This design comes from an exercise in tuning for a short achievable clock period on the open sky130 flow, not from production work. Only simulation tests tie the RTL to the original design; equivalence was not proved. Some runs may be left out. An edit can pass the tests and still lose a function that they never use.

==> flow/design.v <==
module signExtend(	input [24:0] instr,
					output [31:0] imm_i,
					output [31:0] imm_s,
					output [31:0] imm_b,
					output [31:0] imm_u,
					output [31:0] imm_j,
					output [31:0] imm_z
					);
assign imm_i = { {20{{instr[24]}}}, instr[24:13]};
assign imm_s = { {20{instr[24]}}, instr[24:18], instr[4:0]};
assign imm_b = { {20{instr[24]}}, instr[0], instr[23:18], instr[4:1], 1'b0};
assign imm_u = { instr[24:5], {12{1'b0}}};
assign imm_j = { {12{instr[24]}}, instr[12:5], instr[13], instr[23:18], instr[17:14], 1'b0};
assign imm_z = { {27{1'b0}}, instr[19:15] };  
endmodule
module SignExtendSelector(	output reg [31:0] out,
							input [31:0] imm_i,
							input [31:0] imm_s,
							input [31:0] imm_b,
							input [31:0] imm_u,
							input [31:0] imm_j,
							input [31:0] imm_z,
							input [6:0] opcode);
always @(*)
begin
	case (opcode)
		7'b0010011:	out = imm_i;
		7'b0000011:	out = imm_i;
		7'b1100111:	out = imm_i;
		7'b1110011:  out = imm_z;
		7'b0100011:		out = imm_s;
		7'b1100011:		out = imm_b;
		7'b1101111:		out = imm_j;
		7'b0010111,
		7'b0110111:	out = imm_u;
		default:		out = 32'b0;
	endcase
end
endmodule
module RegFile (input clock, reset,
				input [4:0] raA, raB, wa,
				input wen,
				input [31:0] wd,
				output [31:0] rdA, rdB);
integer i;
reg [31:0] data[31:0];
always @(posedge clock or negedge reset)
begin
	if (reset == 1'b0) begin
		for (i = 0; i < 32; i = i+1)
			data[i] <= 0;
            data[2] <= 256;
    end
	else begin
		if (wen == 1'b1 && wa != 5'b0)
			data[wa] <=  wd;
	end
end
assign rdA = (wen == 1'b1 && wa == raA && wa != 5'b0) ? wd : data[raA];
assign rdB = (wen == 1'b1 && wa == raB && wa != 5'b0) ? wd : data[raB];
endmodule
module CSRFile (input clock, 
                input reset,
                input [11:0] csrAddr,
                input [11:0] csrWAddr,
                input ren,
                input wen,
                input [31:0] wd,
                output reg [31:0] rd,
                input write_pc,
                input [31:0] PC,
                input [31:0] IDEX_PC,
                input timer_interrupt,
                input software_interrupt,
                input external_interrupt,
                input syscall,
                output reg int_taken,
                output int_taken_nx,
                output reg trap_in_ID,
                output reg flushPipeline,
                output reg [31:0] trap_vector
);
parameter FLUSH_COUNT = 4'd13;
integer i;
reg [31:0] mstatus;  
reg [31:0] mstatush;  
reg [31:0] misa;     
reg [31:0] mie;      
reg [31:0] mtvec;    
reg [31:0] mscratch; 
reg [31:0] mepc;     
reg [31:0] mcause;   
reg [31:0] mtval;    
wire [31:0] mip;      
assign mip = {16'b0,4'b0,external_interrupt,3'b0,timer_interrupt,3'b0,software_interrupt,3'b0}; 
reg [2:0] enableInterrupts;
reg [3:0] pipeline_flush_count;
assign int_taken_nx = flushPipeline ? ((pipeline_flush_count == FLUSH_COUNT) ? 1'b1 : int_taken)
                                    : (write_pc ? 1'b0 : int_taken);
always @(posedge clock or negedge reset)
begin
    if(reset == 1'b0)
    begin
        mstatus <= 32'b0;
        mstatush <= 32'b0;
        misa <= 32'h40000100;
        mie <= 32'b0;
        mtvec <= 32'b0;
        mscratch <= 32'b0;
        mepc <= 32'b0;
        mcause <= 32'b0;
        mtval <= 32'b0;
        int_taken <= 1'b0;
        trap_vector <= 32'b0;
        enableInterrupts <= 3'b111;
        flushPipeline <= 1'b0;
        pipeline_flush_count <= FLUSH_COUNT;
        rd <= 32'b0;
        trap_in_ID <= 1'b0;
    end
    else
    begin
        begin  
            if(wen == 1'b1)
            begin
                case(csrWAddr)
                    12'h300: mstatus <= wd;
                    12'h304: mie <= wd;
                    12'h305: mtvec <= {wd[31:2],2'b0};
                    12'h301: mstatush <= wd;
                    12'h340: mscratch <= wd;
                    12'h341: mepc <= wd;
                    12'h342: mcause <= wd;
                    12'h343: mtval <= wd;
                endcase 
            end
            if(csrAddr==csrWAddr)
            begin
                rd <= wd;
            end
            else begin
                if(write_pc)begin
                    case(csrAddr)
                        12'h300: rd <= mstatus;
                        12'h301: rd <= misa;
                        12'h304: rd <= mie;
                        12'h305: rd <= mtvec;
                        12'h301: rd <= mstatush;
                        12'h340: rd <= mscratch;
                        12'h341: rd <= mepc;
                        12'h342: rd <= mcause;
                        12'h343: rd <= mtval;
                        12'h344: rd <= mip;
                        default: rd <= 32'b0;
                    endcase 
                end
            end
        end
        begin  
            if(enableInterrupts <= 3'b110)
            begin
                enableInterrupts <= enableInterrupts + 1;
                if(enableInterrupts == 3'b110)
                begin
                    mstatus[3] <= mstatus[7];
                end
            end
            if(flushPipeline == 1'b1)
            begin
                if(write_pc == 1'b1)
                    pipeline_flush_count <= pipeline_flush_count + 1;
                if(pipeline_flush_count == FLUSH_COUNT)
                begin
                    flushPipeline <= 1'b0;
                    mepc <= IDEX_PC;
                    int_taken <= 1;
                end
            end
            else if(write_pc == 1'b1)
            begin
                int_taken <= 1'b0;
                trap_in_ID <= 1'b0;
                if(syscall == 1'b1) begin
                    if(csrAddr==0)begin
                        mepc <= IDEX_PC;
                        trap_in_ID <= 1'b1;
                        trap_vector <= {mtvec[31:2],2'b0};
                        mcause <= {1'b1,31'd11};
                        mstatus[7] <= mstatus[3];
                        mstatus[3] <= 1'b0;
                    end
                    else if(csrAddr==1)begin
                        mepc <= IDEX_PC;
                        trap_in_ID <= 1'b1;
                        trap_vector <= {mtvec[31:2],2'b0};
                        mcause <= {1'b1,31'd3};
                        mstatus[7] <= mstatus[3];
                        mstatus[3] <= 1'b0;
                    end
                    else if(csrAddr=='h302)begin
                        trap_in_ID <= 1'b1;
                        trap_vector <= mepc;
                        enableInterrupts <= 0;
                    end
                end
                else if(mstatus[3] == 1'b1) begin
                    if(external_interrupt & mie[11]==1'b1 & mip[11] == 1'b1) begin
                        trap_vector <= {mtvec[31:2],2'b0};
                        mcause <= {1'b1,31'd11};
                        mstatus[7] <= mstatus[3];
                        mstatus[3] <= 1'b0;
                        flushPipeline <= 1'b1;
                        pipeline_flush_count <= 0;
                    end
                    else if(timer_interrupt & mie[7]==1'b1 & mip[7] == 1'b1) begin
                        trap_vector <= {mtvec[31:2],2'b0};
                        mcause <= {1'b1,31'd7};
                        mstatus[7] <= mstatus[3];
                        mstatus[3] <= 1'b0;
                        flushPipeline <= 1'b1;
                        pipeline_flush_count <= 0;
                    end
                    else if(software_interrupt & mie[3]==1'b1 & mip[3] == 1'b1) begin
                        trap_vector <= {mtvec[31:2],2'b0};
                        mcause <= {1'b1,31'd3};
                        mstatus[7] <= mstatus[3];
                        mstatus[3] <= 1'b0;
                        flushPipeline <= 1'b1;
                        pipeline_flush_count <= 0;
                    end
                end
            end
        end
    end
end
endmodule
module ALUCPU #(parameter N = 32) (output [N-1:0] out,
								output zero,
								output overflow,
								input signed [N-1:0] inA, inB,
								input [3:0] op);
wire 	[N-1:0] 	out_val;
/*verilator lint_off UNUSED*/
wire 	[N:0]		unsigned_sub;
/*verilator lint_on UNUSED*/
assign unsigned_sub = {({1'b0, inA} - {1'b0, inB})};
assign {overflow, out_val} = (op == 4'b0000) ? (inA + inB) : 
	(op == 4'b0001) 	? 	(inA - inB) :  
	(op == 4'b0010) 	? 	{1'b0, (inA ^ inB)} :
	(op == 4'b0011)  	? 	{1'b0, (inA | inB)} :
	(op == 4'b0100) 	? 	{1'b0, (inA & inB)} :
	(op == 4'b1110) 	? 	{1'b0, ((!inA) & inB)} :
	(op == 4'b0101) 	? 	{1'b0, (inA << inB[4:0])} :
	(op == 4'b0110) 	? 	{1'b0, (inA >> inB[4:0])} :
	(op == 4'b0111) 	? 	{1'b0, {inA >>> inB[4:0]}} :
	(op == 4'b1000) 	? 	{1'b0, ( (inA < inB) ? 32'b1 : 32'b0 )} :
	(op == 4'b1001)	? 	{1'b0, ( ($unsigned(inA) < $unsigned(inB)) ? 32'b1 : 32'b0)} :
	(op == 4'b1010)  	? 	{1'b0, unsigned_sub[32:1]} :  
	(op == 4'b1011)   	? 	{1'b0, inB[31:12], 12'b0}:
	(op == 4'b1100) 	? 	(inA + {inB[31:12], 12'b0}) : 33'b0;
assign zero = (out == 0);
assign out 	= {{(N-32){out_val[31]}}, out_val[31:0]};
endmodule
module control_alu(	output reg [3:0] ALUOp,
					output reg csr_immidiate,
					input [2:0] ALUcntrl,
					input [2:0] funct3,
					input [6:0] funct7);
always @(ALUcntrl or funct3 or funct7)
begin
	csr_immidiate = 0;
	case (ALUcntrl)
		3'b000: begin
			case (funct3)
				3'b000:	ALUOp = (funct7 == 7'h00) ? 4'b0000 : 4'b0001;
				3'b100:		ALUOp = 4'b0010;
				3'b110:			ALUOp = 4'b0011;
				3'b111:		ALUOp = 4'b0100;
				3'b001:		ALUOp = 4'b0101;
				3'b101:		ALUOp = (funct7 == 7'h00) ? 4'b0110 : 4'b0111;
				3'b010:		ALUOp = 4'b1000;
				3'b011:		ALUOp = 4'b1001;
				default:			ALUOp = 4'b0000;
			endcase
		end
		3'b001: begin
			ALUOp  = 4'b0000;
		end
		3'b010: begin
			case (funct3)
				3'b000, 3'b001, 3'b100, 3'b101:	ALUOp = 4'b0001;
				3'b110, 3'b111:							ALUOp = 4'b1010;
				default:											ALUOp = 4'b0001;
			endcase
		end
		3'b011: begin
			ALUOp = 4'b1011;
		end
		3'b100: begin
			ALUOp = 4'b1100;
		end
		3'b101: begin
			case (funct3)
				3'b000:	ALUOp = 4'b0000;
				3'b100:	ALUOp = 4'b0010;
				3'b110:	ALUOp = 4'b0011;
				3'b111:	ALUOp = 4'b0100;
				3'b001:	ALUOp = 4'b0101;
				3'b101:	ALUOp = (funct7 == 7'h00) ? 4'b0110 : 4'b0111;
				3'b010:	ALUOp = 4'b1000;
				3'b011:	ALUOp = 4'b1001;
				default:		ALUOp = 4'b0000;
			endcase
		end
		3'b110: begin
			ALUOp = 4'b0000;
		end
		3'b111:begin
			case (funct3)
				3'b001:
				begin
					csr_immidiate = 0;
					ALUOp = 4'b0000;
				end
				3'b010:
				begin
					csr_immidiate = 0;
					ALUOp = 4'b0011;
				end
				3'b011:
				begin
					csr_immidiate = 0;
					ALUOp = 4'b1110;
				end
				3'b101:
				begin
					csr_immidiate = 1;
					ALUOp = 4'b0000;
				end
				3'b110:
				begin
					csr_immidiate = 1;
					ALUOp = 4'b0011;
				end
				3'b111:
				begin
					csr_immidiate = 1;
					ALUOp = 4'b1110;
				end
				default:
				begin
					csr_immidiate = 0;
					ALUOp = 4'b0000;
				end
			endcase
		end
		default: begin
			ALUOp = 4'b0000;
		end
	endcase
end
endmodule
module control_branch(	output reg branch_taken,
						input [2:0] funct3,
						input Branch,
						input zero,
						input sign);
always @(*)
begin
	if (Branch) begin
		case (funct3)
			3'b000:	branch_taken = zero;
			3'b001:	branch_taken = ~zero;
			3'b100,
			3'b110:	branch_taken = sign;
			3'b101,
			3'b111:	branch_taken = ~sign;
			default:		branch_taken = 1'b0;
		endcase
	end
	else begin
		branch_taken = 1'b0;
	end
end
endmodule
module control_bypass_ex(
    output reg [31:0] bypassOutA,      
    output reg [31:0] bypassOutB,      
    input [4:0] idex_rs1,              
    input [4:0] idex_rs2,              
    input [4:0] idex_rd,               
    input [1:0] idex_reg_type,         
	input [1:0] exmem_reg_type,              
	input [1:0] memwb_reg_type,              
    input [31:0] idex_rdA,             
    input [31:0] idex_rdB,             
    input [31:0] wRegData,             
    input [31:0] EXMEM_ALUOut,         
    input [31:0] csr_data,             
    input [31:0] WB_csr_data,             
    input [31:0] idex_csr_addr,             
    input [31:0] exmem_csr_addr,             
    input [31:0] memwb_csr_addr,             
    input csr_immidiate,               
	input exmem_csr_write_allowed,
	input memwb_csr_write_allowed,
    input [4:0] exmem_rd,              
    input [4:0] memwb_rd,              
    input exmem_regwrite,              
    input memwb_regwrite               
);
reg [1:0] bypassA;  
reg [1:0] bypassB;  
always @(*) begin
	if (exmem_regwrite == 1'b1 && exmem_rd != 5'b0 && exmem_rd == idex_rs1) begin
		bypassA = 2'b10;  
	end
	else if (memwb_regwrite == 1'b1 && memwb_rd != 5'b0 && memwb_rd == idex_rs1) begin
		bypassA = 2'b01;  
	end
	else begin
		bypassA = 2'b00;  
	end
end
always @(*) begin
	case(idex_reg_type)
	2'b00:begin
		if (exmem_regwrite == 1'b1 && exmem_rd == idex_rs2) begin
			bypassB = 2'b10;  
		end
		else if (memwb_regwrite == 1'b1 && memwb_rd == idex_rs2) begin
			bypassB = 2'b01;  
		end
		else begin
			bypassB = 2'b00;  
		end
	end
	2'b01:begin
		if (exmem_regwrite == 1'b1 && exmem_rd != 5'b0 && exmem_csr_addr == idex_csr_addr) begin
			bypassB = 2'b10;  
		end
		else if (memwb_regwrite == 1'b1 && memwb_rd != 5'b0 && memwb_csr_addr == idex_csr_addr) begin
			bypassB = 2'b01;  
		end
		else begin
			bypassB = 2'b00;  
		end
	end
	default:begin
		bypassB = 2'b00;  
	end
	endcase
end
always @(*) begin
	if(csr_immidiate == 1'b1) begin
		bypassOutA = idex_rs1;
	end
	else begin
		case (bypassA)
			2'b00: bypassOutA = idex_rdA;			 
			2'b01: bypassOutA = (idex_reg_type == 2'b01) ?WB_csr_data:wRegData; 
			default: bypassOutA = EXMEM_ALUOut;		 
		endcase
	end
end
always @(*) begin
    case (bypassB)
        2'b00: bypassOutB = (idex_reg_type == 2'b01) ? csr_data : idex_rdB; 	 
        2'b01: bypassOutB = (idex_reg_type == 2'b01) ? WB_csr_data : wRegData; 	 
        default: bypassOutB = EXMEM_ALUOut;                                		 
    endcase
end
endmodule
module control_main(output reg RegDst,
					output reg Branch,
					output reg MemRead,
					output reg MemWrite,
					output reg MemToReg,
					output reg ALUSrc,
					output reg RegWrite,
					output reg Jump,
					output reg JumpJALR,
					output reg inA_is_PC,
					output reg [1:0] reg_type,
					output reg [2:0] ALUcntrl,
					input [6:0] opcode);
always @(*)
begin
	reg_type = 0;  
	case (opcode)
		7'b0110011: begin 
			RegDst		= 1'b1;
			MemRead		= 1'b0;
			MemWrite	= 1'b0;
			MemToReg	= 1'b0;
			ALUSrc		= 1'b0;
			RegWrite	= 1'b1;
			Branch		= 1'b0;
			Jump		= 0;
			JumpJALR	= 0;
			inA_is_PC	= 1'b0;
			ALUcntrl	= 3'b000;
		end
		7'b0010011: begin
			RegDst 		= 1'b1;
			MemRead 	= 1'b0;
			MemWrite 	= 1'b0;
			MemToReg 	= 1'b0;
			ALUSrc 		= 1'b1;
			RegWrite 	= 1'b1;
			Branch 		= 1'b0;
			Jump 		= 0;
			JumpJALR 	= 0;
			inA_is_PC 	= 1'b0;
			ALUcntrl 	= 3'b101;
		end
		7'b0000011: begin 
			RegDst		= 1'b1;
			MemRead		= 1'b1;
			MemWrite	= 1'b0;
			MemToReg	= 1'b1;
			ALUSrc		= 1'b1;
			RegWrite	= 1'b1;
			Branch		= 1'b0;
			Jump		= 0;
			JumpJALR	= 0;
			inA_is_PC	= 1'b0;
			ALUcntrl	= 3'b001;
		end
		7'b1110011: 	begin
			reg_type 	= 2'b01;  
			RegDst		= 1'b1;
			MemRead		= 1'b0;
			MemWrite	= 1'b0;
			MemToReg	= 1'b0;
			ALUSrc		= 1'b0;
			RegWrite	= 1'b1;
			Branch		= 1'b0;
			Jump		= 0;
			JumpJALR	= 0;
			inA_is_PC	= 1'b0;
			ALUcntrl	= 3'b111;
		end
		7'b1100111: begin
			RegDst		= 1'b1;
			MemRead		= 1'b0;
			MemWrite	= 1'b0;
			MemToReg	= 1'b0;
			ALUSrc		= 1'b0;
			RegWrite	= 1'b1;
			Branch		= 1'b0;
			Jump		= 0;
			JumpJALR	= 1;
			inA_is_PC	= 1'b1;
			ALUcntrl	= 3'b110;
		end
		7'b0100011: begin 
			RegDst		= 1'b0;
			MemRead		= 1'b0;
			MemWrite	= 1'b1;
			MemToReg	= 1'b0;
			ALUSrc		= 1'b1;
			RegWrite	= 1'b0;
			Branch		= 1'b0;
			Jump		= 0;
			JumpJALR	= 0;
			inA_is_PC	= 1'b0;
			ALUcntrl	= 3'b001;
		end
		7'b1100011: begin 
			RegDst		= 1'b0;
			MemRead		= 1'b0;
			MemWrite	= 1'b0;
			MemToReg	= 1'b0;
			ALUSrc		= 1'b0;
			RegWrite	= 1'b0;
			Branch		= 1'b1;
			Jump		= 0;
			JumpJALR	= 0;
			inA_is_PC	= 1'b0;
			ALUcntrl	= 3'b010;
		end
		7'b1101111: begin
			RegDst		= 1'b1;
			MemRead		= 1'b0;
			MemWrite	= 1'b0;
			MemToReg	= 1'b0;
			ALUSrc		= 1'b0;
			RegWrite	= 1'b1;
			Branch		= 1'b0;
			Jump		= 1;
			JumpJALR	= 0;
			inA_is_PC	= 1'b1;
			ALUcntrl	= 3'b110;
		end
		7'b0110111: begin
			RegDst		= 1'b1;
			MemRead		= 1'b0;
			MemWrite	= 1'b0;
			MemToReg	= 1'b0;
			ALUSrc		= 1'b1;
			RegWrite	= 1'b1;
			Branch		= 1'b0;
			Jump		= 1'b0;
			JumpJALR	= 0;
			inA_is_PC	= 1'b0;
			ALUcntrl	= 3'b011;
		end
		7'b0010111: begin
			RegDst		= 1'b1;
			MemRead		= 1'b0;
			MemWrite	= 1'b0;
			MemToReg	= 1'b0;
			ALUSrc		= 1'b1;
			RegWrite	= 1'b1;
			Branch		= 1'b0;
			Jump		= 1'b0;
			JumpJALR	= 0;
			inA_is_PC	= 1'b1;
			ALUcntrl	= 3'b100;
		end
		default: begin
			RegDst		= 1'b0;
			MemRead		= 1'b0;
			MemWrite	= 1'b0;
			MemToReg	= 1'b0;
			ALUSrc		= 1'b0;
			RegWrite	= 1'b0;
			Branch		= 0;
			Jump		= 0;
			JumpJALR	= 0;
			inA_is_PC	= 1'b0;
			ALUcntrl	= 3'b000;
		end
	endcase
end  
endmodule
module  control_stall_id(	
	output reg bubble_ifid,
	output reg bubble_idex,
	output reg bubble_exmem,
	output reg bubble_memwb,
	output reg write_ifid,
	output reg write_idex,
	output reg write_exmem,
	output reg write_memwb,
	output reg write_pc,
	output reg instr_en,
	output reg trap_waiting,
	input [4:0] ifid_rs,
	input [4:0] ifid_rt,
	input [4:0] idex_rd,
	input memRead,
	input idex_memWrite,
	input idex_memread,
	input memReady,
	input Jump,
	input IDEX_Branch,
	input EXMEM_Branch,
	input syscall,
	input int_trap,
	input trap_in_ID,
	input flushPipeline,
	input PCSrc);
reg memStalled;
reg suppressTrap;
reg [3:0] state;
always @(*)
begin
	state = 4'b0000;
	bubble_ifid		= 1'b0;
	bubble_idex		= 1'b0;
	bubble_exmem	= 1'b0;
	bubble_memwb	= 1'b0;
	write_pc		= 1'b1;
	write_ifid		= 1'b1;
	write_idex		= 1'b1;
	write_exmem		= 1'b1;
	write_memwb		= 1'b1;
	memStalled		= 1'b0;
	suppressTrap	= 1'b0;
	trap_waiting   	= syscall;
	instr_en 		= 1'b1;
	if(memReady == 1'b0) begin  
		state = 4'd1;
		memStalled		= 1'b1;
		if(memStalled == 1'b0) begin
			write_exmem		= 1'b0;
			write_idex		= 1'b0;
			write_ifid		= 1'b1;
			write_pc		= 1'b0;
		end
		else begin
			write_memwb		= 1'b0;
			write_exmem		= 1'b0;
			write_idex		= 1'b0;
			write_ifid		= 1'b0;
			write_pc		= 1'b0;
			trap_waiting	= 1'b0;
		end
	end
	else if((IDEX_Branch|EXMEM_Branch) && (syscall))begin
		state = 4'd2;
		suppressTrap=1;
		bubble_idex	= 1'b1;
		write_ifid	= 1'b0;
		trap_waiting= 1'b0;
	end
	else if(memRead==1'b1 && idex_memWrite == 1'b1)begin
		state = 4'd3;
		bubble_idex	= 1'b1;
		write_ifid	= 1'b0;
		write_pc	= 1'b0;
		instr_en	= 1'b0;
		trap_waiting= 1'b0;
	end
	else if ((idex_memread == 1'b1) && ((idex_rd==ifid_rs) || (idex_rd==ifid_rt))) begin  
		state = 4'd4;
		bubble_idex	= 1'b1;
		write_ifid	= 1'b0;
		write_pc	= 1'b0;
		instr_en 	= 1'b0;
		trap_waiting= 1'b0;
	end
	else if (Jump == 1'b1||trap_in_ID == 1'b1) begin  
		state = 4'd5;
		bubble_ifid	= 1'b1;
	end
	if(int_trap == 1'b1) begin  
		state = 4'd6;
		bubble_ifid		= 1'b1;
		bubble_idex		= 1'b1;
		bubble_exmem	= 1'b1;
		bubble_memwb	= 1'b1;
		write_pc	= 1'b1;
	end
	else if (PCSrc == 1'b1) begin  
		state = 4'd7;
		bubble_ifid		= 1'b1;
		bubble_idex		= 1'b1;
		bubble_exmem	= 1'b1;
		write_pc	= 1'b1;  
		instr_en = 1'b0;
	end
	if(flushPipeline == 1'b1) begin
		state = 4'd8;
		bubble_ifid		= 1'b1;
	end
end
endmodule
module mem_read_selector(	input [2:0] mem_select,
							input [31:0] DMemOut,
							input [1:0] byte_index,
							output reg [31:0] out);
wire [7:0] byte_sel;
wire [15:0] half;
assign byte_sel = (byte_index == 2'b00) ? DMemOut[7:0] :
				(byte_index == 2'b01) ? DMemOut[15:8] :
				(byte_index == 2'b10) ? DMemOut[23:16] : DMemOut[31:24];
assign half = (byte_index[1] == 1'b0) ? DMemOut[15:0] : DMemOut[31:16];
always @(*)
begin
	case (mem_select)
		3'b000:		out = {{24{byte_sel[7]}}, byte_sel};
		3'b001:		out = {{16{half[15]}}, half};
		3'b100:	out = {{24{1'b0}}, byte_sel};
		3'b101:	out = {{16{1'b0}}, half};
		default:		out = DMemOut;
	endcase
end
endmodule
module mem_write_selector(	input [2:0] mem_select,
							input [31:0] ALUin,
							input [1:0] offset,
							output reg [3:0] byte_select_vector,
							output reg [31:0] out);
always @(*)
begin
	case (mem_select)
		3'b000  : byte_select_vector = 4'b0001 << offset; 
		3'b001  : byte_select_vector = (offset[1] == 1'b1) ? 4'b1100 : 4'b0011;
		default: byte_select_vector = 4'b1111;
	endcase
end
always @(*)
begin
	if (mem_select == 3'b000)
		case (offset)
			2'b00: out = ALUin;
			2'b01: out = ALUin << 8;
			2'b10: out = ALUin << 16;
			2'b11: out = ALUin << 24;
		endcase
	else if (mem_select == 3'b001)
		case (offset)
			2'b00:		out = ALUin;
			2'b10:		out = ALUin << 16;
			default:	out = 32'b0;
		endcase
	else
		out = ALUin;
end
endmodule
module cpu(	input clock,
			input reset,
			output 	[31:0] PC_out,
			input  	[31:0] instr_in,
			output 	[31:0] data_addr,
			output ren,
			output wen,
			output instr_en,
			output 	[31:0] data_out,
			input 	[31:0] data_in,
			output 	[3:0]  byte_select,
			input software_interrupt,
			input timer_interrupt,
			input external_interrupt,
			input memReady
			);
wire mr = memReady;
reg		[31:0]	IFID_instr;
reg 	[31:0]  PC_IF2;
reg		[31:0]	PC, IFID_PC, IDEX_PC;
wire	[31:0]	JumpAddress;
reg 	[31:0]  PC_new;
wire	[31:0]	instr;
reg		[31:0]	IF2_instr;
reg     [31:0]  delayed_instr;
wire			inA_is_PC;
reg		[31:0]	IDEX_signExtend;
wire	[31:0]	signExtend;
wire	[31:0]	rdA, rdB;
reg		[31:0]	IDEX_rdA, IDEX_rdB;
reg		[2:0]	IDEX_funct3;
reg		[4:0]	IDEX_instr_rs2, IDEX_instr_rs1, IDEX_instr_rd;
reg				IDEX_RegDst, IDEX_ALUSrc, IDEX_inA_is_PC, IDEX_Jump, IDEX_JumpJALR;
reg 	[1:0] 	IDEX_reg_type;
reg				IDEX_MemRead, IDEX_MemWrite;
reg				IDEX_MemToReg, IDEX_RegWrite;
reg				IDEX_csr_imm;
reg 	[2:0]	EXMEM_funct3;
reg 	[4:0]	EXMEM_RegWriteAddr;
reg 	[31:0]	EXMEM_ALUOut;
reg 	[31:0]	EXMEM_BranchALUOut;
reg 	[1:0] 	EXMEM_reg_type;
reg				EXMEM_JumpJALR;
reg				EXMEM_MemRead, EXMEM_MemWrite, EXMEM_RegWrite, EXMEM_MemToReg;
reg		[4:0]	MEMWB_RegWriteAddr;
reg				MEMWB_RegWrite;
wire			RegDst, MemRead, MemWrite, MemToReg, ALUSrc, RegWrite, Jump, JumpJALR;
wire 	[1:0] 	reg_type;
wire			Branch;
reg				IDEX_Branch, EXMEM_Branch;
wire	[6:0]	opcode;
wire	[2:0]	funct3, ALUcntrl;
wire 	[31:0] 	csr_data;
reg 	[31:0] 	EXMEM_csr_data;
wire 	[11:0]	csr_addr;
reg 	[11:0]	IDEX_csr_addr;
reg 	[11:0]	EXMEM_csr_addr;
reg 	[11:0]	MEMWB_csr_addr;
reg 			csr_write_allowed;
reg 			IDEX_csr_write_allowed;
reg 			EXMEM_csr_write_allowed;
reg 			MEMWB_csr_write_allowed;
wire	[6:0]	funct7;
wire	[4:0]	instr_rs1, instr_rs2, instr_rd, RegWriteAddr;
wire	[31:0]	imm_i, imm_s, imm_b, imm_u, imm_j, imm_z;
reg keepDelayInstr;
wire flushPipeline;
wire int_taken, int_taken_nx;
wire [31:0] trap_vector;
wire syscall, trap_waiting;
wire trap_in_ID;
reg		[31:0]	MEMWB_wRegData;		 
reg		[31:0]	MEMWB_wbData;		 
wire	[31:0]	WB_csr_data = mr ? MEMWB_wbData : 32'b0;
reg		s2_q;		 
reg		s34_q;		 
reg		X_q;		 
reg		brtaken_q;	 
wire PCSrc = EXMEM_JumpJALR | brtaken_q;
wire int_trap = int_taken;
wire stallY = ~s2_q & s34_q;
wire write_pc		= int_trap | PCSrc | (mr & ~stallY);
wire write_ifid		= mr & ~s2_q & ~s34_q;
wire write_idex		= mr;
wire write_exmem	= mr;
wire write_memwb	= mr;
wire bubble_idex	= int_trap | PCSrc | (mr & (s2_q | s34_q));
wire bubble_exmem	= int_trap | PCSrc;
wire bubble_ifid	= int_trap | PCSrc | flushPipeline | (mr & ~s2_q & ~s34_q & (Jump | trap_in_ID));
assign trap_waiting	= mr & syscall & ~s2_q & ~s34_q;
assign instr_en		= ~(X_q | (mr & stallY));
assign PC_out = PC;
assign instr = instr_in;
assign wen = EXMEM_MemWrite;
always @(posedge clock or negedge reset)
begin
	if (reset == 1'b0)
		PC <= 32'h00000000;
	else if (write_pc == 1'b1)
		PC <= PC_new;
end
reg bubble_ifid_delayed;
always @(posedge clock or negedge reset)
begin
	if(reset == 1'b0)begin
		PC_IF2 <= 32'b0;
		bubble_ifid_delayed <= 1'b0;
		delayed_instr <= 32'b0;
		keepDelayInstr <= 1'b0;
	end
	else begin
		if(write_ifid == 1'b1)begin
			if(bubble_ifid == 1'b1)
				PC_IF2 <= 32'hffffffff;
			else
				PC_IF2 <= PC;
			bubble_ifid_delayed <= bubble_ifid;
			delayed_instr <= 0;
			keepDelayInstr <= 0;
		end
		else begin
			if(bubble_ifid == 1'b1||bubble_ifid_delayed == 1'b1)
				PC_IF2 <= 32'hffffffff;
			if(keepDelayInstr ==1'b0) begin
				keepDelayInstr <= 1;
				delayed_instr <= (PCSrc)?32'hffffffff: instr;
			end
		end
	end
end
always@(*)
begin
	if(delayed_instr == 0)
		IF2_instr = instr;
	else if(bubble_ifid_delayed == 1'b1)
		IF2_instr = 32'b0;
	else
		IF2_instr = delayed_instr;
end
always @(*) begin
	if(int_taken||trap_in_ID)
		PC_new = trap_vector;
	else if (PCSrc == 1'b0) begin
		if (Jump == 1'b0)
			PC_new = PC + ((flushPipeline == 1'b1) ? 32'd0 : 32'd4);
		else
			PC_new = JumpAddress;
	end
	else
		PC_new = EXMEM_BranchALUOut;
end
assign JumpAddress = IFID_PC + signExtend;
wire ifid_clear = bubble_ifid_delayed | bubble_ifid;
wire [31:0] IFID_instr_d = ifid_clear ? 32'b0 : (write_ifid ? IF2_instr : IFID_instr);
always @(posedge clock or negedge reset)
begin
	if((reset == 1'b0))
	begin
		IFID_PC			<= 32'b0;
		IFID_instr		<= 32'b0;
	end
	else begin
		IFID_instr <= IFID_instr_d;
		if (ifid_clear)
			IFID_PC			<= 32'hffffffff;
		else if (write_ifid == 1'b1)
			IFID_PC			<= PC_IF2;
	end
end
assign opcode		= IFID_instr[6:0];
assign funct3		= IFID_instr[14:12];
assign funct7		= IFID_instr[31:25];
assign instr_rs1	= IFID_instr[19:15];
assign csr_addr		= IFID_instr[31:20];
assign instr_rs2	= IFID_instr[24:20];
assign instr_rd		= IFID_instr[11:7];
assign syscall		= (IDEX_Jump==1'b0 &
						IDEX_JumpJALR==1'b0&opcode == 7'b1110011 & funct3==0) ? 1'b1 : 1'b0;
always @(*) begin
	if(reg_type == 2'b01) begin
		if(funct3[1:0] == 2'b00)
			csr_write_allowed = 1'b0;
		else if(funct3[1:0] == 2'b01)
			csr_write_allowed = 1'b1;
		else
			csr_write_allowed = (instr_rs1 != 5'b0);
	end
	else
		csr_write_allowed = 1'b0;
end
signExtend signExtendUnit (
	.instr(IFID_instr[31:7]),
	.imm_i(imm_i),
	.imm_s(imm_s),
	.imm_b(imm_b),
	.imm_u(imm_u),
	.imm_j(imm_j),
	.imm_z(imm_z)
);
RegFile cpu_regs (
	.clock(clock),
	.reset(reset),
	.raA(instr_rs1),
	.raB(instr_rs2),
	.wa(MEMWB_RegWriteAddr),
	.wen(MEMWB_RegWrite),
	.wd(MEMWB_wRegData),
	.rdA(rdA),
	.rdB(rdB)
);
SignExtendSelector SignExtendSelector (
	.out(signExtend),
	.imm_i(imm_i),
	.imm_s(imm_s),
	.imm_b(imm_b),
	.imm_u(imm_u),
	.imm_j(imm_j),
	.imm_z(imm_z),
	.opcode(opcode)
);
localparam NOPS = 13;
localparam O_ADD = 0, O_SUB = 1, O_XOR = 2, O_OR = 3, O_AND = 4, O_SLL = 5, O_SRL = 6,
           O_SRA = 7, O_SLT = 8, O_SLTU = 9, O_SUBU = 10, O_LUI = 11, O_CLEAR = 12;
wire [3:0] ALUOp_id;
wire csr_imm_id;
control_alu control_alu(
	.ALUOp(ALUOp_id),
	.ALUcntrl(ALUcntrl),
	.csr_immidiate(csr_imm_id),
	.funct3(funct3),
	.funct7(funct7)
);
reg [NOPS-1:0] op_id;
always @(*) begin
	op_id = 0;
	case (ALUOp_id)
		4'b0000:   op_id[O_ADD] = 1'b1;
		4'b1100: op_id[O_ADD] = 1'b1;
		4'b0001:   op_id[O_SUB] = 1'b1;
		4'b0010:   op_id[O_XOR] = 1'b1;
		4'b0011:    op_id[O_OR] = 1'b1;
		4'b0100:   op_id[O_AND] = 1'b1;
		4'b0101:   op_id[O_SLL] = 1'b1;
		4'b0110:   op_id[O_SRL] = 1'b1;
		4'b0111:   op_id[O_SRA] = 1'b1;
		4'b1000:   op_id[O_SLT] = 1'b1;
		4'b1001:  op_id[O_SLTU] = 1'b1;
		4'b1010:  op_id[O_SUBU] = 1'b1;
		4'b1011:   op_id[O_LUI] = 1'b1;
		4'b1110: op_id[O_CLEAR] = 1'b1;
		default: op_id = 0;
	endcase
end
reg [NOPS-1:0] IDEX_op;
always @(posedge clock or negedge reset)
begin
	if ((reset == 1'b0)) begin
		IDEX_inA_is_PC	<= 1'b0;
		IDEX_Jump		<= 1'b0;
		IDEX_JumpJALR	<= 1'b0;
		IDEX_signExtend	<= 32'b0;
		IDEX_instr_rd	<= 5'b0;
		IDEX_instr_rs1	<= 5'b0;
		IDEX_instr_rs2	<= 5'b0;
		IDEX_RegDst		<= 1'b0;
		IDEX_ALUSrc		<= 1'b0;
		IDEX_Branch		<= 1'b0;
		IDEX_MemRead	<= 1'b0;
		IDEX_MemWrite	<= 1'b0;
		IDEX_MemToReg	<= 1'b0;
		IDEX_RegWrite	<= 1'b0;
		IDEX_funct3		<= 3'b0;
		IDEX_PC			<= 32'b0;
		IDEX_rdA		<= 32'b0;
		IDEX_rdB		<= 32'b0;
		IDEX_reg_type	<= 2'b0;
		IDEX_csr_addr	<= 12'b0;
		IDEX_csr_write_allowed <= 1'b0;
		IDEX_csr_imm	<= 1'b0;
		IDEX_op			<= 1 << O_ADD;
	end
	else
	begin
		if ((bubble_idex == 1'b1)) begin
			IDEX_inA_is_PC	<= 1'b0;
			IDEX_Jump		<= 1'b0;
			IDEX_JumpJALR	<= 1'b0;
			IDEX_signExtend	<= 32'b0;
			IDEX_instr_rd	<= 5'b0;
			IDEX_instr_rs1	<= 5'b0;
			IDEX_instr_rs2	<= 5'b0;
			IDEX_RegDst		<= 1'b0;
			IDEX_ALUSrc		<= 1'b0;
			IDEX_Branch		<= 1'b0;
			IDEX_MemRead	<= 1'b0;
			IDEX_MemWrite	<= 1'b0;
			IDEX_MemToReg	<= 1'b0;
			IDEX_RegWrite	<= 1'b0;
			IDEX_funct3		<= 3'b0;
			IDEX_rdA		<= 32'b0;
			IDEX_rdB		<= 32'b0;
			IDEX_reg_type	<= 2'b0;
			IDEX_csr_addr	<= 12'b0;
			IDEX_csr_write_allowed <= 1'b0;
			IDEX_csr_imm	<= 1'b0;
			IDEX_op			<= 1 << O_ADD;
			IDEX_PC			<= 32'hffffffff;
		end
		else if (write_idex == 1'b1) begin
			IDEX_inA_is_PC	<= inA_is_PC;
			IDEX_Jump		<= Jump;
			IDEX_JumpJALR	<= JumpJALR;
			IDEX_signExtend	<= signExtend;
			IDEX_instr_rd	<= instr_rd;
			IDEX_instr_rs1	<= instr_rs1;
			IDEX_instr_rs2	<= instr_rs2;
			IDEX_RegDst		<= RegDst;
			IDEX_ALUSrc		<= ALUSrc;
			IDEX_Branch		<= Branch;
			IDEX_MemRead	<= MemRead;
			IDEX_MemWrite	<= MemWrite;
			IDEX_MemToReg	<= MemToReg;
			IDEX_RegWrite	<= RegWrite;
			IDEX_funct3		<= funct3;
			IDEX_PC			<= IFID_PC;
			IDEX_rdA		<= rdA;
			IDEX_rdB		<= rdB;
			IDEX_reg_type	<= reg_type;
			IDEX_csr_addr	<= csr_addr;
			IDEX_csr_write_allowed <= csr_write_allowed;
			IDEX_csr_imm	<= csr_imm_id;
			IDEX_op			<= op_id;
		end
	end
end
reg [31:0] newmepc;
localparam MEPC_IDLE = 1'b0;
localparam MEPC_WAITINGJUMP = 1'b1;
reg mepc_state;
always@(posedge clock or negedge reset)begin
	if(reset==1'b0)begin
		newmepc <= 32'h0;
		mepc_state <= MEPC_IDLE;
	end
	else
	begin
		case(mepc_state)
			MEPC_IDLE:begin
				if(flushPipeline)
				begin
					if(brtaken_q||Jump||EXMEM_JumpJALR)
						newmepc <= PC_new;
					else if(write_pc==1'b0&&IFID_PC!=32'hffffffff)
						newmepc <= IFID_PC;
					else if(PC_IF2!=32'hffffffff)
						newmepc <= PC_IF2;
					else
						newmepc <= PC;
					mepc_state <= MEPC_WAITINGJUMP;
				end
			end
			MEPC_WAITINGJUMP:begin
				if(brtaken_q||Jump||EXMEM_JumpJALR)
					newmepc <= PC_new;
				if(flushPipeline==1'b0)
					mepc_state <= MEPC_IDLE;
			end
		endcase
	end
end
CSRFile csrFile(
	.clock(clock),
	.reset(reset),
	.wen(MEMWB_csr_write_allowed),
	.ren(reg_type==2'b01),
	.csrAddr(csr_addr),
	.csrWAddr(MEMWB_csr_addr),
	.wd(WB_csr_data),
	.rd(csr_data),
	.write_pc(write_pc),
	.PC(PC),
	.IDEX_PC(newmepc),
	.software_interrupt(software_interrupt),
	.timer_interrupt(timer_interrupt),
	.external_interrupt(external_interrupt),
	.syscall(trap_waiting),
	.int_taken(int_taken),
	.int_taken_nx(int_taken_nx),
	.trap_in_ID(trap_in_ID),
	.flushPipeline(flushPipeline),
	.trap_vector(trap_vector)
);
control_main control_main (
	.RegDst(RegDst),
	.reg_type(reg_type),
	.Branch(Branch),
	.MemRead(MemRead),
	.MemWrite(MemWrite),
	.MemToReg(MemToReg),
	.ALUSrc(ALUSrc),
	.RegWrite(RegWrite),
	.Jump(Jump),
	.JumpJALR(JumpJALR),
	.inA_is_PC(inA_is_PC),
	.ALUcntrl(ALUcntrl),
	.opcode(opcode)
);
reg fA_ex, fA_wb;		 
reg fB_ex, fB_wb;		 
wire [31:0] wbA = (IDEX_reg_type == 2'b01) ? MEMWB_wbData : MEMWB_wRegData;
wire [31:0] bypassOutA = IDEX_csr_imm ? {27'b0, IDEX_instr_rs1} :
                         fA_ex ? EXMEM_ALUOut : fA_wb ? wbA : IDEX_rdA;
wire [31:0] bypassOutB = fB_ex ? EXMEM_ALUOut : fB_wb ? wbA :
                         ((IDEX_reg_type == 2'b01) ? csr_data : IDEX_rdB);
wire [31:0] ALUInA = IDEX_inA_is_PC ? IDEX_PC : bypassOutA;
wire [31:0] ALUInB = (IDEX_Jump | IDEX_JumpJALR) ? 32'd4 :
                     (IDEX_ALUSrc == 1'b0) ? bypassOutB : IDEX_signExtend;
wire [31:0] BranchInA = (IDEX_JumpJALR == 1'b1) ? bypassOutA : IDEX_PC;
wire [31:0] BranchALUOut = BranchInA + IDEX_signExtend;
wire [31:0] alu_add = ALUInA + ALUInB;
wire [31:0] alu_sub = ALUInA - ALUInB;
wire [32:0] alu_usub = {1'b0, ALUInA} - {1'b0, ALUInB};
wire signed [31:0] sALUInA = ALUInA;
wire signed [31:0] sALUInB = ALUInB;
wire        alu_lt  = sALUInA < sALUInB;
wire        alu_ltu = ALUInA < ALUInB;
wire [31:0] alu_sra = sALUInA >>> ALUInB[4:0];
wire [31:0] ALUOut =
	({32{IDEX_op[O_ADD]}}   & alu_add) |
	({32{IDEX_op[O_SUB]}}   & alu_sub) |
	({32{IDEX_op[O_XOR]}}   & (ALUInA ^ ALUInB)) |
	({32{IDEX_op[O_OR]}}    & (ALUInA | ALUInB)) |
	({32{IDEX_op[O_AND]}}   & (ALUInA & ALUInB)) |
	({32{IDEX_op[O_SLL]}}   & (ALUInA << ALUInB[4:0])) |
	({32{IDEX_op[O_SRL]}}   & (ALUInA >> ALUInB[4:0])) |
	({32{IDEX_op[O_SRA]}}   & alu_sra) |
	({32{IDEX_op[O_SLT]}}   & {31'b0, alu_lt}) |
	({32{IDEX_op[O_SLTU]}}  & {31'b0, alu_ltu}) |
	({32{IDEX_op[O_SUBU]}}  & alu_usub[32:1]) |
	({32{IDEX_op[O_LUI]}}   & {ALUInB[31:12], 12'b0}) |
	({32{IDEX_op[O_CLEAR]}} & {31'b0, (ALUInA == 32'b0) & ALUInB[0]});
reg brcond;
always @(*) begin
	case (IDEX_funct3)
		3'b000:	brcond = (ALUInA == ALUInB);
		3'b001:	brcond = (ALUInA != ALUInB);
		3'b100:	brcond = alu_sub[31];
		3'b101:	brcond = ~alu_sub[31];
		3'b110:	brcond = alu_usub[32];
		3'b111:	brcond = ~alu_usub[32];
		default:		brcond = 1'b0;
	endcase
end
assign RegWriteAddr = (IDEX_RegDst==1'b0) ? IDEX_instr_rs2 : IDEX_instr_rd;
always @(posedge clock or negedge reset)
begin
	if ((reset == 1'b0)) begin
		EXMEM_ALUOut		<= 32'b0;
		EXMEM_JumpJALR 		<= 1'b0;
		EXMEM_BranchALUOut	<= 32'b0;
		EXMEM_RegWriteAddr	<= 5'b0;
		EXMEM_Branch		<= 1'b0;
		EXMEM_MemRead		<= 1'b0;
		EXMEM_MemWrite		<= 1'b0;
		EXMEM_MemToReg		<= 1'b0;
		EXMEM_RegWrite		<= 1'b0;
		EXMEM_funct3		<= 3'b0;
		EXMEM_csr_data		<= 32'b0;
		EXMEM_reg_type		<= 2'b00;
		EXMEM_csr_addr		<= 12'b0;
		EXMEM_csr_write_allowed <= 1'b0;
		brtaken_q			<= 1'b0;
	end
	else
	begin
		if ((bubble_exmem == 1'b1)) begin
			EXMEM_ALUOut		<= 32'b0;
			EXMEM_JumpJALR 		<= 1'b0;
			EXMEM_BranchALUOut	<= 32'b0;
			EXMEM_RegWriteAddr	<= 5'b0;
			EXMEM_Branch		<= 1'b0;
			EXMEM_MemRead		<= 1'b0;
			EXMEM_MemWrite		<= 1'b0;
			EXMEM_MemToReg		<= 1'b0;
			EXMEM_RegWrite		<= 1'b0;
			EXMEM_funct3		<= 3'b0;
			EXMEM_csr_data		<= 32'b0;
			EXMEM_reg_type		<= 2'b00;
			EXMEM_csr_addr		<= 12'b0;
			EXMEM_csr_write_allowed <= 1'b0;
			brtaken_q			<= 1'b0;
		end
		else if (write_exmem == 1'b1) begin
			EXMEM_ALUOut		<= ALUOut;
			EXMEM_JumpJALR		<= IDEX_JumpJALR;
			EXMEM_BranchALUOut	<= BranchALUOut;
			EXMEM_RegWriteAddr	<= RegWriteAddr;
			EXMEM_Branch		<= IDEX_Branch;
			EXMEM_MemRead		<= IDEX_MemRead;
			EXMEM_MemWrite		<= IDEX_MemWrite;
			EXMEM_MemToReg		<= IDEX_MemToReg;
			EXMEM_RegWrite		<= IDEX_RegWrite;
			EXMEM_funct3		<= IDEX_funct3;
			EXMEM_csr_data		<= csr_data;
			EXMEM_reg_type		<= IDEX_reg_type;
			EXMEM_csr_addr		<= IDEX_csr_addr;
			EXMEM_csr_write_allowed <= IDEX_csr_write_allowed;
			brtaken_q			<= IDEX_Branch & brcond;
		end
	end
end
wire [31:0] staddr = bypassOutA + IDEX_signExtend;
wire [3:0]  bsel_ex;
wire [31:0] wdata_ex;
mem_write_selector mem_write_selector(
	.mem_select(IDEX_funct3),
	.ALUin(bypassOutB),
	.offset(staddr[1:0]),
	.byte_select_vector(bsel_ex),
	.out(wdata_ex)
);
reg [3:0]  bsel_q;
reg [31:0] wdata_q;
always @(posedge clock or negedge reset)
begin
	if (reset == 1'b0) begin
		bsel_q  <= 4'b0;
		wdata_q <= 32'b0;
	end
	else if (mr == 1'b1) begin
		bsel_q  <= bsel_ex;
		wdata_q <= wdata_ex;
	end
end
assign byte_select = bsel_q;
assign data_out = wdata_q;
wire [31:0] MemOut_mem;
mem_read_selector mem_read_selector(
	.mem_select(EXMEM_funct3),
	.DMemOut(data_in),
	.byte_index(EXMEM_ALUOut[1:0]),
	.out(MemOut_mem)
);
wire [31:0] wbData_nx = (EXMEM_MemToReg == 1'b0) ? EXMEM_ALUOut : MemOut_mem;
wire [31:0] wRegData_nx = (EXMEM_reg_type == 2'b00) ? wbData_nx : EXMEM_csr_data;
always @(posedge clock or negedge reset)
begin
	if (reset == 1'b0) begin
		MEMWB_RegWriteAddr	<= 5'b0;
		MEMWB_RegWrite		<= 1'b0;
		MEMWB_csr_addr		<= 12'b0;
		MEMWB_csr_write_allowed <= 1'b0;
		MEMWB_wRegData		<= 32'b0;
		MEMWB_wbData		<= 32'b0;
	end
	else if (write_memwb == 1'b1) begin
		MEMWB_RegWriteAddr	<= EXMEM_RegWriteAddr;
		MEMWB_RegWrite		<= EXMEM_RegWrite;
		MEMWB_csr_addr		<= EXMEM_csr_addr;
		MEMWB_csr_write_allowed <= EXMEM_csr_write_allowed;
		MEMWB_wRegData		<= wRegData_nx;
		MEMWB_wbData		<= wbData_nx;
	end
end
wire [4:0]  IDEX_rs1_d   = bubble_idex ? 5'b0 : (write_idex ? instr_rs1 : IDEX_instr_rs1);
wire [4:0]  IDEX_rs2_d   = bubble_idex ? 5'b0 : (write_idex ? instr_rs2 : IDEX_instr_rs2);
wire [4:0]  IDEX_rd_d    = bubble_idex ? 5'b0 : (write_idex ? instr_rd : IDEX_instr_rd);
wire [11:0] IDEX_csra_d  = bubble_idex ? 12'b0 : (write_idex ? csr_addr : IDEX_csr_addr);
wire [1:0]  IDEX_rt_d    = bubble_idex ? 2'b0 : (write_idex ? reg_type : IDEX_reg_type);
wire        IDEX_MemRead_d  = bubble_idex ? 1'b0 : (write_idex ? MemRead : IDEX_MemRead);
wire        IDEX_MemWrite_d = bubble_idex ? 1'b0 : (write_idex ? MemWrite : IDEX_MemWrite);
wire        IDEX_Branch_d   = bubble_idex ? 1'b0 : (write_idex ? Branch : IDEX_Branch);
wire        IDEX_Jump_d     = bubble_idex ? 1'b0 : (write_idex ? Jump : IDEX_Jump);
wire        IDEX_JumpJALR_d = bubble_idex ? 1'b0 : (write_idex ? JumpJALR : IDEX_JumpJALR);
wire [4:0]  EXMEM_rd_d   = bubble_exmem ? 5'b0 : (write_exmem ? RegWriteAddr : EXMEM_RegWriteAddr);
wire        EXMEM_rw_d   = bubble_exmem ? 1'b0 : (write_exmem ? IDEX_RegWrite : EXMEM_RegWrite);
wire [11:0] EXMEM_csra_d = bubble_exmem ? 12'b0 : (write_exmem ? IDEX_csr_addr : EXMEM_csr_addr);
wire        EXMEM_Branch_d = bubble_exmem ? 1'b0 : (write_exmem ? IDEX_Branch : EXMEM_Branch);
wire        EXMEM_JumpJALR_d = bubble_exmem ? 1'b0 : (write_exmem ? IDEX_JumpJALR : EXMEM_JumpJALR);
wire        brtaken_d    = bubble_exmem ? 1'b0 : (write_exmem ? (IDEX_Branch & brcond) : brtaken_q);
wire [4:0]  MEMWB_rd_d   = write_memwb ? EXMEM_RegWriteAddr : MEMWB_RegWriteAddr;
wire        MEMWB_rw_d   = write_memwb ? EXMEM_RegWrite : MEMWB_RegWrite;
wire [11:0] MEMWB_csra_d = write_memwb ? EXMEM_csr_addr : MEMWB_csr_addr;
wire fA_ex_d = EXMEM_rw_d & (EXMEM_rd_d != 5'b0) & (EXMEM_rd_d == IDEX_rs1_d);
wire fA_wb_d = ~fA_ex_d & MEMWB_rw_d & (MEMWB_rd_d != 5'b0) & (MEMWB_rd_d == IDEX_rs1_d);
wire fB_ex_d = (IDEX_rt_d == 2'b00) ? (EXMEM_rw_d & (EXMEM_rd_d == IDEX_rs2_d)) :
               (IDEX_rt_d == 2'b01) ? (EXMEM_rw_d & (EXMEM_rd_d != 5'b0) & (EXMEM_csra_d == IDEX_csra_d)) : 1'b0;
wire fB_wb_d = ~fB_ex_d & ((IDEX_rt_d == 2'b00) ? (MEMWB_rw_d & (MEMWB_rd_d == IDEX_rs2_d)) :
               (IDEX_rt_d == 2'b01) ? (MEMWB_rw_d & (MEMWB_rd_d != 5'b0) & (MEMWB_csra_d == IDEX_csra_d)) : 1'b0);
wire [31:0] ifid_nx = IFID_instr_d;
wire        sys_nx  = ~IDEX_Jump_d & ~IDEX_JumpJALR_d & (ifid_nx[6:0] == 7'b1110011) & (ifid_nx[14:12] == 3'b000);
wire        s2_d    = (IDEX_Branch_d | EXMEM_Branch_d) & sys_nx;
wire        s34_d   = ((ifid_nx[6:0] == 7'b0000011) & IDEX_MemWrite_d) |
                      (IDEX_MemRead_d & ((IDEX_rd_d == ifid_nx[19:15]) | (IDEX_rd_d == ifid_nx[24:20])));
wire        X_d     = ~int_taken_nx & (EXMEM_JumpJALR_d | brtaken_d);
wire ldf_ex = IDEX_RegWrite & (RegWriteAddr != 5'b0) & (RegWriteAddr == instr_rs1);
wire ldf_wb = EXMEM_RegWrite & (EXMEM_RegWriteAddr != 5'b0) & (EXMEM_RegWriteAddr == instr_rs1);
wire [31:0] ldbase = ldf_ex ? ALUOut : ldf_wb ? wRegData_nx : rdA;
wire [31:0] ldaddr = ldbase + signExtend;
wire        ld_enter = MemRead & ~bubble_idex;
reg [31:0] da_q;
reg        ren_q;
always @(posedge clock or negedge reset)
begin
	if (reset == 1'b0) begin
		fA_ex <= 1'b0;
		fA_wb <= 1'b0;
		fB_ex <= 1'b0;
		fB_wb <= 1'b0;
		s2_q  <= 1'b0;
		s34_q <= 1'b0;
		X_q   <= 1'b0;
		ren_q <= 1'b0;
		da_q  <= 32'b0;
	end
	else begin
		fA_ex <= fA_ex_d;
		fA_wb <= fA_wb_d;
		fB_ex <= fB_ex_d;
		fB_wb <= fB_wb_d;
		s2_q  <= s2_d;
		s34_q <= s34_d;
		X_q   <= X_d;
		ren_q <= IDEX_MemRead_d & ~brtaken_d;
		if (mr == 1'b1)
			da_q <= ld_enter ? ldaddr : staddr;
	end
end
assign ren = ren_q;
assign data_addr = da_q;
endmodule
module riscv_core (
	input         clock,
	input         reset,
	output [31:0] PC_out,
	input  [31:0] instr_in,
	output        instr_en,
	output [31:0] data_addr,
	output        ren,
	output        wen,
	output [31:0] data_out,
	input  [31:0] data_in,
	output [3:0]  byte_select,
	input         memReady,
	input         software_interrupt,
	input         timer_interrupt,
	input         external_interrupt
);
	cpu cpu1 (
		.clock(clock),
		.reset(reset),
		.PC_out(PC_out),
		.instr_in(instr_in),
		.data_addr(data_addr),
		.ren(ren),
		.wen(wen),
		.instr_en(instr_en),
		.data_out(data_out),
		.data_in(data_in),
		.byte_select(byte_select),
		.software_interrupt(software_interrupt),
		.timer_interrupt(timer_interrupt),
		.external_interrupt(external_interrupt),
		.memReady(memReady)
	);
endmodule
==> flow/run.sh <==
#!/bin/bash
# synth_recipe.tcl (not shown) runs the flow's synth.tcl, then flattens the netlist and writes it again
# the make line also repeats each setting of config.mk as NAME=value (left out here)
make -C /OpenROAD-flow-scripts/flow DESIGN_CONFIG=/design/flow/config.mk WORK_HOME=/design/flow/orfs CLKGATE_MAP_FILE= SYNTH_SCRIPT=/design/flow/synth_recipe.tcl finish
==> flow/config.mk <==
export PLATFORM = sky130hd
export DESIGN_NAME = riscv_core
export DESIGN_NICKNAME = riscv_core
export VERILOG_FILES = /design/flow/design.v
export SDC_FILE = /design/flow/constraint.sdc
export NUM_CORES = 8
export LEC_CHECK = 0
export CAP_MARGIN = 20
export CORE_MARGIN = 2
export CORE_UTILIZATION = 32
export SLEW_MARGIN = 20
==> flow/constraint.sdc <==
create_clock -name core_clock -period 12.5 [get_ports {clock}]
set_input_delay 2.5000 -clock core_clock [delete_from_list [all_inputs] [get_ports {clock}]]
set_output_delay 2.5000 -clock core_clock [all_outputs]
set_load 0.01 [all_outputs]
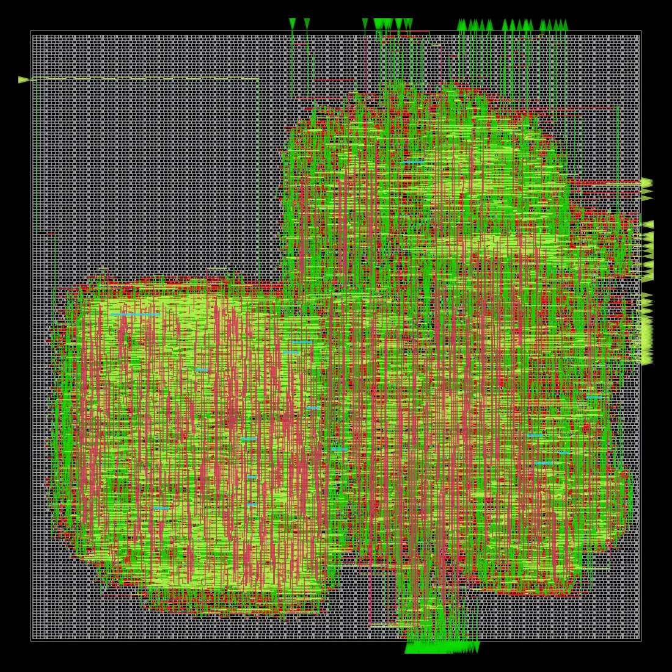
run_1/routed.png
Avg WL per Cell: 35.7 µm
metal2 WL: 242 mm
met3 wire length: 76.3 mm

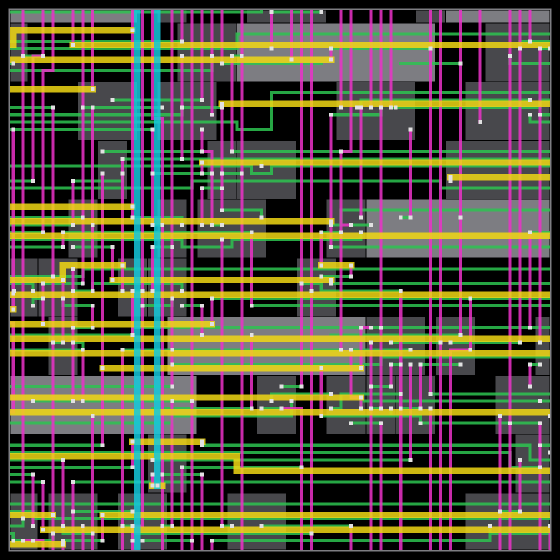
run_1/closeup.png
Window x 438 to 463, y 438 to 463 µm. Cells in gray, sequential cells in the stronger gray; small squares are vias.
layer	color
M4	cyan
M3	yellow
M2	magenta
M1	green
sequential cells in the window	4
netlist names of flops here include	cpu1.IFID_PC (2), cpu1.newmepc (2)
most frequent	buf_4 (5)
cells with their middle in the window	39

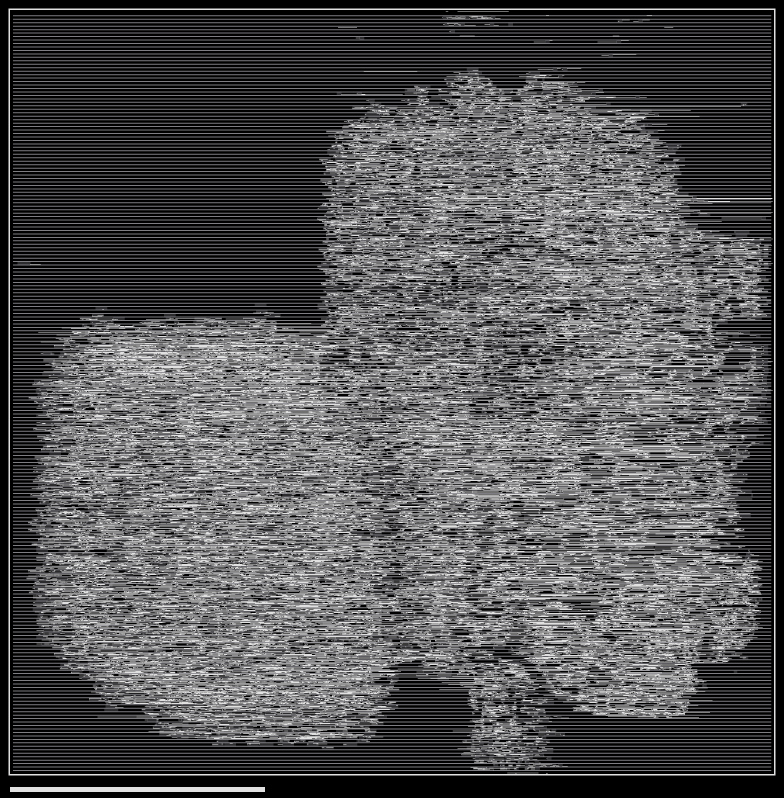
run_1/m1.png
Scale bar: 200 µm. Supply wires on this layer in gray.
share of all routed wire	37%
nets with wire on the layer	11,173
main direction	horizontal
wire length on this layer	218 mm
longest straight run	137 µm
met1 layer usage reported by global route: 39.5%
WL final: 590 mm

==> results.toml, run 1 <==
[clock_tree]
clock-root-buffer = "clkbuf_16"
cts.clk_slew.worst_paths_ns = 0.06
cts_hold_buffers = 0
ctsResizeCount = 0
cts_made_buffers = 221
cts_setup_buffers = 0
htreeDepth = 4
cts.sinks = 1983
clk_latency_ns = 1.07
clk_path_buf_depth = 4
cts_tree = "done"

[finish]
final-seq-area_um2 = 49600
layout.cells.most_common_list = "dfrtp_1, mux2_2, nor2_1"
regMostFlops = "cpu1.cpu_regs.data"
multi_input_area_um2 = 60000
drive_above_1_share_pct = 17.9
utilization_pct = 36.6
largest_reg_flops = 1024
nets = 11893
final_common_cell = "dfrtp_1"
fillers = 35604
area_delta_synth_final_pct = 13.5

[outcome]
status = "finished clean"

[floorplanning]
initial_core_util_pct = 32.2
num_rows = 218
io_pins = 173
dieHeight_um = 600
die_x_um = 600
dieArea_um2 = 360000
fp.coreArea_um2 = 353000

[timing]
fin_hold_ws_ns = 0.404
finalSetupViolations = 0
maxSlewViolCount = 0
setup_tns_ns = 0
hold_viol = 0
finalCriticalPeriod_ns = 9.71
rsz0062_at_grt = "no"
fin_crit_sh_pct = 77.7
fmaxAchievable_ghz = 0.103
worst_pin_slew_ns = 1.31
maxSlewHeadroom_pct = 12.5
skew_ns = 0.170

[route]
first_pass_iters = 7
ant_nets = 0
drt_drc_violations_left = 0
drtIter0Drc = 17342
via_per_inst = 6.50
num_vias = 107451

[worst_setup_path]
required_ns = 13.25
r2r_start = "cpu1.IDEX_reg_type[1]"
cp_data_arrival_time_ns = 10.46
critPathCaptureType = "flop"
reg2reg_depth = 35
critPathKind = "flop to flop"
cpPeakStageDelay_ns = 0.83
startpoint = "cpu1.IDEX_reg_type[1]"
cpMostUsedCell = "nor2_1"
reg2reg_to = "cpu1.da_q[30]"
crit_path_end = "cpu1.da_q[30]"
crit_fanout = 29
crit_path_start_kind = "flop"
cp_slowest_cell = "nor2b_4"
ff2ff_setup_slack_ns = 2.79

[grt]
grt_pass1_wl_mm = 814
antenna_found_initial = 37
grt_pass1_vias = 100454
grt_usage_pct = 31.7
grt_overflow = 0
grt_max_degree = 184

[job]
maxCapViolCount = 0

[yosys]
yosysSeqAreaShare_pct = 43.6
syn_avg_cell_area_um2 = 9.59
muxShareOfSynthArea_pct = 13.1
yosys-top-cells-area = "dfrtp_1, mux2_2, a21oi_1"
ys_async_sr_fraction_pct = 100
synth_cells = 11866
synth_xor_area_share_pct = 2.08
synth_top_area_share_pct = 43.4
ys_warn_count = 9
synthSimpleGateAreaFrac_pct = 12.2
synth.distinct_cells = 105
synth_top_family_by_area = "compound AO/OA/AOI/OAI gates"
ys_ff_latch = 1983
synth_nets = 12168
yosysTopAreaCell = "dfrtp_1"
synth_compound_area_share_pct = 21.9
netlist_area_um2 = 114000
synth_flop_cell = "dfrtp_1"
synthAdderAreaFrac_pct = 2.59
synth_edf_count = 0

[placed_design]
io_buffer_count = 172
hpwl_mm = 393
gp_congestion = 1.05

[worst_hold_path]
hold_class = "flop to flop"
run 1: cell families after synthesis:
logic type,Yosys count
AOI/OAI and AO/OA,3699
and+or+nand+nor,3060
DFF,1983
muxes,1319
buffers and inverters,1305
xor gates and xnor gates,268
adders and majority gates,232
run 1: how the worst min path moves through the flow:
stage | startpoint | end | slack [ns] | cells past startpoint
2_1_floorplan | cpu1.csrFile.flushPipeline | cpu1.mepc_state | 0.35 | 0
3_3_place_gp | cpu1.cpu_regs.data[0][18] | cpu1.cpu_regs.data[0][18] | 0.39 | 0
3_5_place_dp | cpu1.cpu_regs.data[0][9] | cpu1.cpu_regs.data[0][9] | 0.39 | 0
5_1_grt | cpu1.cpu_regs.data[0][21] | cpu1.cpu_regs.data[0][21] | 0.42 | 0
4_1_cts | cpu1.cpu_regs.data[0][9] | cpu1.cpu_regs.data[0][9] | 0.41 | 0
6_report | cpu1.cpu_regs.data[0][12] | cpu1.cpu_regs.data[0][12] | 0.40 | 0
run 1: metrics by stage:
stage / setup slack, ns / instance area (µm²) / instances
6_report: 2.79 / 129000 / 16524
5_1_grt: 2.22 / 129000 / 16503
4_1_cts: 2.98 / 129000 / 16499
3_5_place_dp: 3.02 / 121000 / 16095
3_3_place_gp: 3.06 / 121000 / 16095
2_1_floorplan: 4.71 / 114000 / 11866
run 1: Yosys cell counts, drive strengths merged (172+ instances only):
cell type and n:
clkbuf 890, nand3 306, ha 226, a21oi 953
nor2 1030, xnor2 177, a22oi 570, mux2i 236
nand2 963, dfrtp 1975, buf 172, nor3 182
o21ai 701, nand4 186, a221oi 312, a22o 258
mux2 1050, inv 233
run 1: area by class of cell:
class,count,area share [%]
antenna,22,0.0426
clock buffer,308,4.89
clock inverter,96,1.14
inverter,243,0.707
multi-input combinational,8578,46.5
sequential,1983,38.4
tap,4730,4.58
timing repair buffer,564,3.75
run 1: layer usage:
| metal | vias up | track usage [%] | share of wire [%] |
|---|---|---|---|
| li1 | 43413 | - | - |
| met1 | 53544 | 39.5 | 37 |
| met2 | 8076 | 45.4 | 41 |
| met3 | 2388 | 11.1 | 13 |
| met4 | 30 | 22.9 | 9.1 |
| met5 | - | 0.147 | 0.037 |
run 1: worst max-delay path, delay by kind of cell (launching register included):
family	cells	cell delay [ns]
AO/OA/AOI/OAI	14	2.97
multiplexers	2	0.90
XOR/XNOR	2	0.35
adder cells (fa/ha/maj)	3	1.07
AND/OR/NAND/NOR	11	3.10
flip-flops	1	0.40
buffers and inverters	3	0.71
run_1/class_map.png
Scale bar: 200 µm.
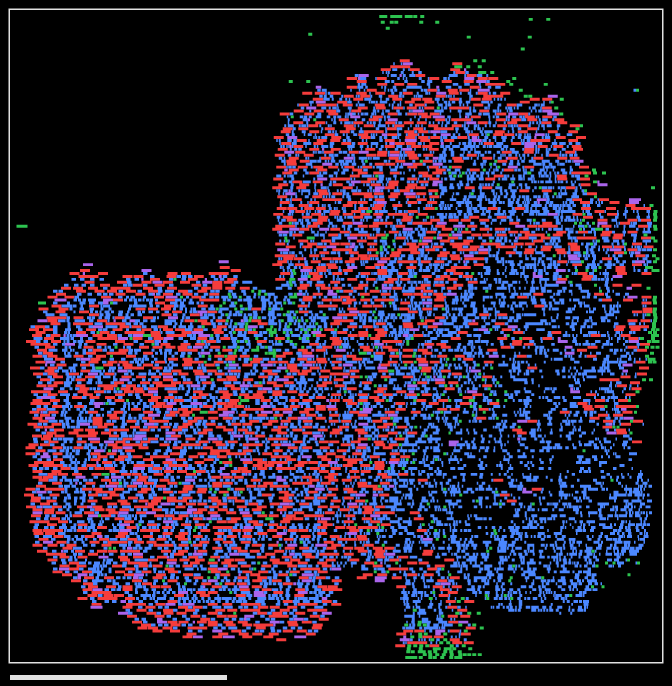

## Run 2: what changed since run 1
--- a/flow/design.v
+++ b/flow/design.v
@@ -879,6 +879,7 @@
 reg		s34_q;		 
 reg		X_q;		 
 reg		brtaken_q;	 
+reg		Y_q;		 
 wire PCSrc = EXMEM_JumpJALR | brtaken_q;
 wire int_trap = int_taken;
 wire stallY = ~s2_q & s34_q;
@@ -891,7 +892,7 @@
 wire bubble_exmem	= int_trap | PCSrc;
 wire bubble_ifid	= int_trap | PCSrc | flushPipeline | (mr & ~s2_q & ~s34_q & (Jump | trap_in_ID));
 assign trap_waiting	= mr & syscall & ~s2_q & ~s34_q;
-assign instr_en		= ~(X_q | (mr & stallY));
+assign instr_en		= ~(X_q | (mr & Y_q));
 assign PC_out = PC;
 assign instr = instr_in;
 assign wen = EXMEM_MemWrite;
@@ -1210,14 +1211,23 @@
 );
 reg fA_ex, fA_wb;		 
 reg fB_ex, fB_wb;		 
-wire [31:0] wbA = (IDEX_reg_type == 2'b01) ? MEMWB_wbData : MEMWB_wRegData;
-wire [31:0] bypassOutA = IDEX_csr_imm ? {27'b0, IDEX_instr_rs1} :
-                         fA_ex ? EXMEM_ALUOut : fA_wb ? wbA : IDEX_rdA;
-wire [31:0] bypassOutB = fB_ex ? EXMEM_ALUOut : fB_wb ? wbA :
-                         ((IDEX_reg_type == 2'b01) ? csr_data : IDEX_rdB);
-wire [31:0] ALUInA = IDEX_inA_is_PC ? IDEX_PC : bypassOutA;
-wire [31:0] ALUInB = (IDEX_Jump | IDEX_JumpJALR) ? 32'd4 :
-                     (IDEX_ALUSrc == 1'b0) ? bypassOutB : IDEX_signExtend;
+reg bA_imm, bA_ex, bA_wbc, bA_wbr, bA_rf;			 
+reg aA_pc, aA_imm, aA_ex, aA_wbc, aA_wbr, aA_rf;	 
+reg bB_ex, bB_wbc, bB_wbr, bB_csr, bB_rf;			 
+reg aB_4, aB_imm, aB_ex, aB_wbc, aB_wbr, aB_csr, aB_rf;	 
+wire [31:0] bypassOutA = ({32{bA_imm}} & {27'b0, IDEX_instr_rs1}) | ({32{bA_ex}} & EXMEM_ALUOut) |
+                         ({32{bA_wbc}} & MEMWB_wbData) | ({32{bA_wbr}} & MEMWB_wRegData) |
+                         ({32{bA_rf}} & IDEX_rdA);
+wire [31:0] bypassOutB = ({32{bB_ex}} & EXMEM_ALUOut) | ({32{bB_wbc}} & MEMWB_wbData) |
+                         ({32{bB_wbr}} & MEMWB_wRegData) | ({32{bB_csr}} & csr_data) |
+                         ({32{bB_rf}} & IDEX_rdB);
+wire [31:0] ALUInA = ({32{aA_pc}} & IDEX_PC) | ({32{aA_imm}} & {27'b0, IDEX_instr_rs1}) |
+                     ({32{aA_ex}} & EXMEM_ALUOut) | ({32{aA_wbc}} & MEMWB_wbData) |
+                     ({32{aA_wbr}} & MEMWB_wRegData) | ({32{aA_rf}} & IDEX_rdA);
+wire [31:0] ALUInB = ({32{aB_4}} & 32'd4) | ({32{aB_imm}} & IDEX_signExtend) |
+                     ({32{aB_ex}} & EXMEM_ALUOut) | ({32{aB_wbc}} & MEMWB_wbData) |
+                     ({32{aB_wbr}} & MEMWB_wRegData) | ({32{aB_csr}} & csr_data) |
+                     ({32{aB_rf}} & IDEX_rdB);
 wire [31:0] BranchInA = (IDEX_JumpJALR == 1'b1) ? bypassOutA : IDEX_PC;
 wire [31:0] BranchALUOut = BranchInA + IDEX_signExtend;
 wire [31:0] alu_add = ALUInA + ALUInB;
@@ -1228,20 +1238,25 @@
 wire        alu_lt  = sALUInA < sALUInB;
 wire        alu_ltu = ALUInA < ALUInB;
 wire [31:0] alu_sra = sALUInA >>> ALUInB[4:0];
-wire [31:0] ALUOut =
-	({32{IDEX_op[O_ADD]}}   & alu_add) |
-	({32{IDEX_op[O_SUB]}}   & alu_sub) |
+wire [31:0] alu_log =
 	({32{IDEX_op[O_XOR]}}   & (ALUInA ^ ALUInB)) |
 	({32{IDEX_op[O_OR]}}    & (ALUInA | ALUInB)) |
 	({32{IDEX_op[O_AND]}}   & (ALUInA & ALUInB)) |
-	({32{IDEX_op[O_SLL]}}   & (ALUInA << ALUInB[4:0])) |
-	({32{IDEX_op[O_SRL]}}   & (ALUInA >> ALUInB[4:0])) |
-	({32{IDEX_op[O_SRA]}}   & alu_sra) |
-	({32{IDEX_op[O_SLT]}}   & {31'b0, alu_lt}) |
-	({32{IDEX_op[O_SLTU]}}  & {31'b0, alu_ltu}) |
-	({32{IDEX_op[O_SUBU]}}  & alu_usub[32:1]) |
 	({32{IDEX_op[O_LUI]}}   & {ALUInB[31:12], 12'b0}) |
 	({32{IDEX_op[O_CLEAR]}} & {31'b0, (ALUInA == 32'b0) & ALUInB[0]});
+wire [31:0] alu_sh =
+	({32{IDEX_op[O_SLL]}}   & (ALUInA << ALUInB[4:0])) |
+	({32{IDEX_op[O_SRL]}}   & (ALUInA >> ALUInB[4:0])) |
+	({32{IDEX_op[O_SRA]}}   & alu_sra);
+wire        alu_ltx = (IDEX_op[O_SLT] & alu_lt) | (IDEX_op[O_SLTU] & alu_ltu);
+wire        op_log = IDEX_op[O_XOR] | IDEX_op[O_OR] | IDEX_op[O_AND] | IDEX_op[O_LUI] | IDEX_op[O_CLEAR];
+wire        op_sh  = IDEX_op[O_SLL] | IDEX_op[O_SRL] | IDEX_op[O_SRA];
+wire        op_lt  = IDEX_op[O_SLT] | IDEX_op[O_SLTU];
+wire [31:0] ALUOut =
+	({32{IDEX_op[O_ADD]}}   & alu_add) |
+	({32{IDEX_op[O_SUB]}}   & alu_sub) |
+	alu_log | alu_sh | {31'b0, alu_ltx} |
+	({32{IDEX_op[O_SUBU]}}  & alu_usub[32:1]);
 reg brcond;
 always @(*) begin
 	case (IDEX_funct3)
@@ -1390,6 +1405,22 @@
                (IDEX_rt_d == 2'b01) ? (EXMEM_rw_d & (EXMEM_rd_d != 5'b0) & (EXMEM_csra_d == IDEX_csra_d)) : 1'b0;
 wire fB_wb_d = ~fB_ex_d & ((IDEX_rt_d == 2'b00) ? (MEMWB_rw_d & (MEMWB_rd_d == IDEX_rs2_d)) :
                (IDEX_rt_d == 2'b01) ? (MEMWB_rw_d & (MEMWB_rd_d != 5'b0) & (MEMWB_csra_d == IDEX_csra_d)) : 1'b0);
+wire csrimm_d = bubble_idex ? 1'b0 : (write_idex ? csr_imm_id : IDEX_csr_imm);
+wire inApc_d  = bubble_idex ? 1'b0 : (write_idex ? inA_is_PC : IDEX_inA_is_PC);
+wire alusrc_d = bubble_idex ? 1'b0 : (write_idex ? ALUSrc : IDEX_ALUSrc);
+wire jmp_d    = IDEX_Jump_d | IDEX_JumpJALR_d;
+wire rt01_d   = (IDEX_rt_d == 2'b01);
+wire bA_imm_d = csrimm_d;
+wire bA_ex_d  = ~csrimm_d & fA_ex_d;
+wire bA_wbc_d = ~csrimm_d & fA_wb_d & rt01_d;
+wire bA_wbr_d = ~csrimm_d & fA_wb_d & ~rt01_d;
+wire bA_rf_d  = ~csrimm_d & ~fA_ex_d & ~fA_wb_d;
+wire bB_ex_d  = fB_ex_d;
+wire bB_wbc_d = fB_wb_d & rt01_d;
+wire bB_wbr_d = fB_wb_d & ~rt01_d;
+wire bB_csr_d = ~fB_ex_d & ~fB_wb_d & rt01_d;
+wire bB_rf_d  = ~fB_ex_d & ~fB_wb_d & ~rt01_d;
+wire bBsel_d  = ~jmp_d & ~alusrc_d;
 wire [31:0] ifid_nx = IFID_instr_d;
 wire        sys_nx  = ~IDEX_Jump_d & ~IDEX_JumpJALR_d & (ifid_nx[6:0] == 7'b1110011) & (ifid_nx[14:12] == 3'b000);
 wire        s2_d    = (IDEX_Branch_d | EXMEM_Branch_d) & sys_nx;
@@ -1398,8 +1429,21 @@
 wire        X_d     = ~int_taken_nx & (EXMEM_JumpJALR_d | brtaken_d);
 wire ldf_ex = IDEX_RegWrite & (RegWriteAddr != 5'b0) & (RegWriteAddr == instr_rs1);
 wire ldf_wb = EXMEM_RegWrite & (EXMEM_RegWriteAddr != 5'b0) & (EXMEM_RegWriteAddr == instr_rs1);
-wire [31:0] ldbase = ldf_ex ? ALUOut : ldf_wb ? wRegData_nx : rdA;
-wire [31:0] ldaddr = ldbase + signExtend;
+wire [31:0] ld_csa_s  = ALUInA ^ ALUInB ^ signExtend;
+wire [31:0] ld_csa_c  = (ALUInA & ALUInB) | (ALUInA & signExtend) | (ALUInB & signExtend);
+wire [31:0] ld_csu_s  = ALUInA ^ ~ALUInB ^ signExtend;
+wire [31:0] ld_csu_c  = (ALUInA & ~ALUInB) | (ALUInA & signExtend) | (~ALUInB & signExtend);
+wire [31:0] ld_add    = ld_csa_s + {ld_csa_c[30:0], 1'b0};
+wire [31:0] ld_sub    = ld_csu_s + {ld_csu_c[30:0], 1'b1};
+wire [31:0] ld_log    = alu_log + signExtend;
+wire [31:0] ld_sh     = alu_sh + signExtend;
+wire [31:0] imm_p1    = signExtend + 32'd1;
+wire [31:0] ld_lt     = alu_ltx ? imm_p1 : signExtend;
+wire [31:0] ld_fwd    = ({32{IDEX_op[O_ADD]}} & ld_add) | ({32{IDEX_op[O_SUB]}} & ld_sub) |
+                        ({32{op_log}} & ld_log) | ({32{op_sh}} & ld_sh) | ({32{op_lt}} & ld_lt);
+wire [31:0] ld_wb     = wRegData_nx + signExtend;
+wire [31:0] ld_rf     = rdA + signExtend;
+wire [31:0] ldaddr    = ldf_ex ? ld_fwd : ldf_wb ? ld_wb : ld_rf;
 wire        ld_enter = MemRead & ~bubble_idex;
 reg [31:0] da_q;
 reg        ren_q;
@@ -1410,9 +1454,14 @@
 		fA_wb <= 1'b0;
 		fB_ex <= 1'b0;
 		fB_wb <= 1'b0;
+		bA_imm <= 1'b0; bA_ex <= 1'b0; bA_wbc <= 1'b0; bA_wbr <= 1'b0; bA_rf <= 1'b1;
+		aA_pc <= 1'b0; aA_imm <= 1'b0; aA_ex <= 1'b0; aA_wbc <= 1'b0; aA_wbr <= 1'b0; aA_rf <= 1'b1;
+		bB_ex <= 1'b0; bB_wbc <= 1'b0; bB_wbr <= 1'b0; bB_csr <= 1'b0; bB_rf <= 1'b1;
+		aB_4 <= 1'b0; aB_imm <= 1'b0; aB_ex <= 1'b0; aB_wbc <= 1'b0; aB_wbr <= 1'b0; aB_csr <= 1'b0; aB_rf <= 1'b1;
 		s2_q  <= 1'b0;
 		s34_q <= 1'b0;
 		X_q   <= 1'b0;
+		Y_q   <= 1'b0;
 		ren_q <= 1'b0;
 		da_q  <= 32'b0;
 	end
@@ -1421,9 +1470,19 @@
 		fA_wb <= fA_wb_d;
 		fB_ex <= fB_ex_d;
 		fB_wb <= fB_wb_d;
+		bA_imm <= bA_imm_d; bA_ex <= bA_ex_d; bA_wbc <= bA_wbc_d; bA_wbr <= bA_wbr_d; bA_rf <= bA_rf_d;
+		aA_pc  <= inApc_d;
+		aA_imm <= ~inApc_d & bA_imm_d; aA_ex <= ~inApc_d & bA_ex_d; aA_wbc <= ~inApc_d & bA_wbc_d;
+		aA_wbr <= ~inApc_d & bA_wbr_d; aA_rf <= ~inApc_d & bA_rf_d;
+		bB_ex <= bB_ex_d; bB_wbc <= bB_wbc_d; bB_wbr <= bB_wbr_d; bB_csr <= bB_csr_d; bB_rf <= bB_rf_d;
+		aB_4   <= jmp_d;
+		aB_imm <= ~jmp_d & alusrc_d;
+		aB_ex <= bBsel_d & bB_ex_d; aB_wbc <= bBsel_d & bB_wbc_d; aB_wbr <= bBsel_d & bB_wbr_d;
+		aB_csr <= bBsel_d & bB_csr_d; aB_rf <= bBsel_d & bB_rf_d;
 		s2_q  <= s2_d;
 		s34_q <= s34_d;
 		X_q   <= X_d;
+		Y_q   <= ~s2_d & s34_d;
 		ren_q <= IDEX_MemRead_d & ~brtaken_d;
 		if (mr == 1'b1)
 			da_q <= ld_enter ? ldaddr : staddr;
--- a/flow/config.mk
+++ b/flow/config.mk
@@ -8,4 +8,5 @@
 export CAP_MARGIN = 20
 export CORE_MARGIN = 2
 export CORE_UTILIZATION = 32
+export SETUP_SLACK_MARGIN = 5
 export SLEW_MARGIN = 20
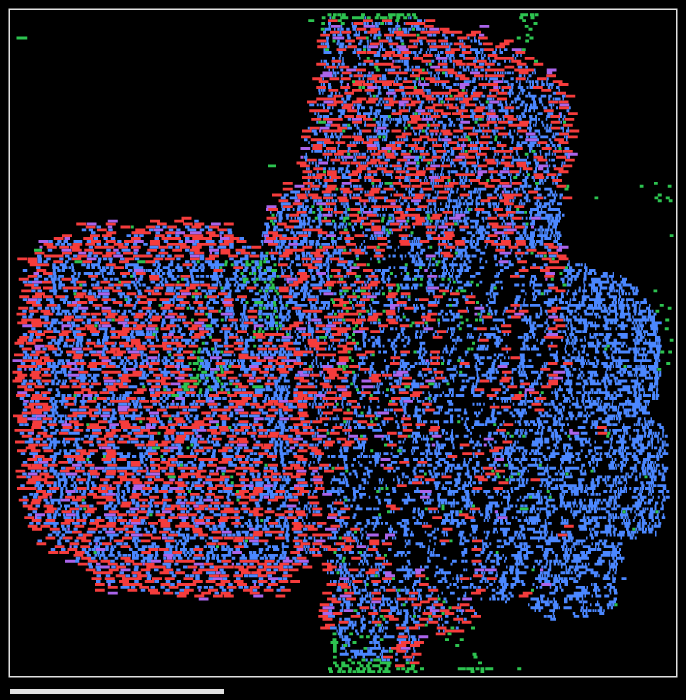
run_2/class_map.png
Scale bar: 200 µm.
class	color	cells	share of their area
registers	red	2,001	38%
clock drivers and dummy loads	purple	405	5.9%
remaining buffers and delay cells	green	637	4.1%
remaining logic cells	blue	9,992	52%
core area: 382,000 µm²
Seq/total area: 36.0%

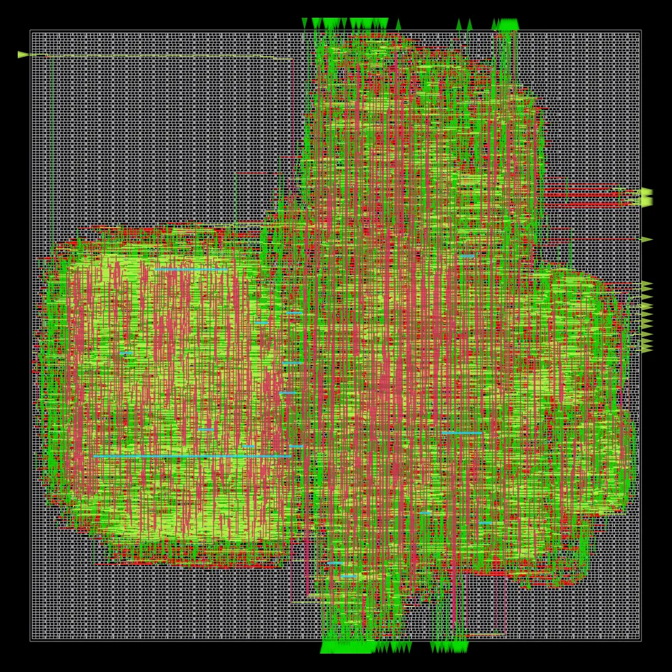
run_2/routed.png
GRT Util Overall: 32.6%
WL final: 660 mm
Vias: 119,037
metal2 WL: 265 mm

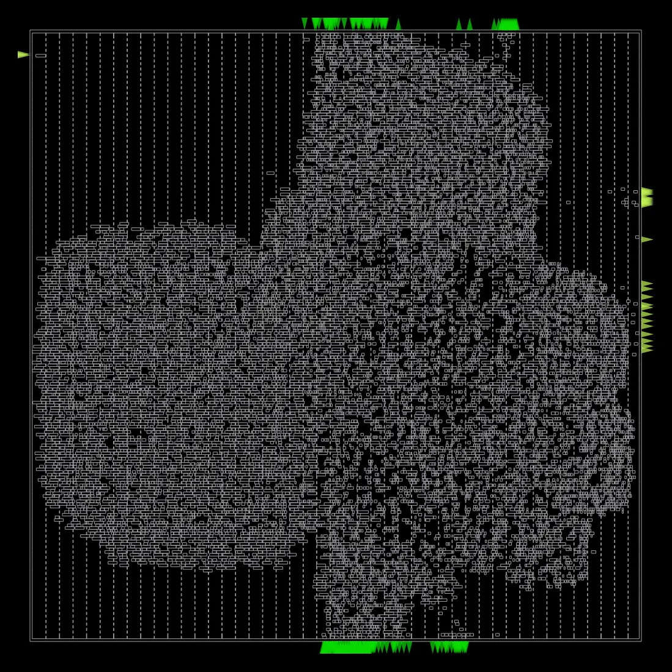
run_2/placed.png
Rows: 227
Tapcells: 5,038
FFs & Latches: 2,001
Filler Cell Count: 38,722

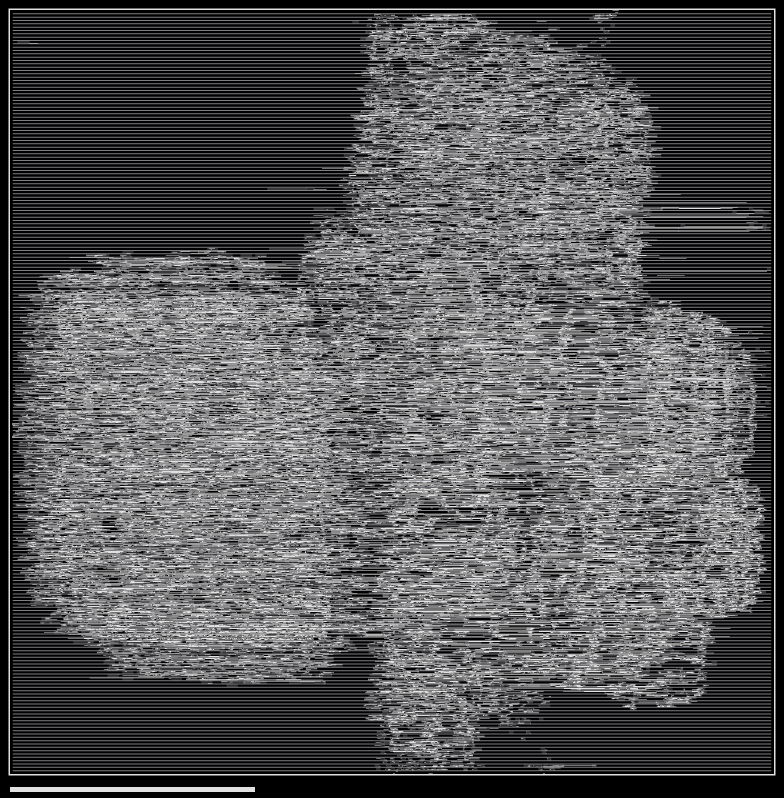
run_2/m1.png
Scale bar: 200 µm. Supply wires on this layer in gray.
longest straight run	157 µm
nets with wire on the layer	12,592
met1 layer usage reported by global route: 39.7%

==> run 2 against run 1 <==
Compared with the run above: still clean; hold slack got worse by 0.00078 ns; count of clock-buffer cells in the layout rose by 9; non-clock buffer count rose by 73; clock skew fell by 0.026 ns; via count rose by 11%; register-to-register slack improved by 2.2 ns; fmax rose by 30%; synthesized cell count rose by 10%; utilization fell by 0.17 points; flip-flop and latch count rose by 18.
==> results.toml, run 2 <==
[outcome]
status = "finished clean"

[yosys]
synth_nets = 13571
ys_ff_latch = 2001
ys_async_sr_fraction_pct = 100
synth_flop_cell = "dfrtp_1"
syn_avg_cell_area_um2 = 9.37
netlist_area_um2 = 123000
yosysTopAreaCell = "dfrtp_1"
ys_warn_count = 9
synth_cells = 13093
synth_edf_count = 0
yosys-top-cells-area = "dfrtp_1, mux2_2, nand2_1"
synthTopCellsByCount = "dfrtp_1, nand2_1, nor2_1"
yosys.cell_count.top_type = "dfrtp_1"
yosysSeqAreaShare_pct = 40.8
synth_top_area_share_pct = 40.6
synth.distinct_cells = 118

[finish]
layout.cells.most_common_list = "dfrtp_1, nand2_1, mux2_2"
largest_reg_flops = 1024
final_common_cell = "dfrtp_1"
nets = 13334
regMostFlops = "cpu1.cpu_regs.data"
area_delta_synth_final_pct = 13.3
drive_above_1_share_pct = 16.7
final_cells = 18105
utilization_pct = 36.4

[route]
first_pass_iters = 11
ant_nets = 0
wl_per_cell_um = 36.4
via_per_inst = 6.57
drtIter0Drc = 19112
drt_drc_violations_left = 0

[clock_tree]
clock-root-buffer = "clkbuf_16"
cts.clk_slew.worst_paths_ns = 0.07
htreeDepth = 4
cts_made_buffers = 224
cts_hold_buffers = 0
clk_path_buf_depth = 4
cts_tree = "done"
cts.sinks = 2001
clk_latency_ns = 0.98

[timing]
skew_ns = 0.144
maxSlewHeadroom_pct = 7.19
setup_ws_ns = 5.00
worst_pin_slew_ns = 1.39
fmaxAchievable_ghz = 0.133
maxSlewViolCount = 0
fin_crit_sh_pct = 60.0
setup_tns_ns = 0
finalSetupViolations = 0
finalCriticalPeriod_ns = 7.50
hold_viol = 0
rsz0062_at_grt = "yes"

[placed_design]
placedCellCount = 17650
pre_cts_ws_ns = 4.04
gp_congestion = 1.05
io_buffer_count = 172
hpwl_mm = 451

[worst_setup_path]
critPathKind = "flop to flop"
required_ns = 13.33
crit_fanout = 26
crit_path_start_kind = "flop"
critPathCaptureType = "flop"
cp_data_arrival_time_ns = 8.33

[floorplanning]
io_pins = 173
initial_core_util_pct = 32.1
die_x_um = 623
dieHeight_um = 623
dieArea_um2 = 388000

[grt]
grt_max_degree = 168
grt_pass1_wl_mm = 906
antenna_found_initial = 53
grt_overflow = 0
grt_pass1_vias = 111880

[worst_hold_path]
hold_class = "flop to flop"

[job]
maxCapViolCount = 0
-- run 2: changes by cell type in the layout (fill, tap and decap cells not counted), moves of 49 or more --
cell / before / now
o211ai_1: 47 / 96
a222oi_1: 36 / 120
nor2_1: 952 / 1020
a21oi_1: 948 / 772
o21ai_0: 666 / 860
ha_1: 226 / 343
nand2_1: 950 / 1219
xnor2_1: 177 / 243
a221oi_1: 309 / 402
buf_4: 377 / 450
fa_1: 6 / 65
a22o_1: 258 / 328
inv_1: 227 / 372
-- run 2: layout make-up --
| class | instances | area, µm² | share of cell area (%) |
|---|---|---|---|
| diodes | 32 | 80.1 | 0.0576 |
| clock buffers | 317 | 6430 | 4.62 |
| clock inverters | 88 | 1370 | 0.986 |
| inverters | 383 | 1450 | 1.05 |
| multi-input cells | 9609 | 67900 | 48.9 |
| flip-flops and latches | 2001 | 50100 | 36.0 |
| well taps | 5038 | 6300 | 4.53 |
| repair buffers | 637 | 5390 | 3.88 |
-- run 2: cell families after synthesis --
logic type,count (synthesis),share of synthesized area [%]
AO/OA/AOI/OAI,4048,22.9
buffers and inverters,1483,4.69
XOR/XNOR,381,2.73
AND/OR/NAND/NOR,3487,12.7
multiplexers,1282,11.6
flip-flops,2001,40.8
adder cells (fa/ha/maj),411,4.58
-- run 2: per-layer routing --
layer	routed length [µm]	GRT usage, %	vias to the layer above
met4	73100	28.1	32
met1	239000	39.7	59000
li1	-	-	48101
met3	82500	10.6	2889
met5	473	0.370	-
met2	265000	46.3	9015
-- run 2: worst paths after layout --
kind / depth (start not counted) / to / startpoint / slack (ns)
worst max-delay path: 22 / cpu1.da_q[25] / cpu1.IFID_instr[18] / 5.00
worst min-delay path: 0 / cpu1.cpu_regs.data[0][24] / cpu1.cpu_regs.data[0][24] / 0.40
worst max register to register: 22 / cpu1.da_q[25] / cpu1.IFID_instr[18] / 5.00
worst min register to register: 0 / cpu1.cpu_regs.data[0][24] / cpu1.cpu_regs.data[0][24] / 0.40
max in group asynchronous: 4 / cpu1.wdata_q[3] / reset / 8.37
min in group asynchronous: 1 / cpu1.cpu_regs.data[9][15] / reset / 1.56
-- run 2: worst max-delay path, cell delays in order, from the launching register on --
cell	delay, ns
dfrtp_1	0.38
buf_4	0.38
nand2b_1	0.69
nor2_4	0.29
buf_4	0.41
a221oi_1	0.37
nand3_1	0.15
o32ai_2	0.68
nor2_1	0.09
a21oi_1	0.84
a21oi_1	0.27
ha_1	0.42
a21o_1	0.19
a21oi_1	0.25
inv_1	0.08
a21oi_1	0.22
a21oi_1	0.14
nor4_1	0.43
o31a_1	0.33
o21ai_0	0.18
a31oi_1	0.23
xor2_1	0.11
a311oi_1	0.28
-- run 2: repair_timing --
action	CTS	global route
resized for setup	16	26
setup buffers	3	10
pin swaps	2	3
endpoints found under the setup margin	29	26
-- run 2: through the flow --
| step | area, µm² | hold slack [ns] |
|---|---|---|
| final | 139000 | 0.404 |
| after global routing | 139000 | 0.412 |
| after CTS | 139000 | 0.405 |
| after detailed placement | 131000 | 0.388 |
| after global placement | 131000 | 0.388 |
| after floorplan | 123000 | 0.352 |
run_2/m3.png
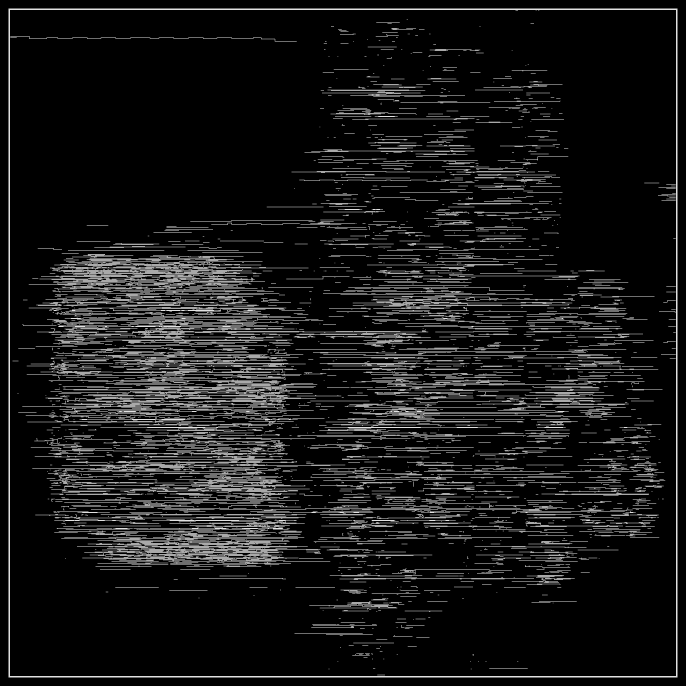

## Run 3: what changed since run 2
--- a/flow/config.mk
+++ b/flow/config.mk
@@ -7,6 +7,7 @@
 export LEC_CHECK = 0
 export CAP_MARGIN = 20
 export CORE_MARGIN = 2
-export CORE_UTILIZATION = 32
+export CORE_UTILIZATION = 45
+export PLACE_DENSITY = 0.65
 export SETUP_SLACK_MARGIN = 5
 export SLEW_MARGIN = 20
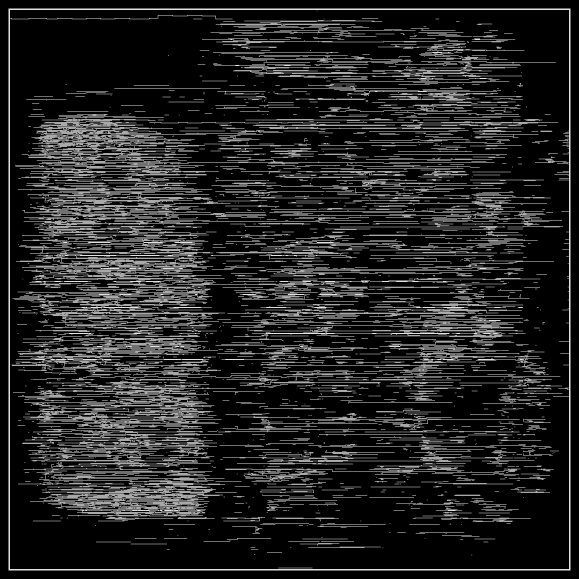
run_3/m3.png
share of all routed wire	14%
main direction	horizontal
wire length on this layer	93.5 mm
Vias: 122,194
WL final: 664 mm
grt met3 use: 16.7%

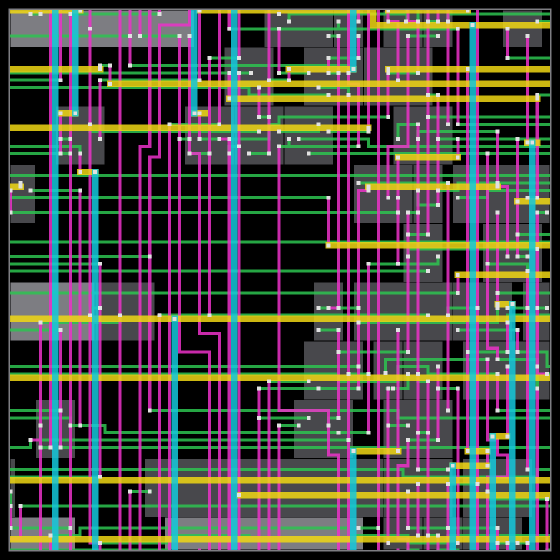
run_3/closeup.png
Window x 382 to 407, y 382 to 407 µm. Cells in gray, sequential cells in the stronger gray; small squares are vias.
layer	color
M3	yellow
M4	cyan
M2	magenta
M1	green
cells with their middle in the window	38
netlist names of flops here include	cpu1.EXMEM_BranchALUOut (1), cpu1.IFID_PC (1)
sequential cells in the window	2
most frequent	a21oi_1 (5), a211oi_1 (5), nand4_1 (4)

==> run 3 against run 2 <==
Compared with the run above: via count up 2.7%; highest routed layer unchanged; critical endpoint is now cpu1.da_q[30]; setup slack worse by 0.13 ns; non-clock buffer count down 11; routed wire length up 0.72%; synthesized area unchanged; flip-flop and latch count unchanged; final area down 1.5%; fmax down 1.7%.
==> results.toml, run 3 <==
[worst_setup_path]
crit_path_start_kind = "flop"
required_ns = 13.32
critPathKind = "flop to flop"
crit_fanout = 16
cp_data_arrival_time_ns = 8.45
reg2reg_depth = 23
critPathCaptureType = "flop"
reg2reg_to = "cpu1.da_q[30]"
ff2ff_setup_slack_ns = 4.87
r2r_start = "cpu1.IFID_instr[15]"

[floorplanning]
io_pins = 173
num_rows = 191
die_x_um = 526
fp.coreArea_um2 = 271000
initial_core_util_pct = 45.3
dieHeight_um = 526
dieArea_um2 = 277000

[placed_design]
hpwl_mm = 451
placed_cell_area_um2 = 129000
io_buffer_count = 172
gp_congestion = 1.08

[grt]
grt_pass1_wl_mm = 914
grt_usage_pct = 46.4
grt_overflow = 0
antenna_found_initial = 58
grt_pass1_vias = 114700
grt_max_degree = 176

[job]
maxCapViolCount = 0

[yosys]
ys_warn_count = 9
synth_edf_count = 0
yosysTopAreaCell = "dfrtp_1"
ys_async_sr_fraction_pct = 100
ys_ff_latch = 2001
synth_nets = 13571
netlist_area_um2 = 123000
synth_top_area_share_pct = 40.6
synth.distinct_cells = 118
yosysSeqAreaShare_pct = 40.8
synth_flop_cell = "dfrtp_1"
synthTopCellsByCount = "dfrtp_1, nand2_1, nor2_1"
syn_avg_cell_area_um2 = 9.37
synth_cells = 13093
yosys.cell_count.top_type = "dfrtp_1"
yosys-top-cells-area = "dfrtp_1, mux2_2, nand2_1"

[timing]
finalCriticalPeriod_ns = 7.63
rsz0062_at_grt = "yes"
worst_pin_slew_ns = 1.29
fin_crit_sh_pct = 61.0
maxSlewHeadroom_pct = 14.1
hold_viol = 0
maxSlewViolCount = 0
fmaxAchievable_ghz = 0.131
skew_ns = 0.105
setup_tns_ns = 0
finalSetupViolations = 0

[outcome]
status = "finished clean"

[clock_tree]
cts_made_buffers = 222
cts_hold_buffers = 0
clock-root-buffer = "clkbuf_16"
cts_tree = "done"
clk_path_buf_depth = 4
cts.clk_slew.worst_paths_ns = 0.07
cts.sinks = 2001
htreeDepth = 4
clk_latency_ns = 0.98

[worst_hold_path]
hold_path_end = "cpu1.cpu_regs.data[0][29]"
hold_depth = 0
holdCritStartpoint = "cpu1.cpu_regs.data[0][29]"
hold_class = "flop to flop"

[route]
wl_per_cell_um = 39.9
first_pass_iters = 12
drt_drc_violations_left = 0
via_per_inst = 7.34
ant_nets = 0
drtIter0Drc = 21254

[finish]
nets = 13321
fillers = 24817
drive_above_1_share_pct = 16.8
layout.cells.most_common_list = "dfrtp_1, nand2_1, mux2_2"
regMostFlops = "cpu1.cpu_regs.data"
final_common_cell = "dfrtp_1"
largest_reg_flops = 1024
area_delta_synth_final_pct = 11.7
fin_area_um2 = 137000
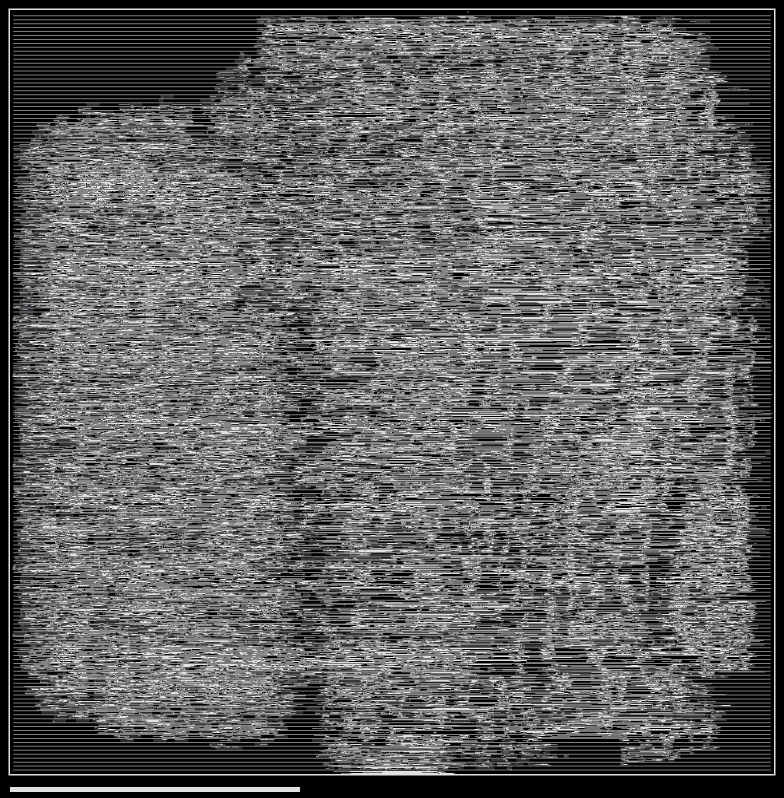
run_3/m1.png
Scale bar: 200 µm. Supply wires on this layer in gray.
share of all routed wire	35%
main direction	horizontal

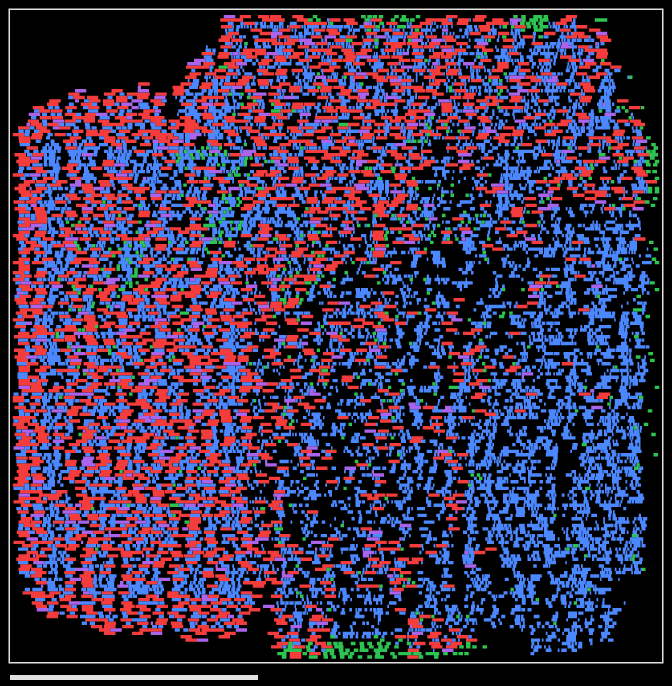
run_3/class_map.png
Scale bar: 200 µm.
class	color	cells	share of their area
registers	red	2,001	38%
remaining logic cells	blue	9,992	52%
clock drivers and dummy loads	purple	411	5.8%
remaining buffers and delay cells	green	626	4.0%

run 3: cell counts after synthesis:
No cell type changed its count.
run 3: critical path, stage by stage, from the launching register on:
cell and delay (ns):
dfrtp_4 0.61, inv_1 0.69, nor4_2 0.31, buf_4 0.33, a22o_1 0.21, a221oi_1 0.27, nand4_1 0.20, o32ai_2 0.53
nor2_1 0.17, a21oi_2 0.42, a21oi_1 0.23, ha_1 0.41, a41oi_1 0.19, o21ai_1 0.13, a221oi_2 0.30, a21boi_2 0.29
o211ai_2 0.18, a311o_1 0.43, and2_4 0.21, a311oi_4 0.48, a211oi_1 0.19, or3_1 0.37, o211ai_1 0.14, o221ai_1 0.17
run 3: area by class of cell:
class	instances	area, µm²	area share [%]
tap	3570	4470	3.26
clock inverter	92	1200	0.874
sequential	2001	50100	36.6
antenna	37	92.6	0.0676
clock buffer	319	6470	4.72
multi-input combinational	9609	67900	49.6
inverter	383	1460	1.07
timing repair buffer	626	5300	3.87
run 3: metal layers:
layer	routed length [µm]	global-route usage (%)
met5	540	0.485
met4	74000	39.8
met3	93500	16.7
met2	262000	64.0
met1	235000	57.2
run 3: kinds of logic after synthesis:
| logic type | share of synthesized area, % |
|---|---|
| buffers and inverters | 4.69 |
| muxes | 11.6 |
| adders and majority gates | 4.58 |
| and+or+nand+nor | 12.7 |
| AOI/OAI and AO/OA | 22.9 |
| xor gates and xnor gates | 2.73 |
| DFF | 40.8 |
run 3: worst max-delay path by stage:
stage | end | start
global placement | cpu1.da_q[31] | cpu1.IFID_instr[3]
floorplan | instr_en | memReady
finish | cpu1.da_q[30] | cpu1.IFID_instr[15]
detailed placement | cpu1.da_q[31] | cpu1.IFID_instr[3]
CTS | cpu1.da_q[31] | cpu1.aB_wbr
global route | cpu1.da_q[31] | cpu1.aB_ex
run 3: what timing repair did:
| item | CTS | global route |
|---|---|---|
| pin swaps | 1 | 5 |
| gates resized for setup | 26 | 32 |
| gates cloned | 0 | 0 |
| setup buffers | 3 | 15 |
| setup endpoints to repair | 24 | 27 |
run 3: stage by stage:
step / cells / worst slack [ns] / hold WS [ns] / util (%)
2_1_floorplan: 13093 / 5.12 / 0.352 / -
3_3_place_gp: 16163 / 3.20 / 0.385 / 47.5
3_5_place_dp: 16167 / 3.80 / 0.385 / 47.5
4_1_cts: 16581 / 4.97 / 0.401 / 50.4
5_1_grt: 16605 / 4.83 / 0.411 / 50.5
6_report: 16637 / 4.87 / 0.402 / 50.6
run_3/placed.png
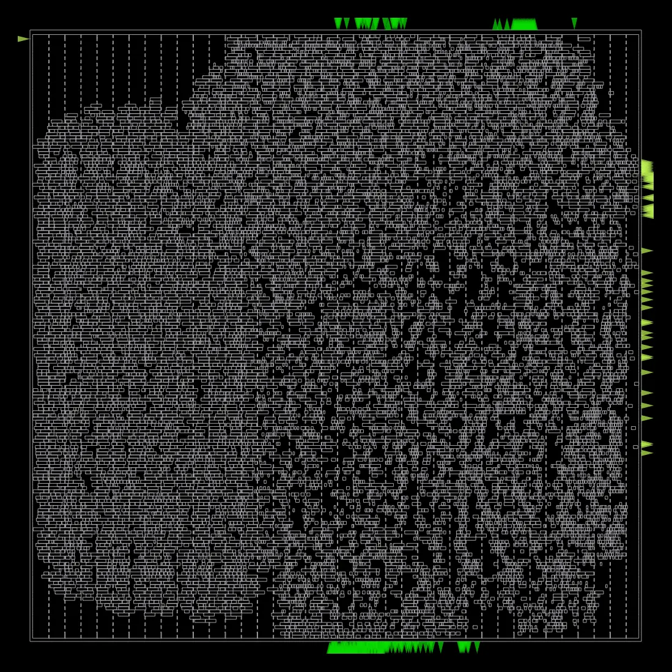

## Run 4: what changed since run 3
--- a/flow/design.v
+++ b/flow/design.v
@@ -954,6 +954,28 @@
 		PC_new = EXMEM_BranchALUOut;
 end
 assign JumpAddress = IFID_PC + signExtend;
+signExtend signExtendUnit (
+	.instr(IF2_instr[31:7]),
+	.imm_i(imm_i),
+	.imm_s(imm_s),
+	.imm_b(imm_b),
+	.imm_u(imm_u),
+	.imm_j(imm_j),
+	.imm_z(imm_z)
+);
+wire [31:0] signExtend_if2;
+SignExtendSelector SignExtendSelector (
+	.out(signExtend_if2),
+	.imm_i(imm_i),
+	.imm_s(imm_s),
+	.imm_b(imm_b),
+	.imm_u(imm_u),
+	.imm_j(imm_j),
+	.imm_z(imm_z),
+	.opcode(IF2_instr[6:0])
+);
+reg [31:0] IFID_imm;
+assign signExtend = IFID_imm;
 wire ifid_clear = bubble_ifid_delayed | bubble_ifid;
 wire [31:0] IFID_instr_d = ifid_clear ? 32'b0 : (write_ifid ? IF2_instr : IFID_instr);
 always @(posedge clock or negedge reset)
@@ -962,13 +984,18 @@
 	begin
 		IFID_PC			<= 32'b0;
 		IFID_instr		<= 32'b0;
+		IFID_imm		<= 32'b0;
 	end
 	else begin
 		IFID_instr <= IFID_instr_d;
-		if (ifid_clear)
+		if (ifid_clear) begin
 			IFID_PC			<= 32'hffffffff;
-		else if (write_ifid == 1'b1)
+			IFID_imm		<= 32'b0;
+		end
+		else if (write_ifid == 1'b1) begin
 			IFID_PC			<= PC_IF2;
+			IFID_imm		<= signExtend_if2;
+		end
 	end
 end
 assign opcode		= IFID_instr[6:0];
@@ -992,15 +1019,6 @@
 	else
 		csr_write_allowed = 1'b0;
 end
-signExtend signExtendUnit (
-	.instr(IFID_instr[31:7]),
-	.imm_i(imm_i),
-	.imm_s(imm_s),
-	.imm_b(imm_b),
-	.imm_u(imm_u),
-	.imm_j(imm_j),
-	.imm_z(imm_z)
-);
 RegFile cpu_regs (
 	.clock(clock),
 	.reset(reset),
@@ -1012,16 +1030,6 @@
 	.rdA(rdA),
 	.rdB(rdB)
 );
-SignExtendSelector SignExtendSelector (
-	.out(signExtend),
-	.imm_i(imm_i),
-	.imm_s(imm_s),
-	.imm_b(imm_b),
-	.imm_u(imm_u),
-	.imm_j(imm_j),
-	.imm_z(imm_z),
-	.opcode(opcode)
-);
 localparam NOPS = 13;
 localparam O_ADD = 0, O_SUB = 1, O_XOR = 2, O_OR = 3, O_AND = 4, O_SLL = 5, O_SRL = 6,
            O_SRA = 7, O_SLT = 8, O_SLTU = 9, O_SUBU = 10, O_LUI = 11, O_CLEAR = 12;
==> flow/flow/run.sh (new file) <==
#!/bin/bash
# Layout flow: the standard flow (standard.sh, unchanged synthesis, floorplan,
# placement, CTS and routing) with two changes to how the layout is optimised:
#  - the setup repair steps aim for a larger slack margin, so that repair_timing
#    keeps improving paths that already meet the 12.5 ns clock;
#  - memReady and instr_en, the only input-to-output path, get adjacent pins.
set -euo pipefail
here=$(pwd)
bash standard.sh SETUP_SLACK_MARGIN=7 IO_CONSTRAINTS=$here/flow/io.tcl finish > $here/standard.log 2>&1
==> flow/flow/io.tcl (new file) <==
set_io_pin_constraint -group -order -pin_names {memReady instr_en}
==> flow/standard.sh (new file) <==
#!/bin/bash
# synth_recipe.tcl (not shown) runs the flow's synth.tcl, then flattens the netlist and writes it again
# the make line also repeats each setting of config.mk as NAME=value (left out here)
make -C /OpenROAD-flow-scripts/flow DESIGN_CONFIG=/design/flow/config.mk WORK_HOME=/design/flow/orfs CLKGATE_MAP_FILE= SYNTH_SCRIPT=/design/flow/synth_recipe.tcl "${@:-finish}"
--- a/flow/config.mk
+++ b/flow/config.mk
@@ -7,7 +7,5 @@
 export LEC_CHECK = 0
 export CAP_MARGIN = 20
 export CORE_MARGIN = 2
-export CORE_UTILIZATION = 45
-export PLACE_DENSITY = 0.65
-export SETUP_SLACK_MARGIN = 5
+export CORE_UTILIZATION = 32
 export SLEW_MARGIN = 20
removed: flow/run.sh
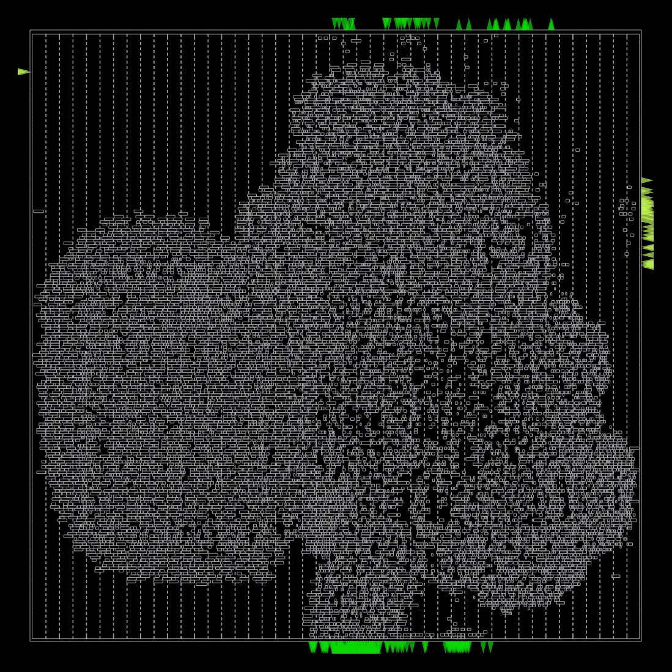
run_4/placed.png
core area: 383,000 µm²
Seq/total area: 35.0%
non-filler cells, final: 18,350
Core Util, Final: 38.0%
FFs & Latches: 2,033

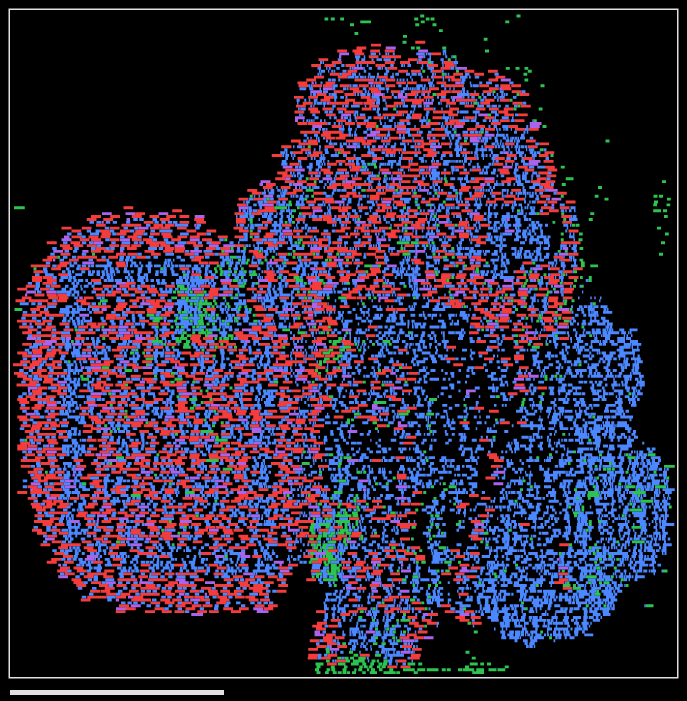
run_4/class_map.png
Scale bar: 200 µm.
class	color	cells	share of their area
registers	red	2,033	37%
clock drivers and dummy loads	purple	414	5.6%
remaining logic cells	blue	9,866	51%
remaining buffers and delay cells	green	959	6.5%
Final Cell Area: 145,000 µm²

==> run 4 against run 3 <==
Compared with the run above: sequential share of layout area is 1.5 points lower; setup slack better by 1.3 ns; cell count is 10% higher; hold slack better by 0.0050 ns; non-clock buffer count is 333 higher; fmax is 21% higher.
==> results.toml, run 4 <==
[outcome]
status = "finished clean"

[floorplanning]
dieHeight_um = 624
die_x_um = 624
num_rows = 227
initial_core_util_pct = 32.2
dieArea_um2 = 390000
io_pins = 173

[route]
via_per_inst = 6.67
ant_nets = 0
drtIter0Drc = 20562
drt_drc_violations_left = 0
wl_per_cell_um = 37.5

[clock_tree]
htreeDepth = 4
cts_made_buffers = 224
cts_tree = "done"
clk_path_buf_depth = 4
clock-root-buffer = "clkbuf_16"
cts.clk_slew.worst_paths_ns = 0.07
cts.sinks = 2033

[grt]
grt_pass1_wl_mm = 936
grt_overflow = 0
grt_max_degree = 167

[timing]
rsz0062_at_grt = "yes"
fin_crit_sh_pct = 50.4
maxSlewHeadroom_pct = 8.72
finalSetupViolations = 0
setup_ws_ns = 6.20
worst_pin_slew_ns = 1.37
finalCriticalPeriod_ns = 6.30
setup_tns_ns = 0
fmaxAchievable_ghz = 0.159

[yosys]
synth_nets = 13459
synth_cells = 12960
yosysSeqAreaShare_pct = 41.3
synth_edf_count = 0
synth_flop_cell = "dfrtp_1"
yosys.cell_count.top_type = "dfrtp_1"
ys_warn_count = 9
yosysTopAreaCell = "dfrtp_1"
ys_async_sr_fraction_pct = 100
syn_avg_cell_area_um2 = 9.51
netlist_area_um2 = 123000
synthTopCellsByCount = "dfrtp_1, nand2_1, mux2_2"

[worst_setup_path]
cpPeakStageDelay_ns = 0.49
crit_fanout = 13
crit_path_start_kind = "flop"
ff2ff_setup_slack_ns = 6.20
r2r_start = "cpu1.IFID_instr[16]"
cp_data_arrival_time_ns = 7.17
required_ns = 13.37
critPathCaptureType = "flop"

[placed_design]
gp_congestion = 1.05
placed_cell_area_um2 = 132000
hpwl_mm = 458
io_buffer_count = 172

[finish]
final_common_cell = "dfrtp_1"
regMostFlops = "cpu1.cpu_regs.data"
largest_reg_flops = 1024
layout.cells.most_common_list = "dfrtp_1, nand2_1, mux2_2"

[job]
maxCapViolCount = 0

[worst_hold_path]
hold_class = "flop to flop"
hold_path_end = "cpu1.cpu_regs.data[0][25]"
holdCritStartpoint = "cpu1.cpu_regs.data[0][25]"
hold_depth = 0
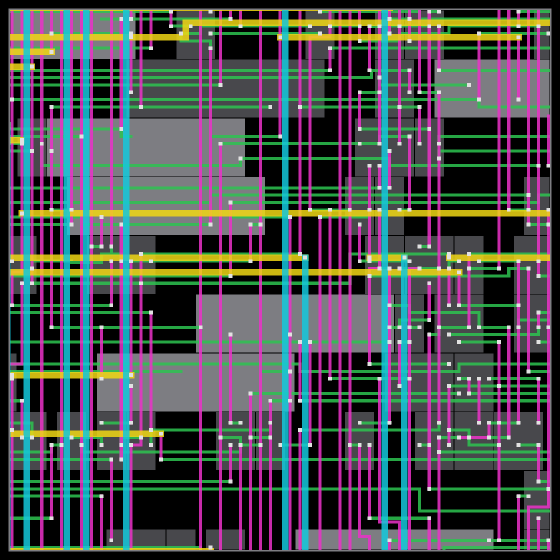
run_4/closeup.png
Window x 456 to 481, y 456 to 481 µm. Cells in gray, sequential cells in the stronger gray; small squares are vias.
layer	color
M1	green
M2	magenta
M4	cyan
M3	yellow
most frequent	nor2_1 (7), nand2_1 (6), dfrtp_1 (6)
netlist names of flops here include	cpu1.PC (4), cpu1.IFID_PC (2)
cells with their middle in the window	40
sequential cells in the window	6

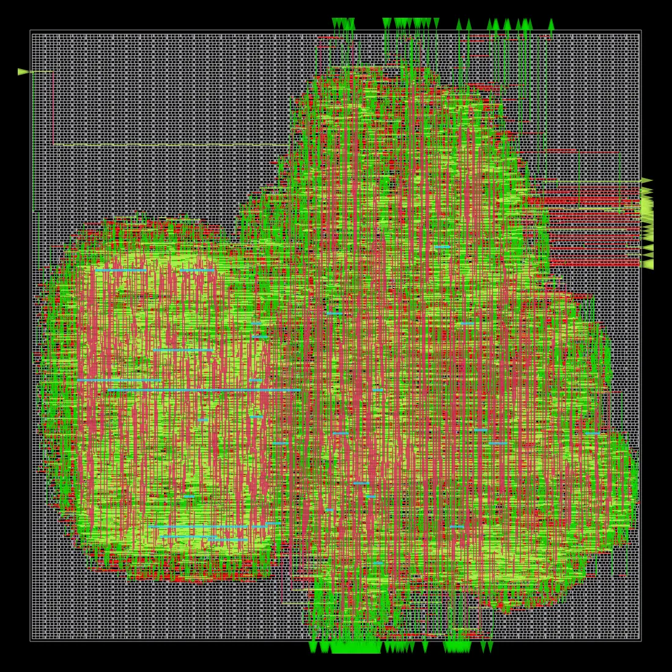
run_4/routed.png
met3 wire length: 96.6 mm
Vias: 122,437
GRT Util Overall: 33.8%
Top Layer Used: met5

-- run 4: kinds of logic after synthesis --
logic type,Yosys count,synth area share (%)
AO/OA/AOI/OAI,4146,23.3
adder cells (fa/ha/maj),429,4.80
buffers and inverters,1451,4.48
multiplexers,1325,11.8
AND/OR/NAND/NOR,3179,11.5
XOR/XNOR,397,2.82
flip-flops,2033,41.3
-- run 4: what timing repair did --
item,CTS,global route
pin swaps,123,68
gates cloned,13,7
hold buffers,0,0
gates resized for setup,484,246
buffers inserted,242,76
setup endpoints to repair,98,42
-- run 4: per-layer routing --
layer | global-route usage [%] | share of wire [%] | wire length, µm
met1 | 40.3 | 35 | 244000
met4 | 28.2 | 11 | 75500
met3 | 13.6 | 14 | 96600
met5 | 0.988 | 0.13 | 865
met2 | 47.2 | 39 | 272000
-- run 4: area by class of cell --
class / instances / area, µm²
antenna: 40 / 100
clock buffer: 305 / 6380
clock inverter: 109 / 1340
fill: 38238 / 237000
inverter: 388 / 1510
multi-input combinational: 9478 / 69800
sequential: 2033 / 50900
tap: 5038 / 6300
timing repair buffer: 959 / 9030
-- run 4: worst max-delay path by stage --
stage	from	end	slack (ns)	cells past startpoint
2_1_floorplan	memReady	instr_en	6.11	8
3_3_place_gp	data_in[23]	cpu1.da_q[31]	4.35	23
3_5_place_dp	data_in[23]	cpu1.da_q[31]	4.46	23
4_1_cts	data_in[8]	cpu1.da_q[30]	6.38	24
5_1_grt	data_in[8]	cpu1.da_q[30]	6.09	24
6_report	cpu1.IFID_instr[16]	cpu1.da_q[30]	6.20	26
-- run 4: critical path: cells and delay by family (launching register included) --
family / cells / cell delay, ns
buffers and inverters: 3 / 0.84
adders and majority gates: 1 / 0.30
xor gates and xnor gates: 1 / 0.14
AOI/OAI and AO/OA: 12 / 2.73
DFF: 1 / 0.49
muxes: 2 / 0.50
and+or+nand+nor: 7 / 1.23
-- run 4: stage by stage --
stage | instances | hold WS, ns
floorplan | 12960 | 0.352
global placement | 17551 | 0.386
detailed placement | 17554 | 0.385
CTS | 18223 | 0.402
global route | 18319 | 0.419
finish | 18350 | 0.408

==> what the ideal ports hide <==
In the flow no input, the clock included, has a driving cell. The finished layouts below were timed again as built, in two steps.
Step 1 assumes that a clkbuf_16 drives the clock port and a buf_2 every other input.
Step 2 also shifts input and output timing later by t, the mid clock arrival at the registers, as if the neighbouring blocks saw the same clock.
a / b / c = ideal ports / drivers / drivers and shift; a / b = the first two.
run | shift t [ns] | slack for setup (ns) | hold WS [ns] | worst setup path after step 2 | worst register clock-pin slew, ns
run 1 | 1.071 | 2.791 / 2.791 / 2.791 | 0.404 / 0.404 / 0.404 | register to register | 0.07 / 0.07
run 2 | 1.005 | 5.004 / 5.004 / 4.320 | 0.404 / 0.404 / 0.404 | input to register | 0.07 / 0.07
run 3 | 1.052 | 4.873 / 4.873 / 4.320 | 0.402 / 0.402 / 0.402 | input to register | 0.07 / 0.07
run 4 | 1.023 | 6.198 / 6.198 / 5.277 | 0.408 / 0.408 / 0.408 | input to register | 0.07 / 0.07
After both steps setup and hold are still met in every run listed. The setup slack of run 4, which loses most, moves by 0.000 ns with the drivers and by -0.921 ns with both steps.
